From an optimization exercise on the open Yosys and OpenROAD flow, aimed at small area; shortcuts taken in it are not production practice.
Where RTL was checked, it was by simulation tests only, not by an equivalence proof against the original.
Not every run is shown, and edits may drop behaviour that the tests do not exercise.
No functional check of the RTL was part of run 2.
In runs 6 to 10 the design's own scripts or RTL, not TritonCTS, make the clock network.
No driver is modelled on the clock port, so clock power and skew are understated where the tree is cut down; a real chip needs a root buffer or a tree.

**Run 1: path with the least slack**

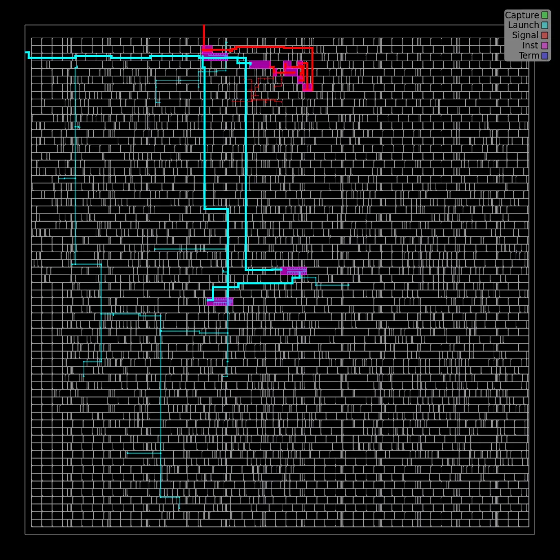
**Run 1: clock distribution**

Scale: 2 px per µm.
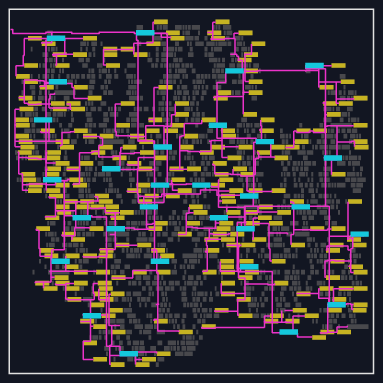
**Run 1: routing congestion**

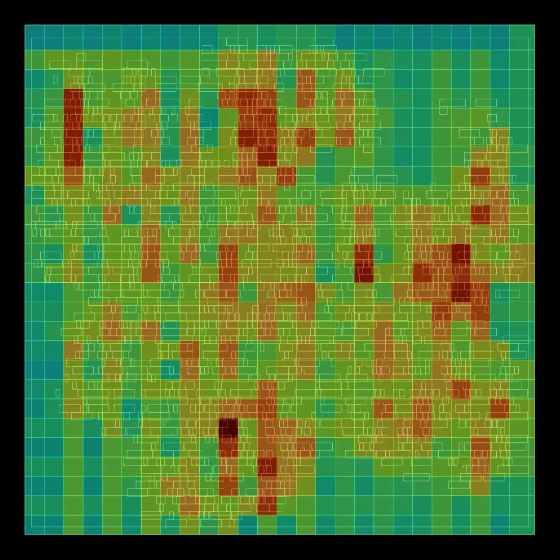
**Run 1: flops by top-level scope**

Scale: 2 px per µm.
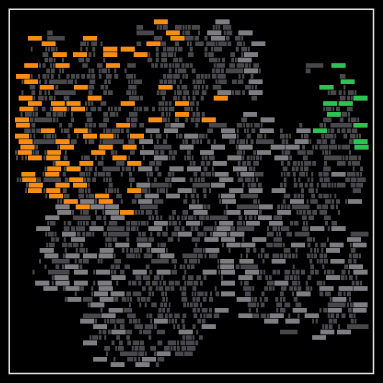
==> design.v <==
module pwm #(
    parameter PWM_INTERVAL = 1200
)(
    input logic clk,
    input logic reset,
    input logic [$clog2(PWM_INTERVAL)-1:0] pwm_value,
    output logic pwm_out
);
    logic [$clog2(PWM_INTERVAL)-1:0] pwm_count;
    always_ff @(posedge clk) begin
        if (reset) begin
            pwm_count <= 0;
        end
        else if (pwm_count == PWM_INTERVAL - 1) begin
            pwm_count <= 0;
        end
        else begin
            pwm_count <= pwm_count + 1;
        end
    end
    assign pwm_out = (pwm_count < pwm_value) ? 1'b1 : 1'b0;
endmodule
module cycle #(
    parameter PWM_INTERVAL = 1200,        
    parameter INC_DEC_INTERVAL = 5000,    
    parameter HOLD_OFF_INC = 800,       
    parameter RAMP_INC = 400,       
    parameter HOLD_ON_INC = 800,        
    parameter INIT_PHASE_OFFSET = 0       
)(
    input clk,
    input reset,
    output reg [10:0] pwm_value            
);
    localparam HOLD_OFF = 2'b00;
    localparam RAMP_UP = 2'b01;
    localparam HOLD_ON = 2'b10;
    localparam RAMP_DOWN = 2'b11;
    reg [1:0] state;                     
    reg [31:0] counter;                  
    reg [31:0] phase_counter;            
    wire [10:0] step_value = 3;          
    always @(posedge clk) begin
        if (reset) begin
            pwm_value <= 0;
            state <= HOLD_OFF;
            counter <= 0;
            phase_counter <= INIT_PHASE_OFFSET;
        end
        else if (counter >= INC_DEC_INTERVAL - 1) begin
            counter <= 0;
            if (phase_counter >= (HOLD_OFF_INC + RAMP_INC + HOLD_ON_INC + RAMP_INC) - 1) begin
                phase_counter <= 0;
            end 
            else begin
                phase_counter <= phase_counter + 1;
            end
            case (state)
                HOLD_OFF: begin
                    if (phase_counter >= HOLD_OFF_INC) begin
                        state <= RAMP_UP;
                    end
                end
                RAMP_UP: begin
                    if (pwm_value < PWM_INTERVAL - step_value) begin
                        pwm_value <= pwm_value + step_value;
                    end 
                    else begin
                        pwm_value <= PWM_INTERVAL;   
                        state <= HOLD_ON;
                    end
                end
                HOLD_ON: begin
                    if (phase_counter >= HOLD_OFF_INC + RAMP_INC + HOLD_ON_INC) begin
                        state <= RAMP_DOWN;
                    end
                end
                RAMP_DOWN: begin
                    if (pwm_value > step_value) begin
                        pwm_value <= pwm_value - step_value;
                    end 
                    else begin
                        pwm_value <= 0; 
                        state <= HOLD_OFF;
                    end
                end
            endcase
        end 
        else begin
            counter <= counter + 1;
        end
    end
endmodule
module top (
    input clk,
    input reset,
    output RGB_R,
    output RGB_G,
    output RGB_B
);
    localparam PWM_INTERVAL = 1200;
    localparam HOLD_OFF_INC = 800;      
    localparam RAMP_INC = 400;          
    localparam HOLD_ON_INC = 800;       
    localparam PHASE_SHIFT = 800;     
    localparam PHASE_SHIFT_2 = 2*PHASE_SHIFT;    
    wire [10:0] red_val, g_val, b_val;
    wire r_pwm, g_pwm, b_pwm;
    cycle #(
        .PWM_INTERVAL(PWM_INTERVAL),
        .INC_DEC_INTERVAL(5000),  
        .HOLD_OFF_INC(HOLD_OFF_INC),
        .RAMP_INC(RAMP_INC),
        .HOLD_ON_INC(HOLD_ON_INC),
        .INIT_PHASE_OFFSET(PHASE_SHIFT_2)
    ) red (
        .clk(clk),
        .reset(reset),
        .pwm_value(red_val)
    );
    cycle #(
        .PWM_INTERVAL(PWM_INTERVAL),
        .INC_DEC_INTERVAL(5000),  
        .HOLD_OFF_INC(HOLD_OFF_INC),
        .RAMP_INC(RAMP_INC),
        .HOLD_ON_INC(HOLD_ON_INC),
        .INIT_PHASE_OFFSET(PHASE_SHIFT)
    ) green (
        .clk(clk),
        .reset(reset),
        .pwm_value(g_val)
    );
    cycle #(
        .PWM_INTERVAL(PWM_INTERVAL),
        .INC_DEC_INTERVAL(5000),  
        .HOLD_OFF_INC(HOLD_OFF_INC),
        .RAMP_INC(RAMP_INC),
        .HOLD_ON_INC(HOLD_ON_INC),
        .INIT_PHASE_OFFSET(0)
    ) blue (
        .clk(clk),
        .reset(reset),
        .pwm_value(b_val)
    );
    pwm red_pwm (.clk(clk), .reset(reset), .pwm_value(red_val), .pwm_out(r_pwm));
    pwm green_pwm (.clk(clk), .reset(reset), .pwm_value(g_val), .pwm_out(g_pwm));
    pwm blue_pwm (.clk(clk), .reset(reset), .pwm_value(b_val), .pwm_out(b_pwm));
    assign RGB_R = ~r_pwm;
    assign RGB_G = ~g_pwm;
    assign RGB_B = ~b_pwm;
endmodule
==> run.sh <==
#!/bin/bash
# synth_recipe.tcl (not shown) runs the flow's synth.tcl, then flattens the netlist and writes it again
# the make line also repeats each setting of config.mk as NAME=value (left out here)
make -C /OpenROAD-flow-scripts/flow DESIGN_CONFIG=/design/flow/config.mk WORK_HOME=/design/flow/orfs CLKGATE_MAP_FILE= SYNTH_SCRIPT=/design/flow/synth_recipe.tcl finish
==> config.mk <==
export PLATFORM = sky130hd
export DESIGN_NAME = top
export DESIGN_NICKNAME = top
export VERILOG_FILES = /design/flow/design.v
export SDC_FILE = /design/flow/constraint.sdc
export NUM_CORES = 4
export LEC_CHECK = 0
export CAP_MARGIN = 20
export CORE_MARGIN = 2
export CORE_UTILIZATION = 40
export SLEW_MARGIN = 20
==> constraint.sdc <==
create_clock -name core_clock -period 5.0 [get_ports {clk}]
set_input_delay 1.0000 -clock core_clock [delete_from_list [all_inputs] [get_ports {clk}]]
set_output_delay 1.0000 -clock core_clock [all_outputs]
set_load 0.01 [all_outputs]
==> run notes, run 1 <==
- Skew final: 0.0121 ns
- Worst reg2reg path depth: 6
- Slowest Stage Delay on Critical Path: 0.56 ns
- I/O pin total: 5
- Worst-path clk slew: 0.06 ns
- Top cells by area, synth: dfxtp_1, nor2_1, ha_1, xnor2_1, xor2_1
- Share of post-route cells with drive strength above 1: 5.61%
- Num Clock Sinks: 264
- Synth Instances: 1487
- Clock tree buffer depth: 3
- Status: finished clean
- CP Depth: 7
- Mean post-synth cell area: 8.47 µm²
- Req. time, crit path: 4.00 ns
- Vias per cell: 5.34
- DRC violations left: 0
- Met1 Routed Length: 13300 µm
- Vias in the first global route: 9775
- HP Class: reg2reg
- Most common cell after layout, fill and taps aside: dfxtp_1
- Number of H-tree levels: 1
- Fmax achieved: 271 MHz
- Largest net degree at the start of global routing: 58
About 'path with the least slack':
worst setup margin: 1.31 ns
total negative setup slack: 0 ns
min Tclk post-route: 3.69 ns

About 'clock distribution':
cyan -> clock-net drivers  # count 29
magenta -> clock wires  # length 3440 µm
yellow -> flip-flops  # count 264
routed clock nets = 30
flops lie = widely spread

About 'routing congestion':
routed length per instance: 13.8 µm
utilization after layout: 46.2%
Total GRT Usage: 16.1%

About 'flops by top-level scope':
green -> red_pwm  # placed flops 11, where top right
orange -> blue  # placed flops 77
not coloured = 176

-- run 1: through the flow --
stage	cell area, µm²	setup slack (ns)	util, %
3_3_place_gp	13100	1.96	42.5
2_1_floorplan	12800	2.43	-
3_5_place_dp	13100	1.91	42.5
4_1_cts	14200	1.31	46.2
5_1_grt	14200	1.15	46.2
6_report	14200	1.31	46.2
-- run 1: layout make-up --
| cell class | instances | area (µm²) | area share, % |
|---|---|---|---|
| Multi-Input combinational cell | 1151 | 6970 | 49.0 |
| Sequential cell | 264 | 5290 | 37.1 |
| Clock buffer | 33 | 781 | 5.48 |
| Tap cell | 396 | 495 | 3.48 |
| Clock inverter | 21 | 337 | 2.36 |
| Inverter | 66 | 248 | 1.74 |
| Timing Repair Buffer | 15 | 118 | 0.826 |
-- run 1: metal layers --
layer | track usage (%) | vias to the layer above
met3 | 1.97 | 53
met1 | 21.7 | 4811
met2 | 26.9 | 162
met5 | 0 | -
met4 | 5.14 | 0
li1 | - | 5371
==> run 2, diff against run 1 <==
==> design.v (replaced) <==
module pwm (
    input  logic       clk,
    input  logic       reset,
    output logic [8:0] q,
    output logic       step
);
    localparam logic [9:0] C_START = 10'd51;
    localparam logic [9:0] C_LAST  = 10'd356;
    localparam logic [9:0] C_MASK  = 10'b0010111011;
    logic [1:0] r;
    logic [9:0] c;
    logic [2:0] low3;
    logic       c_last;
    assign c_last = ((c ^ C_LAST) & C_MASK) == 10'd0;
    always_ff @(posedge clk) begin
        if (reset) begin
            r <= 2'd0;
            q <= 9'd0;
        end else if (r == 2'd2) begin
            r <= 2'd0;
            q <= (q == 9'd399) ? 9'd0 : q + 9'd1;
        end else begin
            r <= r + 2'd1;
        end
        if (reset || c_last)
            c <= C_START;
        else
            c <= {c[8:0], c[9] ^ c[6]};
    end
    assign low3 = {q[1:0], 1'b0} + q[2:0] + {1'b0, r};
    assign step = c_last && (low3 == 3'd7);
endmodule
module cycle (
    input  logic       clk,
    input  logic       reset,
    input  logic       step,
    output logic [8:0] k,
    output logic [2:0] s,
    output logic       first
);
    always_ff @(posedge clk) begin
        if (reset) begin
            k <= 9'd1;
            s <= 3'd5;
            first <= 1'b1;
        end else if (step) begin
            k <= s[0] ? k - 9'd1 : k + 9'd1;
            if (s[0] ? (k == 9'd1) : (k == 9'd399))
                s <= (s == 3'd5) ? 3'd0 : s + 3'd1;
            if (s == 3'd2)
                first <= 1'b0;
        end
    end
endmodule
module top (
    input clk,
    input reset,
    output RGB_R,
    output RGB_G,
    output RGB_B
);
    logic [8:0] q, k;
    logic [2:0] s;
    logic step, first;
    logic cin, lit;
    logic r_on, g_on, b_on;
    pwm   carrier (.clk(clk), .reset(reset), .q(q), .step(step));
    cycle seq (.clk(clk), .reset(reset), .step(step), .k(k), .s(s), .first(first));
    assign cin = first && (s == 3'd1 || s == 3'd2);
    assign lit = ({1'b0, q} < {1'b0, k} + {9'd0, cin});
    always_comb begin
        case (s)
            3'd0: begin r_on = !first || lit; g_on = lit;  b_on = 1'b0; end
            3'd1: begin r_on = lit;          g_on = 1'b1; b_on = 1'b0; end
            3'd2: begin r_on = first && lit; g_on = 1'b1; b_on = !first && lit; end
            3'd3: begin r_on = 1'b0;         g_on = lit;  b_on = 1'b1; end
            3'd4: begin r_on = lit;          g_on = 1'b0; b_on = 1'b1; end
            default: begin r_on = !first;    g_on = 1'b0; b_on = !first && lit; end
        endcase
    end
    assign RGB_R = ~r_on;
    assign RGB_G = ~g_on;
    assign RGB_B = ~b_on;
endmodule
**Run 2: flops by top-level scope**

Scale: 6 px per µm.
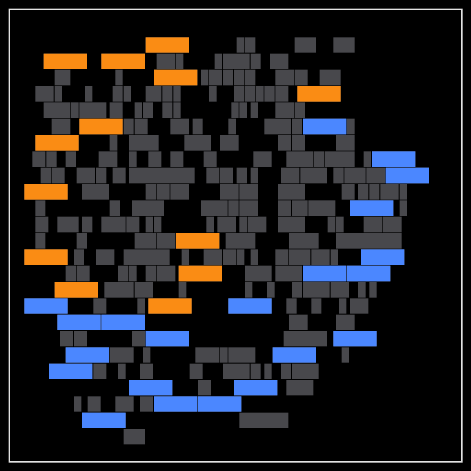
blue -> carrier  # placed flops 21
orange -> seq  # placed flops 13

**Run 2: sequential cells grouped by signal name**

Scale: 8 px per µm.
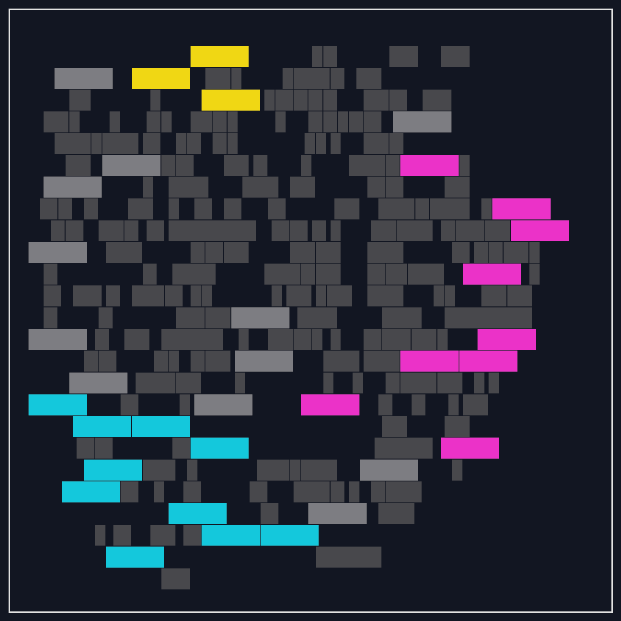
magenta -> carrier.q  # placed flops 9, where right middle
cyan -> carrier.c  # placed flops 10, where bottom left
yellow -> seq.s  # placed flops 3
not coloured = 12

**Run 2: path with the least slack**

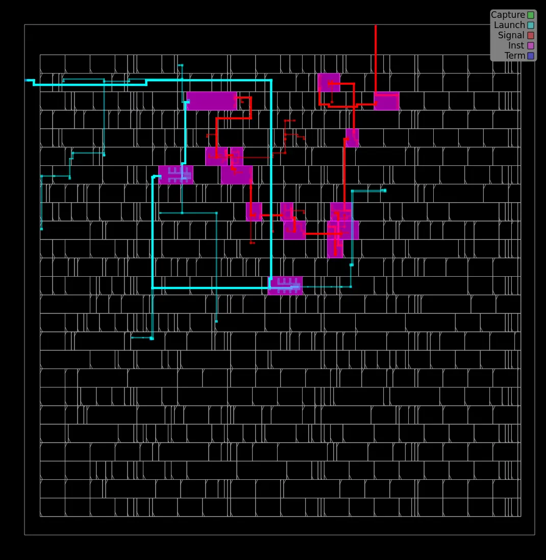
worst setup margin: 0.534 ns
utilization after layout: 46.5%

==> run 2 against run 1 <==
- maximum frequency down 17%
- global-route usage fell by 0.88 points
- critical endpoint unchanged
- final cell count fell by 84%
- design area down 84%
- core utilization rose by 0.32 points
- clock skew decreased by 0.0065 ns
- wire length shrank 86%
- critical path depth is 5 higher
- largest cell class unchanged
- highest routed layer unchanged
==> run notes, run 2 <==
- Min Tclk post-route: 4.47 ns (+0.779 ns)
- I/O pin total: 5 (unchanged)
- Top cells by area, synth: dfxtp_1, ha_1, xnor2_1, nor2_1, xor2_1
- Finished Cell Area: 2240 µm² (-84%)
- Mean post-synth cell area: 8.63 µm² (+1.9%)
- Share of post-route cells with drive strength above 1: 6.38% (+0.77 points)
- DRC violations left: 0 (unchanged)
- Number of H-tree levels: 2 (+1)
- Skew final: 0.00555 ns (-0.00652 ns)
- Vias per cell: 5.09 (-4.7%)
- Total negative setup slack: 0 ns (unchanged)
- Routed length per instance: 12.3 µm (-11%)
- Worst-path clk slew: 0.07 ns (about the same)
- Largest net degree at the start of global routing: 25 (-57%)
- Total GRT Usage: 15.2% (-0.88 points)
- Met3 usage: 4.02% (+2.1 points)
- Synth Instances: 235 (-84%)
- Top Usage Layer GRT: met2
- Most common cell after layout, fill and taps aside: dfxtp_1
- Routing usage on met2: 23.0% (-3.9 points)
- Vias in the first global route: 1455 (-85%)
- HP Class: reg2reg
- Slowest Stage Delay on Critical Path: 0.48 ns (-0.08 ns)
- Req. time, crit path: 4.00 ns (about the same)
- Status: finished clean
- Num Clock Sinks: 34 (-87%)
- Crit path cell chain: xnor2_1 > nor3_1 > ha_1 > and3_1 > nand3_1 > xor2_1 > ha_1 > and3_1 > a221oi_1 > o21ai_0 > o31a_1 > clkdlybuf4s50_1
- Met1 Routed Length: 2000 µm (-85%)
- DP Area: 2100 µm² (-84%)
- Post-place setup slack: 0.809 ns (-1.10 ns)
- Fmax achieved: 224 MHz (-17%)
- Signal arrival time at the worst endpoint: 3.47 ns
- GR Util met1: 21.1% (-0.62 points)
- Clock tree buffer depth: 2 (-1)
==> run 2: cell types whose count changed in the layout (fill, tap and decap cells not counted), moves of 49 or more <==
cell     previous run  this run
nor4_1             50         1
nand3_1            65         8
inv_1              65         8
nor2_1            241        29
dfxtp_1           264        34
conb_1             57         0
a21oi_1            64        13
o21ai_0            65        12
nand2_1            89        12
==> run 2: final cells by class <==
cell class | instances | area, µm² | area share (%)
Clock buffer | 5 | 68.8 | 3.07
Clock inverter | 3 | 68.8 | 3.07
Inverter | 8 | 30.0 | 1.34
Multi-Input combinational cell | 180 | 1260 | 56.3
Sequential cell | 34 | 681 | 30.4
Tap cell | 67 | 83.8 | 3.74
Timing Repair Buffer | 5 | 47.5 | 2.12
==> run 2: worst paths after layout <==
check                                   from      endpoint  slack [ns]  cells past startpoint
worst max-delay path                seq.s[1]         RGB_B        0.53                     12
worst min-delay path            carrier.c[2]  carrier.c[3]        0.43                      1
worst max register to register  carrier.q[0]      seq.k[7]        2.36                      7
worst min register to register  carrier.c[2]  carrier.c[3]        0.43                      1
==> run 3, diff against run 2 <==
--- a/design.v
+++ b/design.v
@@ -39,4 +39,10 @@
     output logic       first
 );
+    logic [8:0] tog;
+    always_comb begin
+        tog[0] = step;
+        for (int i = 1; i < 9; i++)
+            tog[i] = tog[i-1] & (k[i-1] ^ s[0]);
+    end
     always_ff @(posedge clk) begin
         if (reset) begin
@@ -44,10 +50,12 @@
             s <= 3'd5;
             first <= 1'b1;
-        end else if (step) begin
-            k <= s[0] ? k - 9'd1 : k + 9'd1;
-            if (s[0] ? (k == 9'd1) : (k == 9'd399))
-                s <= (s == 3'd5) ? 3'd0 : s + 3'd1;
-            if (s == 3'd2)
-                first <= 1'b0;
+        end else begin
+            k <= k ^ tog;
+            if (step) begin
+                if (s[0] ? (k == 9'd1) : (k == 9'd399))
+                    s <= (s == 3'd5) ? 3'd0 : s + 3'd1;
+                if (s == 3'd2)
+                    first <= 1'b0;
+            end
         end
     end
@@ -68,5 +76,11 @@
     cycle seq (.clk(clk), .reset(reset), .step(step), .k(k), .s(s), .first(first));
     assign cin = first && (s == 3'd1 || s == 3'd2);
-    assign lit = ({1'b0, q} < {1'b0, k} + {9'd0, cin});
+    logic [9:0] cy;
+    always_comb begin
+        cy[0] = cin;
+        for (int i = 0; i < 9; i++)
+            cy[i+1] = (k[i] & ~q[i]) | (cy[i] & (k[i] | ~q[i]));
+    end
+    assign lit = cy[9];
     always_comb begin
         case (s)
--- a/config.mk
+++ b/config.mk
@@ -9,3 +9,6 @@
 export CORE_MARGIN = 2
 export CORE_UTILIZATION = 40
+export CTS_BUF_LIST = sky130_fd_sc_hd__clkbuf_4
+export CTS_CLUSTER_DIAMETER = 500
+export CTS_CLUSTER_SIZE = 100
 export SLEW_MARGIN = 20
**Run 3: sequential cells grouped by signal name**

Scale: 8 px per µm.
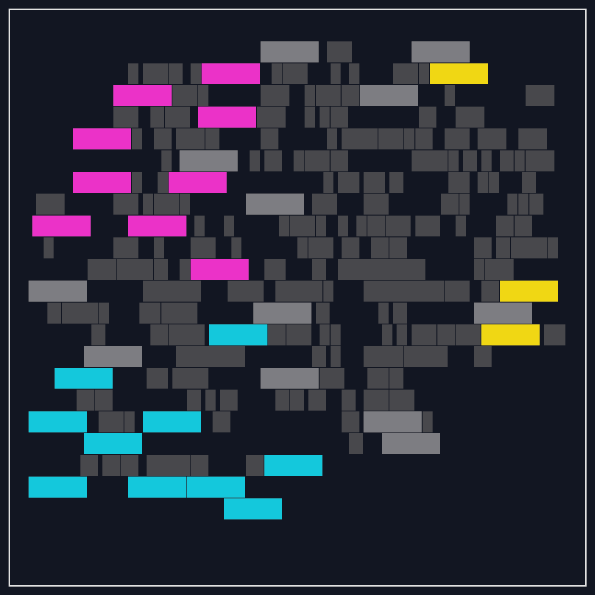
yellow -> seq.s  # placed flops 3
magenta -> carrier.q  # placed flops 9
cyan -> carrier.c  # placed flops 10
not coloured = 12

**Run 3: clock distribution**

Scale: 6 px per µm.
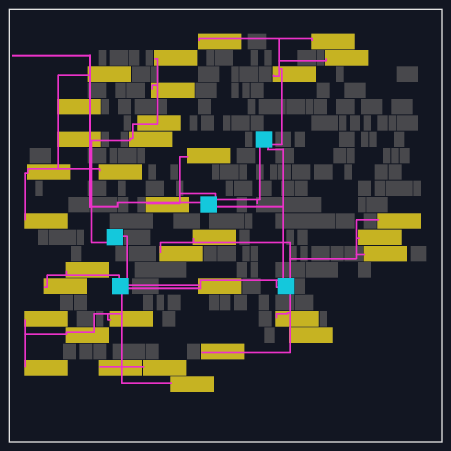
yellow -> flip-flops  # count 34
magenta -> clock wires  # length 494 µm
cyan -> clock-net drivers  # count 5
routed clock nets = 6

**Run 3: flops by top-level scope**

Scale: 6 px per µm.
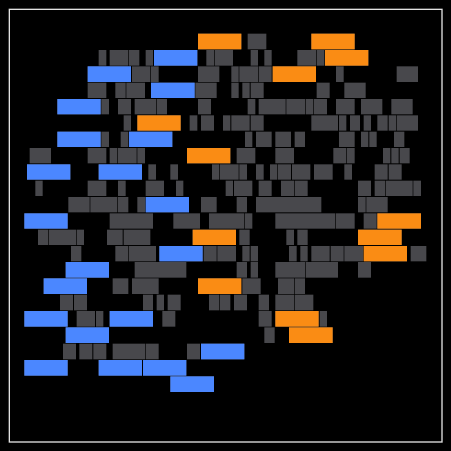
blue -> carrier  # placed flops 21
orange -> seq  # placed flops 13

==> run 3 against run 2 <==
- sequential share of layout area is 4.3 points higher
- hold slack gained 0.0050 ns
- wire length shrank 16%
- highest routed layer unchanged
- critical path depth fell by 4
- flip-flop and latch count unchanged
- largest cell class unchanged
- design area decreased by 12%
- maximum frequency is 15% higher
- still clean on timing, DRC and antenna
- final cell count fell by 14%
- register-to-register slack got worse by 0.07 ns
- first-iteration DRC count fell by 54%
==> run notes, run 3 <==
- Skew final: 0.00331 ns (-0.00224 ns)
- Share of post-route cells with drive strength above 1: 7.69% (+1.3 points)
- FF-to-FF Start: carrier.q[0]
- Hold path start: carrier.c[8]
- Worst R2R Setup Slack: 2.29 ns (-0.07 ns)
- Slowest Stage Delay on Critical Path: 0.59 ns (+0.11 ns)
- DP Area: 1890 µm² (-10%)
- Number of H-tree levels: 2 (unchanged)
- Most common cell after layout, fill and taps aside: dfxtp_1
- R2r endpoint: seq.s[1]
- Post-place setup slack: 1.52 ns (+0.711 ns)
- Utilization after layout: 44.7% (-1.8 points)
- Status: finished clean
- Min Tclk post-route: 3.87 ns (-0.592 ns)
- Worst-path clk slew: 0.11 ns (+0.04 ns)
- Vias per cell: 5.15 (+1.2%)
- Fmax achieved: 258 MHz (+15%)
- Largest net degree at the start of global routing: 29 (+16%)
- Crit path cell chain: buf_4 > xor2_1 > a311oi_1 > o221ai_1 > a211oi_2 > o31ai_2 > a222oi_1 > clkdlybuf4s50_1
- DRC violations left: 0 (unchanged)
- I/O pin total: 5 (unchanged)
- Top cells by area, synth: dfxtp_1, nor2_1, xnor2_1, ha_1, xor2_1
- HP Class: reg2reg
- GR Util met1: 18.7% (-2.4 points)
- Multi-input logic area: 1060 µm² (-16%)
- Routed length per instance: 12.0 µm (-2.8%)
- CP Depth: 8 (-4)
- Met1 Routed Length: 1620 µm (-19%)
- Vias in the first global route: 1217 (-16%)
- Total GRT Usage: 13.9% (-1.3 points)
- Req. time, crit path: 4.00 ns (about the same)
- Total negative setup slack: 0 ns (unchanged)
==> run 3: cell types whose count changed in the layout (fill, tap and decap cells not counted), sizes merged, moves of 3 or more <==
cell / previous run / this run
nor2: 29 / 32
or3: 7 / 2
o22ai: 0 / 5
and3: 5 / 1
o21ai: 12 / 3
nand4: 5 / 1
nor3: 8 / 5
nand3: 8 / 5
nand2b: 4 / 9
a21oi: 13 / 10
ha: 19 / 6
==> run 3: layout make-up <==
type	count	share of cell area, %
well taps	52	3.32
clock buffers	5	1.91
inverters	10	1.91
flip-flops and latches	34	34.7
clock inverters	2	1.72
repair buffers	5	2.43
multi-input cells	152	54.0
==> run 3: how the worst max path moves through the flow <==
stage | from | endpoint | slack, ns
3_3_place_gp | seq.s[0] | RGB_G | 1.55
4_1_cts | seq.s[0] | RGB_G | 1.13
5_1_grt | seq.s[0] | RGB_G | 0.92
2_1_floorplan | seq.s[0] | RGB_G | 2.18
3_5_place_dp | seq.s[0] | RGB_G | 1.52
6_report | seq.s[0] | RGB_G | 1.13
==> run 4, diff against run 3 <==
--- a/config.mk
+++ b/config.mk
@@ -9,5 +9,4 @@
 export CORE_MARGIN = 2
 export CORE_UTILIZATION = 40
-export CTS_BUF_LIST = sky130_fd_sc_hd__clkbuf_4
 export CTS_CLUSTER_DIAMETER = 500
 export CTS_CLUSTER_SIZE = 100
**Run 4: flops by top-level scope**

Scale: 6 px per µm.
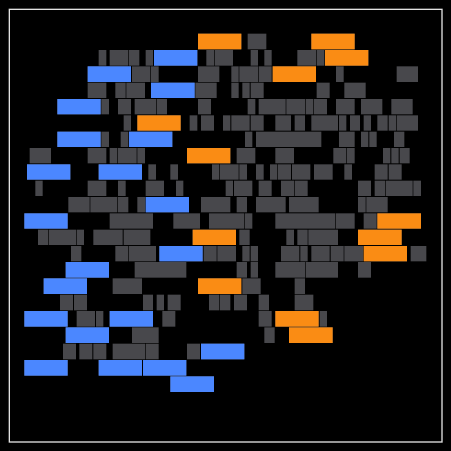
orange -> seq  # placed flops 13
blue -> carrier  # placed flops 21

**Run 4: clock distribution**

Scale: 6 px per µm.
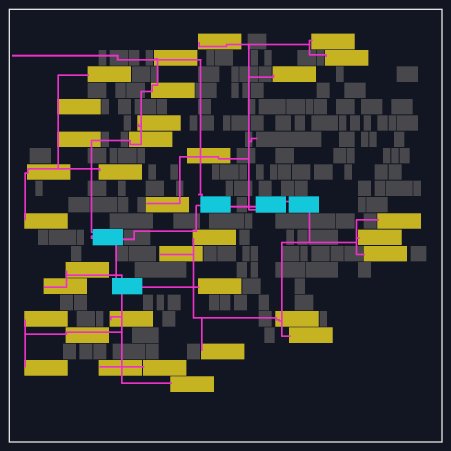
magenta -> clock wires  # length 463 µm
cyan -> clock-net drivers  # count 5
yellow -> flip-flops  # count 34
routed clock nets = 6
flops lie = widely spread

**Run 4: sequential cells grouped by signal name**

Scale: 8 px per µm.
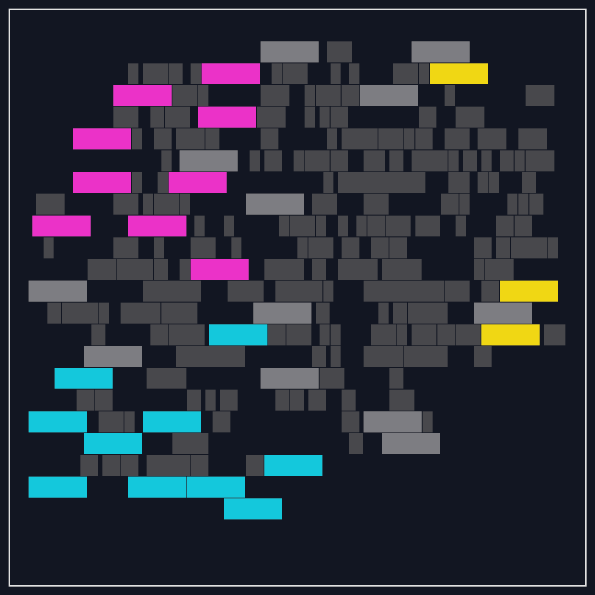
magenta -> carrier.q  # placed flops 9
cyan -> carrier.c  # placed flops 10
yellow -> seq.s  # placed flops 3
not coloured = 12

==> run 4 against run 3 <==
- wire length about the same
- first-iteration DRC count up 9.1%
- global-route usage shrank 0.26 points
- critical path depth unchanged
- flip-flop and latch count unchanged
- core utilization up 0.94 points
- hold slack got worse by 0.010 ns
- design area increased by 2.1%
- via count is 1.0% lower
==> run notes, run 4 <==
- Status: finished clean
- Total negative setup slack: 0 ns (unchanged)
- Fraction of area in multi-input gates: 52.9% (-1.1 points)
- DP Area: 1890 µm² (unchanged)
- Seq/total area: 34.0% (-0.72 points)
- Top cells by area, synth: dfxtp_1, nor2_1, xnor2_1, ha_1, xor2_1
- Skew final: 0.00429 ns (+0.000986 ns)
- FF-to-FF Start: carrier.q[0]
- Vias in the first global route: 1210 (-0.58%)
- Worst-path clk slew: 0.07 ns (-0.04 ns)
- Fmax achieved: 264 MHz (+2.1%)
- CLK BUF: 6 (+1)
- Multi-input logic area: 1060 µm² (unchanged)
- I/O pin total: 5 (unchanged)
- Largest class: multi-input combinational cells
- Final sequential cell count: 34 (unchanged)
- GR Util met1: 18.7% (unchanged)
- Total GRT Usage: 13.7% (-0.26 points)
- Met1 Routed Length: 1680 µm (+3.5%)
- Req. time, crit path: 4.00 ns (about the same)
- Final-layout clock-cell area share: 5.63% (+2.0 points)
- #MultiIn Comb: 152 (unchanged)
==> run 4: cell counts after synthesis <==
Identical to the previous run, type by type.
==> run 4: worst max path at each step <==
stage                        to     start  slack, ns  cells after the start
after CTS                 RGB_G  seq.s[0]       1.20                      8
after floorplan           RGB_G  seq.s[0]       2.18                      7
final                     RGB_G  seq.s[0]       1.21                      8
after global routing      RGB_G  seq.s[0]       1.01                      8
after detailed placement  RGB_G  seq.s[0]       1.52                      8
after global placement    RGB_G  seq.s[0]       1.55                      8
==> run 4: through the flow <==
stage	hold slack, ns	worst slack, ns	utilization, %	instances
floorplan	0.406	2.18	-	206
global placement	0.409	1.55	43.1	253
detailed placement	0.418	1.52	43.1	253
CTS	0.438	1.20	45.7	260
global route	0.456	1.01	45.7	260
finish	0.429	1.21	45.7	260
==> run 5, diff against run 4 <==
--- a/config.mk
+++ b/config.mk
@@ -9,5 +9,3 @@
 export CORE_MARGIN = 2
 export CORE_UTILIZATION = 40
-export CTS_CLUSTER_DIAMETER = 500
-export CTS_CLUSTER_SIZE = 100
 export SLEW_MARGIN = 20
==> run 5 against run 4 <==
- largest cell class unchanged
- maximum frequency is the same
- clock-buffer cell count unchanged
- critical endpoint unchanged
- register-to-register slack about the same
- synthesized cell count did not move
==> run notes, run 5 <==
- Layout Cells excl Fill: 260 (unchanged)
- CP max FO: 28
- Total GRT Usage: 13.7% (unchanged)
- Worst-path clk slew: 0.07 ns (about the same)
- Compound-Gate Fraction of Synth Area: 12.2%
- DP Area: 1890 µm² (unchanged)
- TritonCTS clock tree: yes
- Post-synth EDFFs: 0
- Commonest non-fill, non-tap cells in the layout: dfxtp_1, nor2_1, xnor2_1, nand2_1
- Top cells by area, synth: dfxtp_1, nor2_1, xnor2_1, ha_1, xor2_1
- Share of post-route cells with drive strength above 1: 8.17%
- Cell taking the most area after synthesis: dfxtp_1
- Post-CTS setup buffer count: 0
- Routing usage on met2: 21.2%
- Most common cell in the netlist: dfxtp_1
- Top Usage Layer GRT: met2
- ANT cells: 0
- Status: finished clean
- Mapped cell area: 1840 µm²
- Final setup fails: 0
- # placed instances: 253 (unchanged)
- Largest delay share family, worst path: compound AO/OA/AOI/OAI gates
- I/O pin total: 5 (unchanged)
- GR Util met1: 18.7% (unchanged)
- DR WL met2: 1320 µm
- Fmax achieved: 264 MHz (unchanged)
- Met1 Routed Length: 1680 µm (unchanged)
- First-pass GRT wire length: 5550 µm
- Worst setup margin: 1.21 ns (unchanged)
- Skew final: 0.00429 ns (unchanged)
- Req. time, crit path: 4.00 ns (about the same)
- DR WL met3: 70 µm
- Synth top cells by count: dfxtp_1, nor2_1, xnor2_1
- Utilization after layout: 45.7% (unchanged)
- Min Tclk post-route: 3.79 ns
- Clk latency of the worst-skew pair: 0.27 ns
- Total negative setup slack: 0 ns (unchanged)
- Area added between synthesis and finish: 8.62%
- Hold slack: 0.429 ns (unchanged)
- Post-place setup slack: 1.52 ns (unchanged)
- Max-Cap Viols: 0
- Max-Slew Margin vs Limit: 50.2%
- Xor/xnor share of the synthesized area: 11.3%
- Vias in the first global route: 1210 (unchanged)
run 5: worst reg2reg max path, delay by kind of cell, from the launching register on:
kind                       cells  cell delay, ns
adders and majority gates      2            0.69
and+or+nand+nor                3            0.50
xor gates and xnor gates       1            0.30
AOI/OAI and AO/OA              1            0.41
DFF                            1            0.50
muxes                          1            0.16
run 5: cell type report:
class	count	area (µm²)	share of cell area [%]
clock buffers	6	82.6	4.13
clock inverters	1	30.0	1.50
inverters	10	37.5	1.88
multi-input cells	152	1060	52.9
flip-flops and latches	34	681	34.0
well taps	52	65.1	3.25
repair buffers	5	47.5	2.38
run 5: cells by family (layout without fill, tap and decap cells):
logic type | Yosys count | after routing
AO/OA/AOI/OAI | 30 | 30
XOR/XNOR | 22 | 22
adder cells (fa/ha/maj) | 9 | 9
buffers and inverters | 20 | 22
flip-flops | 34 | 34
multiplexers | 4 | 4
AND/OR/NAND/NOR | 87 | 87
run 5: final timing paths:
kind / start / end / cells after the start
worst max-delay path: seq.s[0] / RGB_G / 8
worst min register to register: carrier.c[2] / carrier.c[3] / 1
worst max register to register: carrier.q[0] / seq.s[1] / 8
worst min-delay path: carrier.c[2] / carrier.c[3] / 1
==> run 6: a larger rewrite; changed files in full <==
removed: run.sh
==> design.v <==
module pwm (
    input  logic       clk,
    input  logic       reset,
    output logic [8:0] q,
    output logic       step
);
    localparam logic [9:0] C_START = 10'd51;
    localparam logic [9:0] C_LAST  = 10'd356;
    localparam logic [9:0] C_MASK  = 10'b0010111011;
    logic [1:0] r;
    logic [9:0] c;
    logic       low7;
    logic       c_last, q_wrap, q_clr;
    logic [8:0] cy;
    assign c_last = ((c ^ C_LAST) & C_MASK) == 10'd0;
    assign q_wrap = r[1] & q[8] & q[7] & q[3] & q[2] & q[1] & q[0];
    assign q_clr  = reset | q_wrap;
    always_comb begin
        for (int i = 0; i < 9; i++)
            cy[i] = r[1] & ((q | ~(9'h1ff >> (9 - i))) == 9'h1ff);
    end
    always_ff @(posedge clk) begin
        r[1] <= !reset && r[0];
        r[0] <= !(reset || r[1] || r[0]);
        q <= q_clr ? 9'd0 : q ^ cy;
        if (reset || c_last)
            c <= C_START;
        else
            c <= {c[8:0], c[9] ^ c[6]};
    end
    always_comb begin
        case (r)
            2'd0:    low7 = (q[2:0] == 3'd5);
            2'd1:    low7 = (q[2:0] == 3'd2);
            default: low7 = (q[2:0] == 3'd7);
        endcase
    end
    assign step = c_last && low7;
endmodule
module cycle (
    input  logic       clk,
    input  logic       reset,
    input  logic       step,
    output logic [8:0] k,
    output logic [2:0] s,
    output logic       first
);
    logic       down, seg_end;
    logic [8:0] tog;
    assign down = s[0] ^ s[1] ^ s[2];
    always_comb begin
        tog[0] = step;
        for (int i = 1; i < 9; i++)
            tog[i] = tog[i-1] & (k[i-1] ^ down);
    end
    assign seg_end = step && (down ? (k[8:1] == 8'd0)
                                   : (k[8] & k[7] & k[3] & k[2] & k[1] & k[0]));
    always_ff @(posedge clk) begin
        if (reset) begin
            k <= 9'd1;
            s <= 3'b100;
            first <= 1'b1;
        end else begin
            k <= k ^ tog;
            if (seg_end)
                s <= {s[1:0], ~s[2]};
            if (step && s[1])
                first <= 1'b0;
        end
    end
endmodule
module top (
    input clk,
    input reset,
    output RGB_R,
    output RGB_G,
    output RGB_B
);
    logic [8:0] q, k;
    logic [2:0] s;
    logic step, first;
    logic cin, lit;
    logic r_on, g_on, b_on;
    logic [9:0] cy;
    pwm   carrier (.clk(clk), .reset(reset), .q(q), .step(step));
    cycle seq (.clk(clk), .reset(reset), .step(step), .k(k), .s(s), .first(first));
    assign cin = first & s[0];
    always_comb begin
        cy[0] = cin;
        for (int i = 0; i < 9; i++)
            cy[i+1] = (k[i] & ~q[i]) | (cy[i] & (k[i] | ~q[i]));
    end
    assign lit = cy[9];
    always_comb begin
        r_on = first ? (!s[2] && lit)
                     : (s[0] ^ s[1]) ? lit : !s[0];
        g_on = (s[0] ^~ s[2]) ? lit : s[0];
        b_on = !first && ((s[1] ^ s[2]) ? lit : s[1]);
    end
    assign RGB_R = ~r_on;
    assign RGB_G = ~g_on;
    assign RGB_B = ~b_on;
endmodule
==> flow/run.sh <==
#!/bin/bash
set -euo pipefail
W=$(pwd)
F=$W/flow
{ head -n 1 synth_recipe.tcl; cat "$F/abc_proc.tcl"; tail -n +2 synth_recipe.tcl; } > my_synth.tcl
sed "s#SYNTH_SCRIPT=[^ ]*#SYNTH_SCRIPT=$W/my_synth.tcl#" standard.sh > my_standard.sh
grep -q "SYNTH_SCRIPT=$W/my_synth.tcl" my_standard.sh
best=""
best_area=""
for script in "$F"/abc*.script; do
  rm -rf orfs
  MY_ABC_SCRIPT=$script bash my_standard.sh synth > "synth_$(basename "$script" .script).log" 2>&1
  area=$(awk '/Chip area for (top )?module/ {a=$NF} END {print a}' orfs/reports/*/top/base/synth_stat.txt)
  echo "$script: $area" >> synth_choice.log
  if [[ -z "$best" ]] || awk -v a="$area" -v b="$best_area" 'BEGIN {exit !(a < b)}'; then
    best=$script
    best_area=$area
  fi
done
echo "chosen: $best ($best_area)" >> synth_choice.log
rm -rf orfs
export MY_ABC_SCRIPT=$best
export POST_CTS_TCL=$F/cts_post.tcl
export CLK_NET_NAME=clk
export CLK_CONFIGS="1 sky130_fd_sc_hd__clkbuf_8 2 sky130_fd_sc_hd__clkbuf_4 3 sky130_fd_sc_hd__clkbuf_4 1 sky130_fd_sc_hd__clkbuf_16 2 sky130_fd_sc_hd__clkbuf_8 3 sky130_fd_sc_hd__clkbuf_8 4 sky130_fd_sc_hd__clkbuf_8"
export CLK_SLEW_TARGET=0.112
export BUFFER_PORTS_ARGS="-buffer_cell sky130_fd_sc_hd__buf_1"
bash my_standard.sh > flow.log 2>&1
==> flow/abc1.script <==
strash
dch -f
amap
topo
==> flow/abc2.script <==
strash
dc2
dch -f
amap
topo
==> flow/abc3.script <==
strash
balance
rewrite
refactor
balance
rewrite
rewrite -z
balance
refactor -z
rewrite -z
balance
resub -K 8
resub -K 10 -N 2
dch -f
amap
topo
==> flow/abc4.script <==
strash
dch -f
amap
topo
strash
dch -f
amap
topo
==> flow/abc_proc.tcl <==
# ABC's mapping call uses flow/abc.script (area-oriented mapping) in place
# of ORFS's script; the rest of the standard flow's synthesis is unchanged.
proc abc {args} {
  set i [lsearch -exact $args -script]
  if {$i >= 0 && [info exists ::env(MY_ABC_SCRIPT)]} {
    lset args [expr {$i + 1}] $::env(MY_ABC_SCRIPT)
  }
  yosys abc {*}$args
}
==> flow/cts_post.tcl <==
# Replace the clock tree that clock_tree_synthesis built with a flat one:
# the clock port drives a few clock buffers (at most CLK_MAX_BUFS, one per
# cluster of registers), and each buffer drives its cluster's registers
# directly. The design has only a few dozen registers, so this is enough.
# The configurations in CLK_CONFIGS ("count cell" pairs, smallest area
# first) are tried in turn; the first whose estimated clock-pin slew stays
# under CLK_SLEW_TARGET (ns) is kept. Registers are clustered by k-means on
# their positions, and each buffer sits at its cluster's centre.
set block [ord::get_db_block]
set clk_port_net [$block findNet $::env(CLK_NET_NAME)]
set sinks {}
set cts_insts {}
foreach net [$block getNets] {
  if {![string match clknet_* [$net getName]]} { continue }
  foreach it [$net getITerms] {
    set inst [$it getInst]
    set iname [$inst getName]
    if {[string match clkbuf_* $iname] || [string match clkload* $iname]} {
      if {[lsearch -exact $cts_insts $inst] < 0} { lappend cts_insts $inst }
    } elseif {[$it isInputSignal]} {
      lappend sinks $it
    }
  }
}
puts "flat clock tree: [llength $sinks] sinks, removing [llength $cts_insts] tree cells"
foreach it $sinks { $it disconnect }
foreach inst $cts_insts { odb::dbInst_destroy $inst }
foreach net [$block getNets] {
  if {[string match clknet_* [$net getName]]} { odb::dbNet_destroy $net }
}

proc sink_xy {it} {
  set b [[$it getInst] getBBox]
  return [list [expr {([$b xMin] + [$b xMax]) / 2.0}] [expr {([$b yMin] + [$b yMax]) / 2.0}]]
}

# k-means clusters of the sinks; returns a list of k lists of sinks
proc clusters {sinks k} {
  set pts {}
  foreach it $sinks { lappend pts [sink_xy $it] }
  set sorted [lsort -real -index 0 [lmap p $pts {lindex $p 0}]]
  set n [llength $sinks]
  set cs {}
  for {set i 0} {$i < $k} {incr i} {
    set idx [expr {int(($i + 0.5) * $n / $k)}]
    set x [lindex $sorted $idx]
    lappend cs [list $x [lindex [lindex $pts $idx] 1]]
  }
  for {set iter 0} {$iter < 50} {incr iter} {
    set assign {}
    foreach p $pts {
      set best 0
      set bd 1e30
      for {set i 0} {$i < $k} {incr i} {
        set c [lindex $cs $i]
        set d [expr {abs([lindex $p 0] - [lindex $c 0]) + abs([lindex $p 1] - [lindex $c 1])}]
        if {$d < $bd} { set bd $d; set best $i }
      }
      lappend assign $best
    }
    set ncs {}
    for {set i 0} {$i < $k} {incr i} {
      set sx 0.0; set sy 0.0; set m 0
      foreach p $pts a $assign {
        if {$a == $i} { set sx [expr {$sx + [lindex $p 0]}]; set sy [expr {$sy + [lindex $p 1]}]; incr m }
      }
      if {$m > 0} { lappend ncs [list [expr {$sx / $m}] [expr {$sy / $m}]] } else { lappend ncs [lindex $cs $i] }
    }
    set cs $ncs
  }
  set groups {}
  for {set i 0} {$i < $k} {incr i} {
    set g {}
    foreach it $sinks a $assign { if {$a == $i} { lappend g $it } }
    if {[llength $g] > 0} { lappend groups $g }
  }
  return $groups
}

proc max_clk_slew {nets} {
  set worst 0.0
  foreach net $nets {
    foreach it [$net getITerms] {
      if {![$it isInputSignal]} { continue }
      set pin [get_pins [[$it getInst] getName]/[[$it getMTerm] getName]]
      foreach p {slew_max_rise slew_max_fall} {
        set s [get_property $pin $p]
        if {$s > $worst} { set worst $s }
      }
    }
  }
  return $worst
}

set configs $::env(CLK_CONFIGS)
set ci 0
foreach {k cell} $configs {
  incr ci
  set master [[ord::get_db] findMaster $cell]
  set bufs {}
  set nets {}
  set i 0
  foreach g [clusters $sinks $k] {
    set buf [odb::dbInst_create $block $master clkbuf_${i}_clk]
    set net [odb::dbNet_create $block clknet_${i}_clk]
    $net setSigType CLOCK
    [$buf findITerm A] connect $clk_port_net
    [$buf findITerm X] connect $net
    set sx 0.0; set sy 0.0
    foreach it $g {
      $it connect $net
      set p [sink_xy $it]
      set sx [expr {$sx + [lindex $p 0]}]; set sy [expr {$sy + [lindex $p 1]}]
    }
    set m [llength $g]
    $buf setLocation [expr {int($sx / $m)}] [expr {int($sy / $m)}]
    $buf setPlacementStatus PLACED
    lappend bufs $buf
    lappend nets $net
    incr i
  }
  global_connect
  detailed_placement
  estimate_parasitics -placement
  set s [max_clk_slew $nets]
  puts "clock buffers [llength $bufs] x $cell: estimated max clock-pin slew $s"
  if {$s < $::env(CLK_SLEW_TARGET) || $ci == [llength $configs] / 2} { break }
  foreach it $sinks { $it disconnect }
  foreach buf $bufs { odb::dbInst_destroy $buf }
  foreach net $nets { odb::dbNet_destroy $net }
}
check_placement -verbose
report_clock_skew
==> standard.sh <==
#!/bin/bash
# synth_recipe.tcl (not shown) runs the flow's synth.tcl, then flattens the netlist and writes it again
# the make line also repeats each setting of config.mk as NAME=value (left out here)
make -C /OpenROAD-flow-scripts/flow DESIGN_CONFIG=/design/flow/config.mk WORK_HOME=/design/flow/orfs CLKGATE_MAP_FILE= SYNTH_SCRIPT=/design/flow/synth_recipe.tcl "${@:-finish}"
==> config.mk <==
export PLATFORM = sky130hd
export DESIGN_NAME = top
export DESIGN_NICKNAME = top
export VERILOG_FILES = /design/flow/design.v
export SDC_FILE = /design/flow/constraint.sdc
export NUM_CORES = 4
export LEC_CHECK = 0
export CAP_MARGIN = 20
export CORE_MARGIN = 2
export CORE_UTILIZATION = 70
export SLEW_MARGIN = 20
**Run 6: signal wires by layer**

Scale: 12 px per µm. Only two layers are drawn.
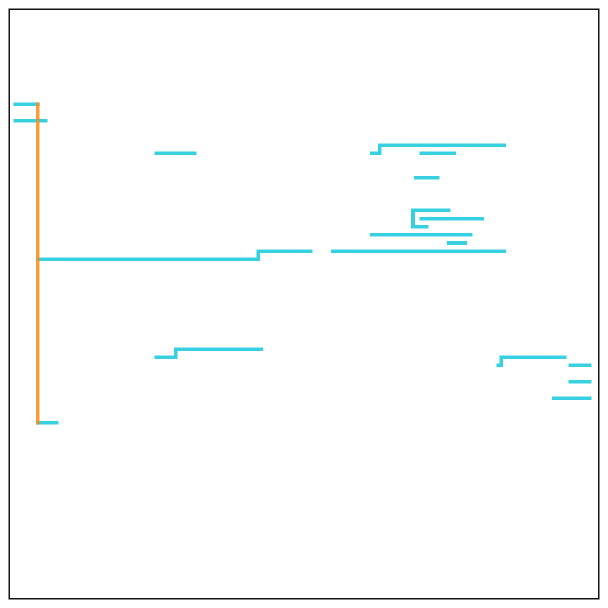
orange -> M4  # wire length 26.5 µm
cyan -> M3  # wire length 105 µm

**Run 6: clock distribution**

Scale: 10 px per µm.
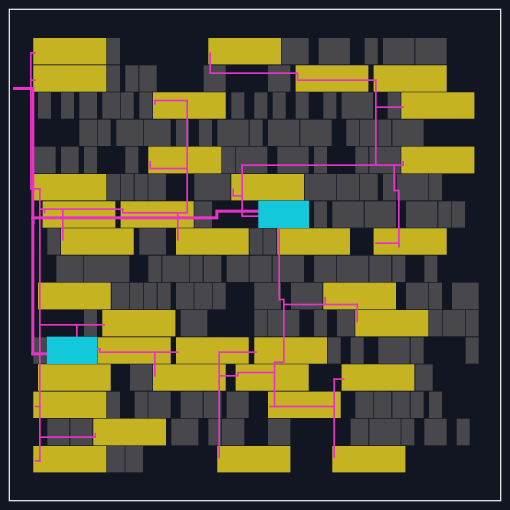
cyan -> clock-net drivers  # count 2
yellow -> flip-flops  # count 34
magenta -> clock wires  # length 301 µm
routed clock nets = 3

**Run 6: sequential cells grouped by signal name**

Scale: 12 px per µm.
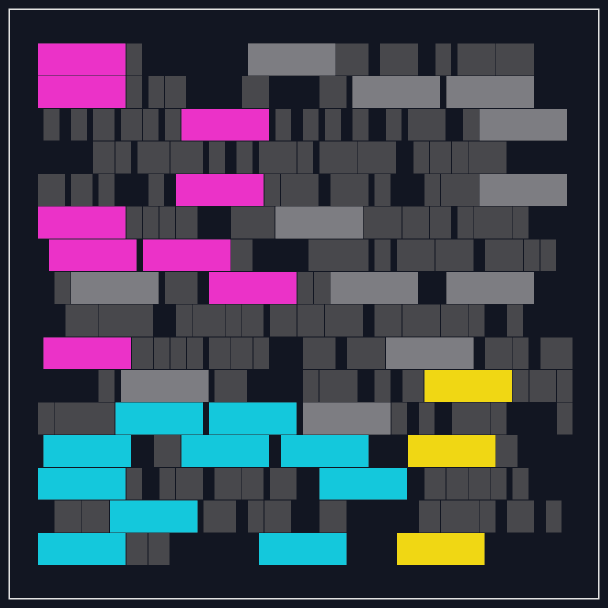
yellow -> seq.s  # placed flops 3
cyan -> carrier.c  # placed flops 10
magenta -> carrier.q  # placed flops 9
not coloured = 12

==> run 6 against run 5 <==
- core utilization is 31 points higher
- die area decreased by 54%
- still clean on timing, DRC and antenna
- largest cell class is now sequential cells
- via count is 5.7% lower
==> run notes, run 6 <==
- Skew final: 0.00493 ns (+0.000640 ns)
- Commonest non-fill, non-tap cells in the layout: clkinv_1, dfxtp_1, nor2_1, o221ai_1, a221oi_1
- Hold slack: 0.438 ns (+0.00884 ns)
- I/O pin total: 5 (unchanged)
- FF-to-FF Start: seq.s[0]
- Share of post-route cells with drive strength above 1: 1.16% (-7.0 points)
- DP Area: 1470 µm² (-22%)
- Cell taking the most area after synthesis: dfxtp_1
- Sequential cell area: 681 µm² (unchanged)
- Largest delay share family, worst path: compound AO/OA/AOI/OAI gates
- ANT cells: 0 (unchanged)
- DR WL met3: 105 µm (+50%)
- Final setup fails: 0 (unchanged)
- Status: finished clean
- Hold path start: carrier.c[5]
- Worst reg2reg path depth: 22 (+14)
- Total GRT Usage: 25.7% (+12 points)
- Critical path endpoint: seq.k[8]
- Max-Slew Margin vs Limit: 49.2% (-1.0 points)
- Max-Cap Viols: 0 (unchanged)
- Routing usage on met2: 42.7% (+22 points)
- Min Tclk post-route: 4.37 ns (+0.572 ns)
- Worst-path clk slew: 0.10 ns (+0.03 ns)
- Req. time, crit path: 5.08 ns (+1.08 ns)
- CP Depth: 22 (+14)
- Top Usage Layer GRT: met2
- Utilization after layout: 76.9% (+31 points)
-- run 6: cell count changes in the layout (fill, tap and decap cells not counted), sizes merged, moves of 10 or more --
cell,change
o221ai,+11
nor2,-13
inv,-10
clkinv,+35
xnor2,-13
-- run 6: kinds of logic after synthesis --
group | count (synthesis) | synth area share [%]
adders and majority gates | 1 | 0.882
and+or+nand+nor | 47 | 15.9
DFF | 34 | 48.0
buffers and inverters | 35 | 9.27
AOI/OAI and AO/OA | 50 | 26.0
-- run 6: tightest hold or removal path, cell delays in order, from the launching register on --
cell,delay [ns]
dfxtp_1,0.32
clkinv_1,0.05
nor2_1,0.04
-- run 6: final cells by class --
class,count,area share [%]
Buffer,2,1.84
Timing Repair Buffer,4,1.01
Tap cell,27,2.26
Inverter,35,8.79
Multi-Input combinational cell,98,40.5
Sequential cell,34,45.6
==> run 7, diff against run 6 <==
--- a/config.mk
+++ b/config.mk
@@ -7,5 +7,5 @@
 export LEC_CHECK = 0
 export CAP_MARGIN = 20
-export CORE_MARGIN = 2
-export CORE_UTILIZATION = 70
+export CORE_AREA = 2 2 62 62
+export DIE_AREA = 0 0 64 64
 export SLEW_MARGIN = 20
**Run 7: path with the least slack**

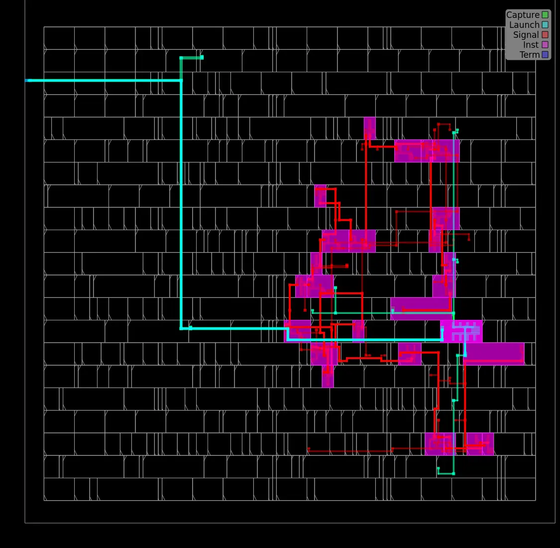
worst setup margin: 1.32 ns
Layout Cells excl Fill: 221
min Tclk post-route: 3.68 ns

**Run 7: clock distribution**

Scale: 8 px per µm.
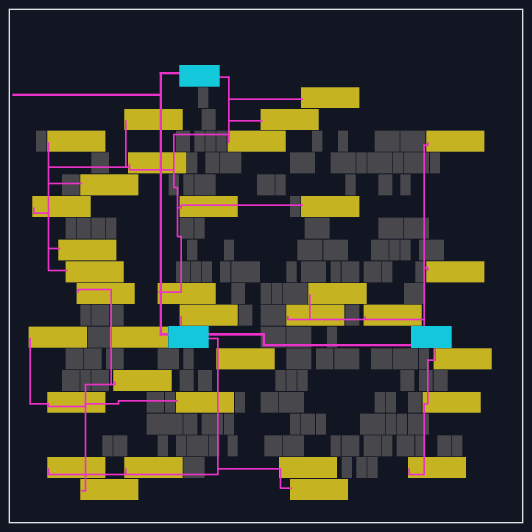
clk latency of the worst-skew pair: 0.14 ns

**Run 7: flops by top-level scope**

Scale: 8 px per µm.
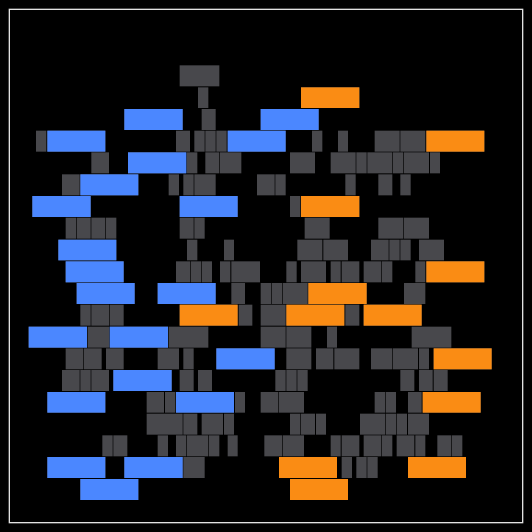
utilization after layout: 45.4%
die area: 4100 µm²

==> run 7 against run 6 <==
- still clean
- maximum frequency grew 18%
- flip-flop and latch count is the same
- setup slack gained 0.68 ns
==> run notes, run 7 <==
- DP Area: 1500 µm² (+2.1%)
- Req. time, crit path: 5.03 ns (-0.05 ns)
- Setup Crit Path Kind: reg2reg
- #MultiIn Comb: 98 (unchanged)
- Fraction of area in multi-input gates: 39.3% (-1.2 points)
- Status: finished clean
- Row count: 21
- Max-Cap Viols: 0 (unchanged)
- Hold endpoint: carrier.c[6]
- CP Depth: 23 (+4.5%)
- Max-Slew Margin vs Limit: 51.2% (+2.0 points)
- Largest delay share family, worst path: compound AO/OA/AOI/OAI gates
- Unrepaired setup endpoints after global routing: no
- CP max FO: 10
- I/O pin total: 5 (unchanged)
- Share of post-route cells with drive strength above 1: 2.29% (+1.1 points)
- Hold path start: carrier.c[5]
- Final sequential cell count: 34 (unchanged)
- Worst-path clk slew: 0.08 ns (-0.02 ns)
- Worst reg2reg path depth: 23 (+4.5%)
- Worst R2R Setup Slack: 1.32 ns
- Inverters: 35 (unchanged)
- Skew final: 0.0203 ns (+0.0153 ns)
- Tap Cells: 46 (+70%)
- Cell taking the most area after synthesis: dfxtp_1
- Ys Warns: 3
- Largest class: sequential cells
- Final setup fails: 0 (unchanged)
- ANT cells: 0 (unchanged)
- Sequential cell area: 681 µm² (unchanged)
- FF-to-FF Start: seq.s[0]
- Total GRT Usage: 14.0% (-12 points)
-- run 7: cell counts after synthesis --
Identical to the previous run, type by type.
-- run 7: logic make-up after synthesis --
logic type / share of synthesized area (%)
AO/OA/AOI/OAI: 26.0
AND/OR/NAND/NOR: 15.9
buffers and inverters: 9.27
flip-flops: 48.0
adder cells (fa/ha/maj): 0.882
-- run 7: worst max-delay path by stage --
stage | start | endpoint | slack, ns
after global placement | seq.k[1] | RGB_R | 1.48
final | seq.s[0] | seq.k[8] | 1.32
after floorplan | seq.s[1] | seq.k[8] | 1.53
after global routing | seq.s[0] | seq.k[8] | 0.85
after detailed placement | seq.s[0] | seq.k[8] | 1.40
-- run 7: routing by layer --
layer	share of wire, %	global-route usage, %	up-vias
met5	0	0	-
met4	1.2	4.08	0
met3	2.7	4.23	3
met2	48	23.2	12
met1	48	17.5	564
li1	-	-	633
==> run 8, diff against run 7 <==
--- a/config.mk
+++ b/config.mk
@@ -9,3 +9,4 @@
 export CORE_AREA = 2 2 62 62
 export DIE_AREA = 0 0 64 64
+export PLACE_DENSITY = 0.95
 export SLEW_MARGIN = 20
**Run 8: clock distribution**

Scale: 8 px per µm.
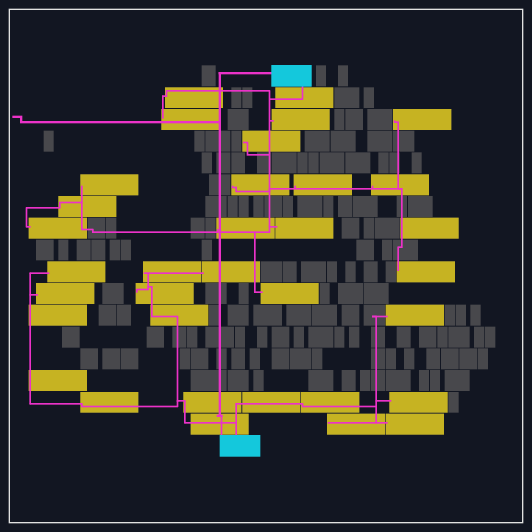
clk latency of the worst-skew pair: 0.16 ns
skew final: 0.00676 ns

**Run 8: flops by top-level scope**

Scale: 8 px per µm.
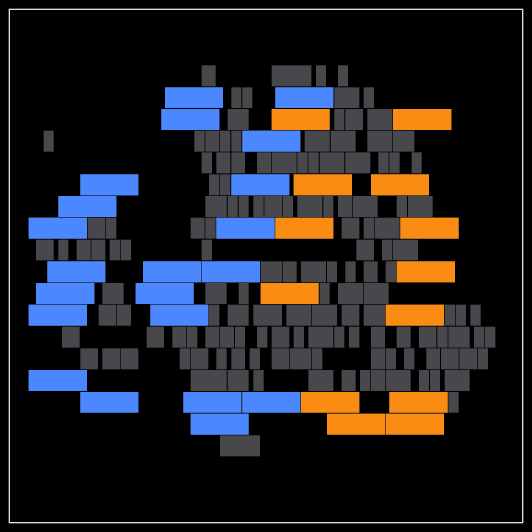
orange -> seq  # placed flops 13
blue -> carrier  # placed flops 21

**Run 8: signal wires by layer**

Scale: 10 px per µm. Only two layers are drawn.
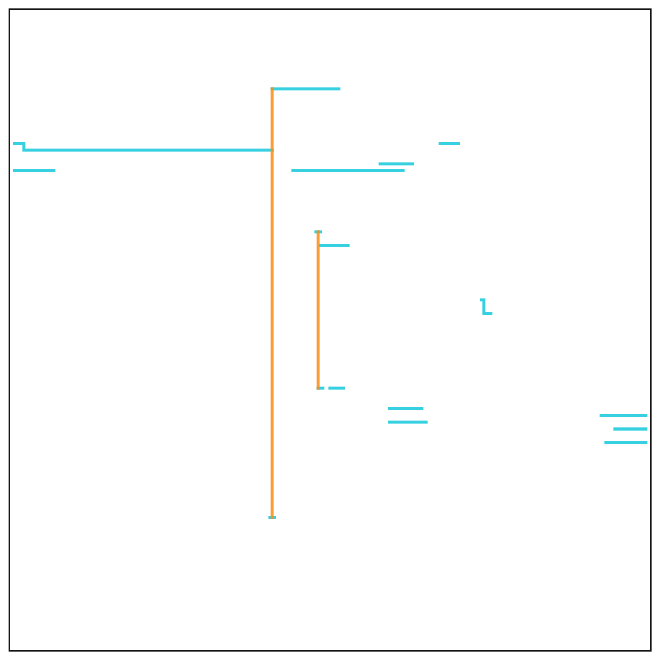
orange -> M4  # wire length 58.5 µm
cyan -> M3  # wire length 78.8 µm

==> run 8 against run 7 <==
- wire length shrank 1.2%
- flip-flop and latch count is the same
- largest cell class unchanged
- hold slack better by 0.0034 ns
==> run notes, run 8 <==
- Adder-cell share of the synthesized area: 0.883% (unchanged)
- Utilization after layout: 45.0% (-0.41 points)
- Req. time, crit path: 4.00 ns (-1.03 ns)
- Slowest Stage Delay on Critical Path: 0.50 ns
- CP max FO: 6 (-4)
- DR WL met2: 1290 µm (-1.8%)
- Vias in the first global route: 1128
- Setup Crit Path Kind: reg2out
- Row count: 21 (unchanged)
- Signal arrival time at the worst endpoint: 2.76 ns
- Total negative setup slack: 0 ns
- Top Usage Layer GRT: met2
- Fmax achieved: 266 MHz
- Total GRT Usage: 14.6% (+0.53 points)
- Die area: 4100 µm² (unchanged)
- Worst setup margin: 1.24 ns (-0.0793 ns)
- Post-synth EDFFs: 0
- DP Area: 1500 µm² (unchanged)
- Min Tclk post-route: 3.76 ns (+0.0793 ns)
- Routing usage on met2: 23.4% (+0.26 points)
- Starting Density: 41.8%
- Share of post-route cells with drive strength above 1: 1.72% (-0.56 points)
- Cell taking the most area after synthesis: dfxtp_1
- Unrepaired setup endpoints after global routing: no
- Compound-Gate Fraction of Synth Area: 25.9% (unchanged)
- Met3 usage: 2.11% (-2.1 points)
- Simple-Gate Fraction of Synth Area: 15.9% (unchanged)
- Top Metal Used: met4
- Largest delay share family, worst path: compound AO/OA/AOI/OAI gates
- DR WL met3: 78 µm (+6.8%)
- ANT cells: 0 (unchanged)
- Max-Slew Margin vs Limit: 53.0% (+1.8 points)
- Layout Cells excl Fill: 220 (-0.45%)
- Status: finished clean
- DRC violations left: 0
- Max-Cap Viols: 0 (unchanged)
- Post-synthesis mux area share: 0% (unchanged)
- I/O pin total: 5 (unchanged)
- Final setup fails: 0 (unchanged)
- Worst-path clk slew: 0.10 ns (+0.02 ns)
- Detailed Route Iter0 Violations: 76
- GR Util met1: 18.3% (+0.78 points)
- Met1 Routed Length: 1260 µm (-3.1%)
- Xor/xnor share of the synthesized area: 0% (unchanged)
- Ys Warns: 3 (unchanged)
[run 8: cell types whose count changed in the layout (fill, tap and decap cells not counted), sizes merged]
| cell | delta |
|---|---|
| clkbuf | -1 |
[run 8: path summary, 6_finish.rpt]
check / from / endpoint / slack (ns) / depth (start not counted)
max: seq.k[1] / RGB_G / 1.24 / 12
max reg2reg: seq.s[0] / seq.k[8] / 1.33 / 23
min reg2reg: carrier.c[5] / carrier.c[6] / 0.43 / 2
min: carrier.c[5] / carrier.c[6] / 0.43 / 2
[run 8: area by class of cell]
| type | instances | area (µm²) |
|---|---|---|
| Buffer | 2 | 27.5 |
| Fill cell | 322 | 1860 |
| Inverter | 35 | 131 |
| Multi-Input combinational cell | 98 | 606 |
| Sequential cell | 34 | 681 |
| Tap cell | 46 | 57.6 |
| Timing Repair Buffer | 5 | 22.5 |
[run 8: logic make-up (layout without fill, tap and decap cells)]
logic type,after synthesis,count (layout)
adders and majority gates,1,1
and+or+nand+nor,47,47
buffers and inverters,35,42
AOI/OAI and AO/OA,50,50
DFF,34,34
==> run 9, diff against run 8 <==
--- a/design.v
+++ b/design.v
@@ -5,13 +5,10 @@
     output logic       step
 );
-    localparam logic [9:0] C_START = 10'd51;
-    localparam logic [9:0] C_LAST  = 10'd356;
-    localparam logic [9:0] C_MASK  = 10'b0010111011;
+    localparam logic [4:0] C_START = 5'd5;
     logic [1:0] r;
-    logic [9:0] c;
-    logic       low7;
-    logic       c_last, q_wrap, q_clr;
+    logic [4:0] c;
+    logic       low7, e200, c_last, q_wrap, q_clr;
     logic [8:0] cy;
-    assign c_last = ((c ^ C_LAST) & C_MASK) == 10'd0;
+    assign c_last = !c[4] && !c[2] && !c[1];
     assign q_wrap = r[1] & q[8] & q[7] & q[3] & q[2] & q[1] & q[0];
     assign q_clr  = reset | q_wrap;
@@ -20,21 +17,21 @@
             cy[i] = r[1] & ((q | ~(9'h1ff >> (9 - i))) == 9'h1ff);
     end
+    always_comb begin
+        case (r)
+            2'd0:    begin low7 = (q[2:0] == 3'd5); e200 = (q[8:3] == 6'd16 || q[8:3] == 6'd41); end
+            2'd1:    begin low7 = (q[2:0] == 3'd2); e200 = (q[8:3] == 6'd8 || q[8:3] == 6'd33); end
+            default: begin low7 = (q[2:0] == 3'd7); e200 = (q[8:3] == 6'd24 || q[8:3] == 6'd49); end
+        endcase
+    end
     always_ff @(posedge clk) begin
         r[1] <= !reset && r[0];
         r[0] <= !(reset || r[1] || r[0]);
         q <= q_clr ? 9'd0 : q ^ cy;
-        if (reset || c_last)
+        if (reset || (low7 && e200 && c_last))
             c <= C_START;
-        else
-            c <= {c[8:0], c[9] ^ c[6]};
+        else if (low7 && e200)
+            c <= {c[3:0], c[4] ^ c[2]};
     end
-    always_comb begin
-        case (r)
-            2'd0:    low7 = (q[2:0] == 3'd5);
-            2'd1:    low7 = (q[2:0] == 3'd2);
-            default: low7 = (q[2:0] == 3'd7);
-        endcase
-    end
-    assign step = c_last && low7;
+    assign step = low7 && e200 && c_last;
 endmodule
 module cycle (
**Run 9: sequential cells grouped by signal name**

Scale: 10 px per µm.
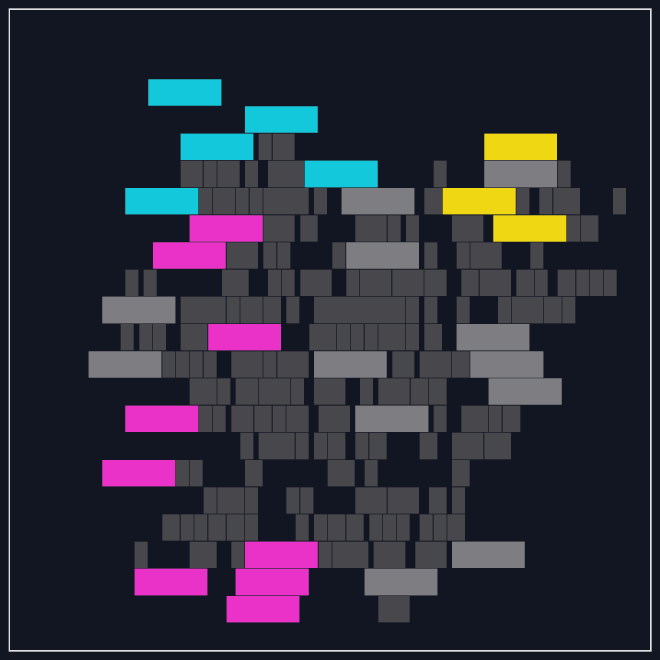
cyan -> carrier.c  # placed flops 5
magenta -> carrier.q  # placed flops 9
yellow -> seq.s  # placed flops 3
not coloured = 12

**Run 9: clock distribution**

Scale: 8 px per µm.
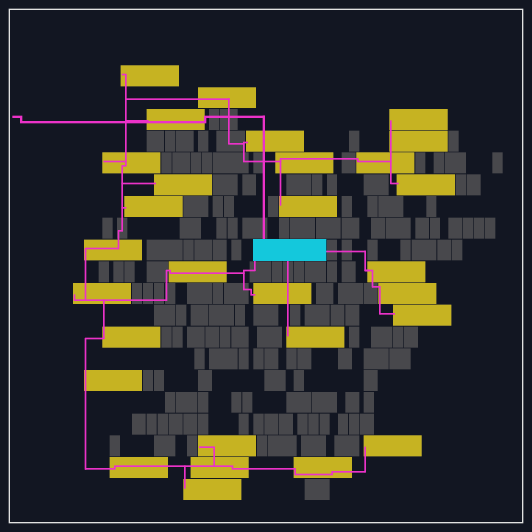
clk latency of the worst-skew pair: 0.17 ns
skew final: 0.00753 ns

**Run 9: flops by top-level scope**

Scale: 8 px per µm.
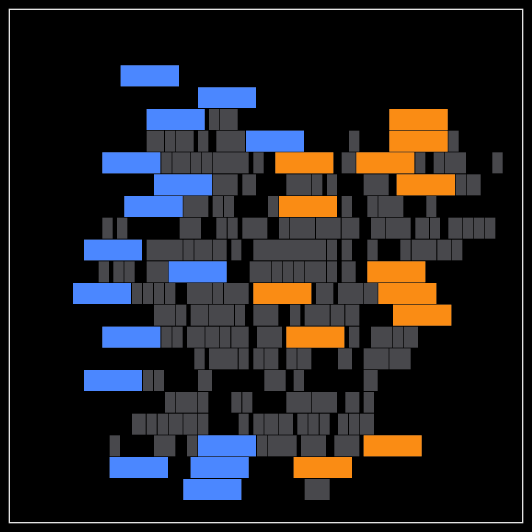
orange -> seq  # placed flops 13
blue -> carrier  # placed flops 16

==> run 9 against run 8 <==
- global-route usage is 0.37 points higher
- core utilization decreased by 0.66 points
- clock skew rose by 0.00078 ns
- final cell count rose by 5.9%
==> run notes, run 9 <==
- Seq/total area: 38.6% (-6.0 points)
- Final setup fails: 0 (unchanged)
- Total GRT Usage: 14.9% (+0.37 points)
- Inverters: 38 (+8.6%)
- Filler cells: 327 (+1.6%)
- DRC violations left: 0 (unchanged)
- Signal arrival time at the worst endpoint: 4.14 ns (+1.38 ns)
- Total negative setup slack: 0 ns (unchanged)
- Largest class: multi-input combinational cells
- ANT cells: 0 (unchanged)
- Share of post-route cells with drive strength above 1: 0.535% (-1.2 points)
- I/O pin total: 5 (unchanged)
- Worst R2R Setup Slack: 0.94 ns (-0.39 ns)
- Fmax achieved: 246 MHz (-7.3%)
- Max-Cap Viols: 0 (unchanged)
- Post-synth EDFFs: 0 (unchanged)
- CP max FO: 7 (+1)
- Hold path start: carrier.r[0]
- Unrepaired setup endpoints after global routing: no
- Largest delay share family, worst path: compound AO/OA/AOI/OAI gates
- Utilization after layout: 44.3% (-0.66 points)
- Fraction of area in multi-input gates: 45.4% (+5.7 points)
- CP startpoint: carrier.q[7]
- Starting Density: 41.5% (-0.37 points)
- Status: finished clean
- Multi-input logic area: 682 µm² (+13%)
- Cell taking the most area after synthesis: dfxtp_1
- Vias in the first global route: 1172 (+3.9%)
- #MultiIn Comb: 115 (+17%)
- Sequential cell area: 581 µm² (-15%)
-- run 9: cell types whose count changed after synthesis, moves of 3 or more --
cell      change
nor2b_1       -4
or3_1         -3
clkinv_1      +3
nor2_1       +11
dfxtp_1       -5
a22oi_1       -3
nand2_1       +6
a21oi_1       +4
-- run 9: per-stage QoR --
step                area [µm²]  setup WS (ns)
floorplan                 1410           1.59
detailed placement        1480           1.09
global route              1500          0.455
global placement          1480           1.15
finish                    1500          0.941
-- run 9: layer usage --
layer | global-route usage, % | wire, µm | vias up
met2 | 25.7 | 1360 | 30
li1 | - | - | 679
met1 | 19.6 | 1410 | 626
met3 | 2.29 | 116 | 2
met4 | 3.26 | 16 | 0
met5 | 0 | 0 | -
-- run 9: final timing paths --
path / cells past startpoint / endpoint
max: 18 / seq.k[8]
min reg2reg: 2 / carrier.r[1]
max reg2reg: 18 / seq.k[8]
min: 2 / carrier.r[1]
-- run 9: cells by family (layout without fill, tap and decap cells) --
family          count (synthesis)  count (layout)  synth area share, %
buf+inv                        38              43                 10.2
flops                          29              29                 41.3
compound gates                 61              61                 31.4
simple gates                   52              52                 15.3
fa+ha+maj                       2               2                 1.78
==> run 10, diff against run 9 <==
==> flow/abc5.script (new file) <==
strash
&get -n
&deepsyn -T 20
&put
dch -f
amap
topo
==> flow/abc6.script (new file) <==
strash
&get -n
&deepsyn -T 15
&put
dch -f
amap
topo
strash
dch -f
amap
topo
==> flow/abc7.script (new file) <==
strash
&get -n
&deepsyn -T 15
&put
dch
amap
topo
**Run 10: signal wires by layer**

Scale: 10 px per µm. Only two layers are drawn.
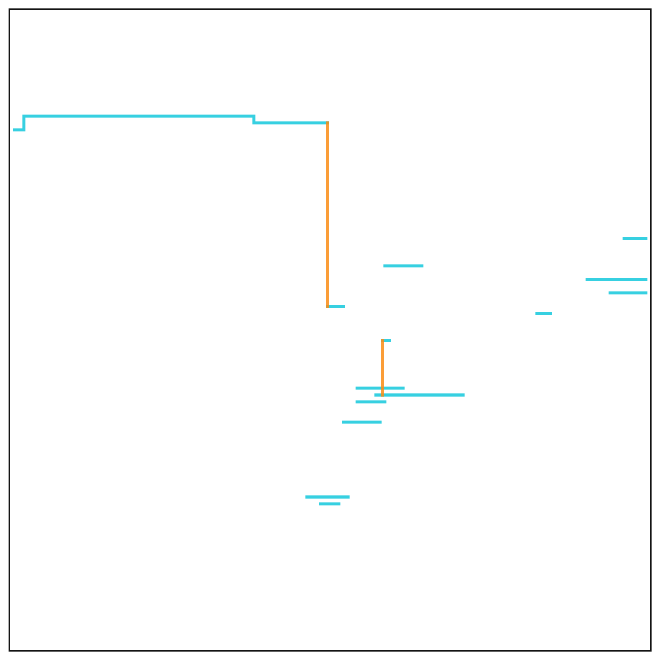
orange -> M4  # wire length 23.8 µm
cyan -> M3  # wire length 78.1 µm

**Run 10: sequential cells grouped by signal name**

Scale: 10 px per µm.
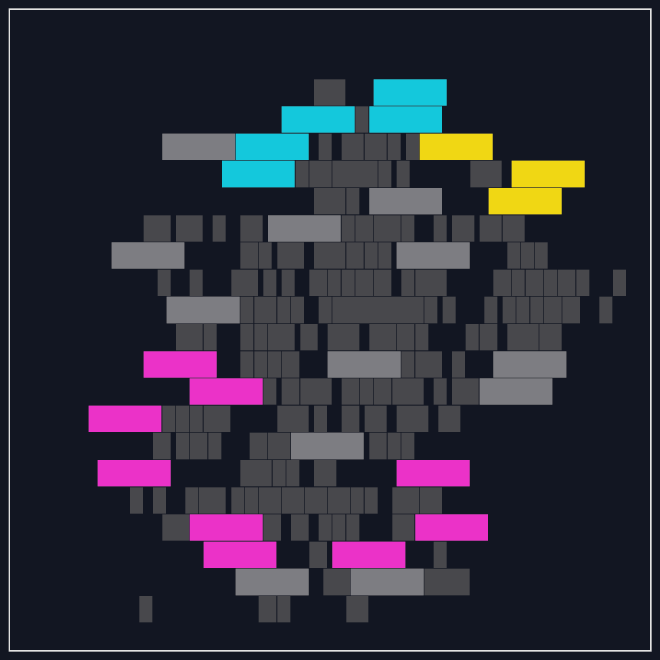
sequential cell area: 581 µm²

**Run 10: clock distribution**

Scale: 8 px per µm.
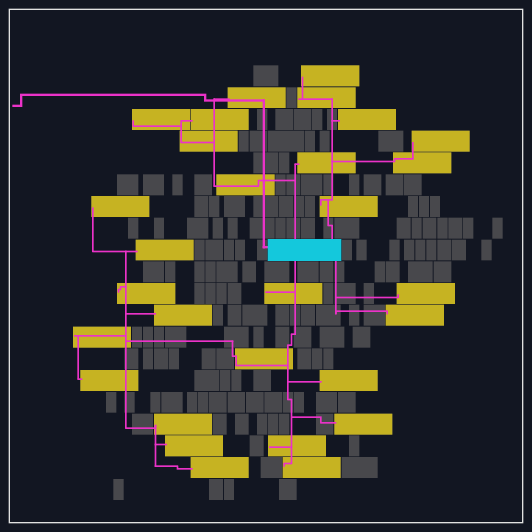
yellow -> flip-flops  # count 29
magenta -> clock wires  # length 308 µm
cyan -> clock-net drivers  # count 1
routed clock nets = 2

==> run 10 against run 9 <==
- first-iteration DRC count is 70% higher
- via count is 6.8% lower
- still clean on timing, DRC and antenna
- synthesized cell count is 2.7% lower
- critical endpoint is now seq.s[2]
- clock skew is 0.0042 ns lower
- flip-flop and latch count stayed put
==> run notes, run 10 <==
- Top Metal Used: met4
- Largest delay share family, worst path: simple AND/OR/NAND/NOR gates
- Vias in the first global route: 1151 (-1.8%)
- Finished Cell Area: 1450 µm² (-3.4%)
- DRC violations left: 0 (unchanged)
- Filler cells: 322 (-1.5%)
- DR WL met2: 1320 µm (-3.2%)
- Skew final: 0.00337 ns (-0.00416 ns)
- Routing usage on met2: 25.3% (-0.39 points)
- Total negative setup slack: 0 ns (unchanged)
- Post-place setup slack: 1.45 ns (+0.354 ns)
- Cell taking the most area after synthesis: dfxtp_1
- Status: finished clean
- Met1 Routed Length: 1310 µm (-6.6%)
- Max-Cap Viols: 0 (unchanged)
- ANT cells: 0 (unchanged)
- CP max FO: 6 (-1)
- Clk latency of the worst-skew pair: 0.17 ns (about the same)
- Top Usage Layer GRT: met2
- Unrepaired setup endpoints after global routing: no
- Met3 usage: 2.29% (unchanged)
- Post-synth EDFFs: 0 (unchanged)
[run 10: cell type report]
cell class                 instances  area, µm²  area share (%)
timing repair buffer               4       15.0            1.03
inverter                          30        113            7.76
tap                               46       57.6            3.97
sequential                        29        581            40.0
buffer                             1       25.0            1.72
multi-input combinational        118        661            45.5
[run 10: cells by family after synthesis]
family                   count (synthesis)  synth area share [%]
adder cells (fa/ha/maj)                  2                  1.85
AND/OR/NAND/NOR                         61                  19.6
AO/OA/AOI/OAI                           55                  27.4
buffers and inverters                   30                  8.32
flip-flops                              29                  42.9
[run 10: worst paths after layout]
| kind | start | end | depth (start not counted) |
|---|---|---|---|
| max reg2reg | carrier.q[7] | seq.s[2] | 17 |
| max | carrier.q[7] | seq.s[2] | 17 |
| min | carrier.c[0] | carrier.c[1] | 2 |
| min reg2reg | carrier.c[0] | carrier.c[1] | 2 |
[run 10: metrics by stage]
stage          cells  hold WS (ns)  util (%)
2_1_floorplan    177         0.433         -
3_3_place_gp     227         0.447      42.1
3_5_place_dp     227         0.459      42.1
5_1_grt          228         0.492      42.8
6_report         228         0.471      42.8

## Gallery

Signal wires by layer.
image #1
Scale: 10 px per µm. Only two layers are drawn.
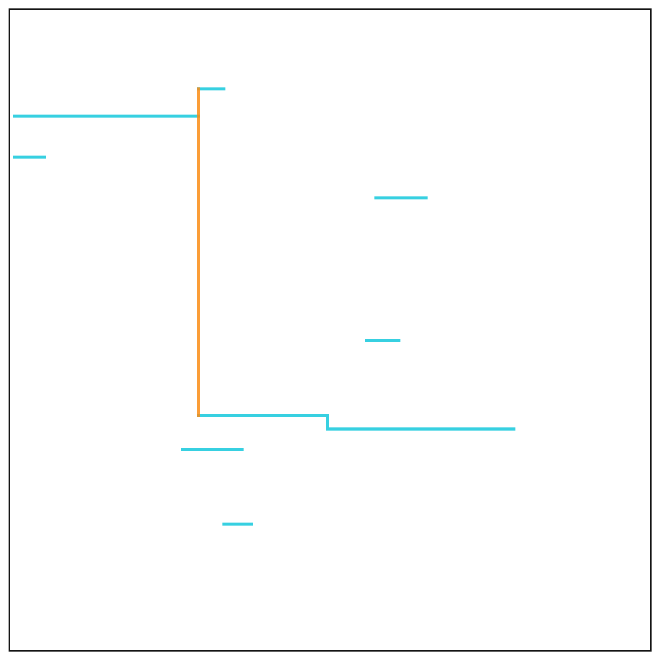
image #2
Scale: 10 px per µm. Only two layers are drawn.
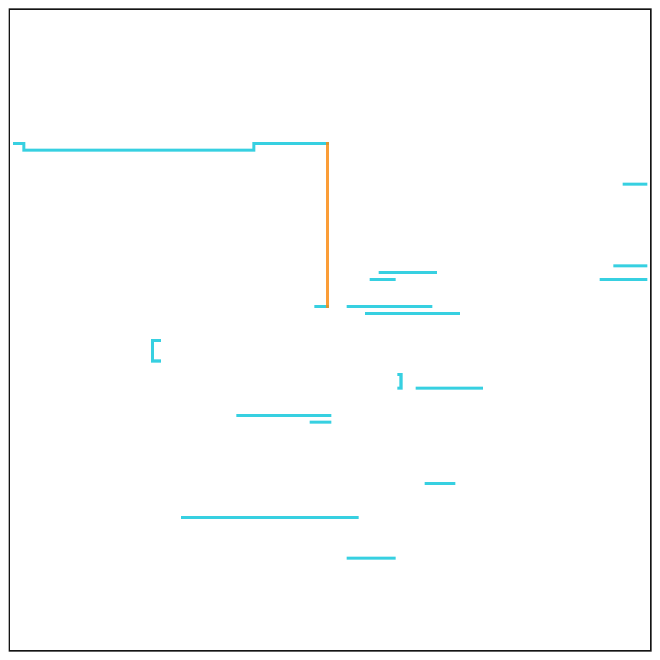
image #3
Scale: 3 px per µm. Only two layers are drawn.
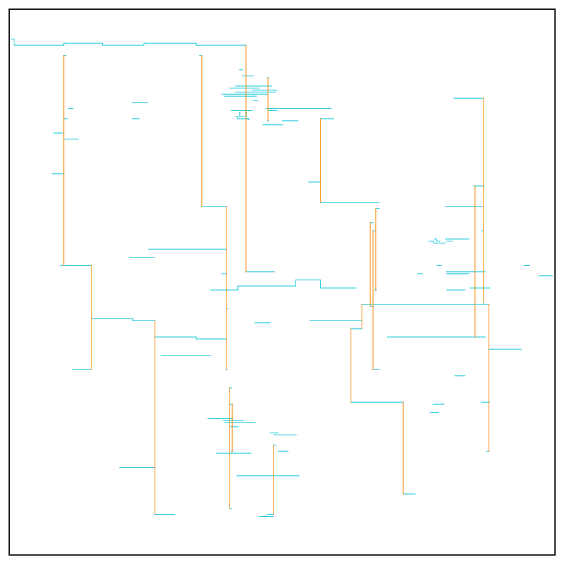
image #4
Scale: 8 px per µm. Only two layers are drawn.
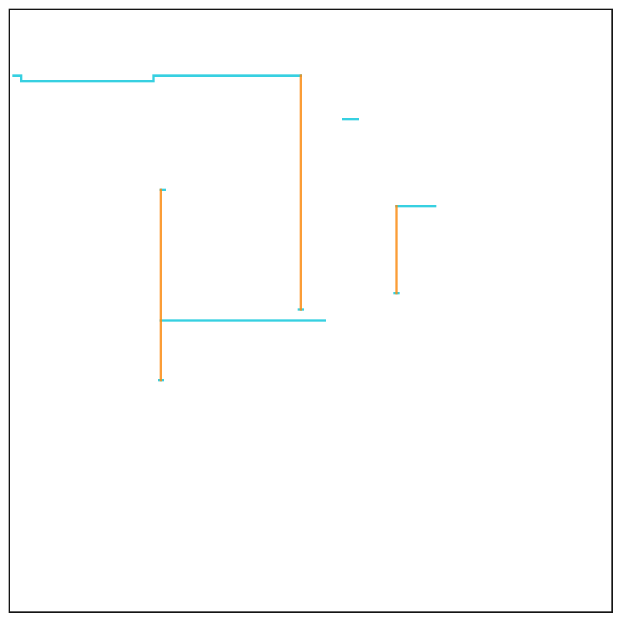
image #5
Scale: 8 px per µm. Only two layers are drawn.
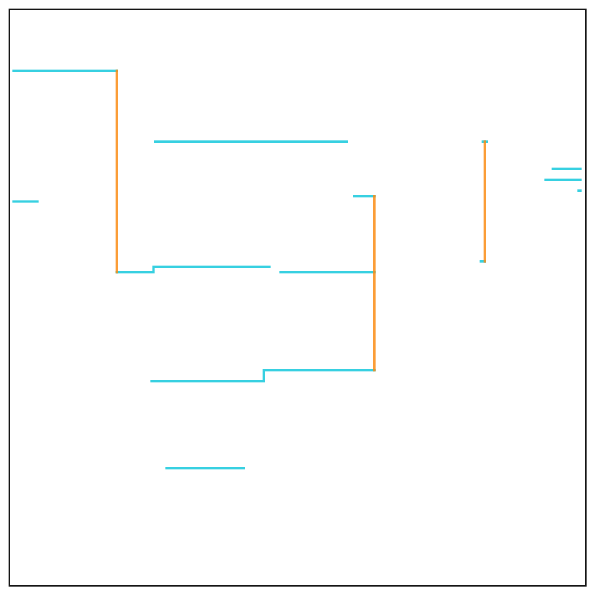
Run 9 is image #2.
Run 7 is image #1.
Run 2 is image #4.
Run 3 is image #5.
Run 1 is image #3.

Key to image #2:
orange -> M4  # wire length 16.3 µm
cyan -> M3  # wire length 116 µm

[afterwards: timing with drivers on the ports]
Ports are ideal in the flow. The routed layouts listed here were re-timed in OpenROAD.
Step 1, drivers: a clkbuf_16 drives clk and a buf_2 each remaining input, both assumed.
Step 2 times the ports against the registers' clock, not the clock port: input delays grow and output delays shrink by t, the midpoint of the rising clock arrivals with the driver on.
Slacks: ideal / step 1 / step 2; pairs: ideal / step 1.
| run | t, ns | setup WS [ns] | worst setup path at the end | worst register clock-pin slew, ns | worst slew at a driven data input, ns |
|---|---|---|---|---|---|
| run 1 | 0.593 | 1.313 / 1.263 / 1.857 | register to output | 0.06 / 0.06 | 0.03 |
| run 2 | 0.313 | 0.534 / 0.506 / 0.819 | register to output | 0.07 / 0.07 | 0.03 |
| run 3 | 0.357 | 1.126 / 1.103 / 1.460 | register to output | 0.11 / 0.11 | 0.03 |
| run 4 | 0.299 | 1.207 / 1.180 / 1.479 | register to output | 0.07 / 0.07 | 0.03 |
| run 5 | 0.299 | 1.207 / 1.180 / 1.479 | register to output | 0.07 / 0.07 | 0.03 |
| run 6 | 0.185 | 0.635 / 0.635 / 0.635 | register to register | 0.10 / 0.10 | 0.03 |
| run 7 | 0.176 | 1.316 / 1.316 / 1.316 | register to register | 0.08 / 0.08 | 0.03 |
| run 8 | 0.190 | 1.236 / 1.201 / 1.327 | register to register | 0.10 / 0.10 | 0.03 |
| run 9 | 0.191 | 0.941 / 0.941 / 0.941 | register to register | 0.10 / 0.10 | 0.03 |
| run 10 | 0.197 | 1.290 / 1.290 / 1.290 | register to register | 0.11 / 0.11 | 0.03 |
After both steps setup and hold are still met in every run listed.
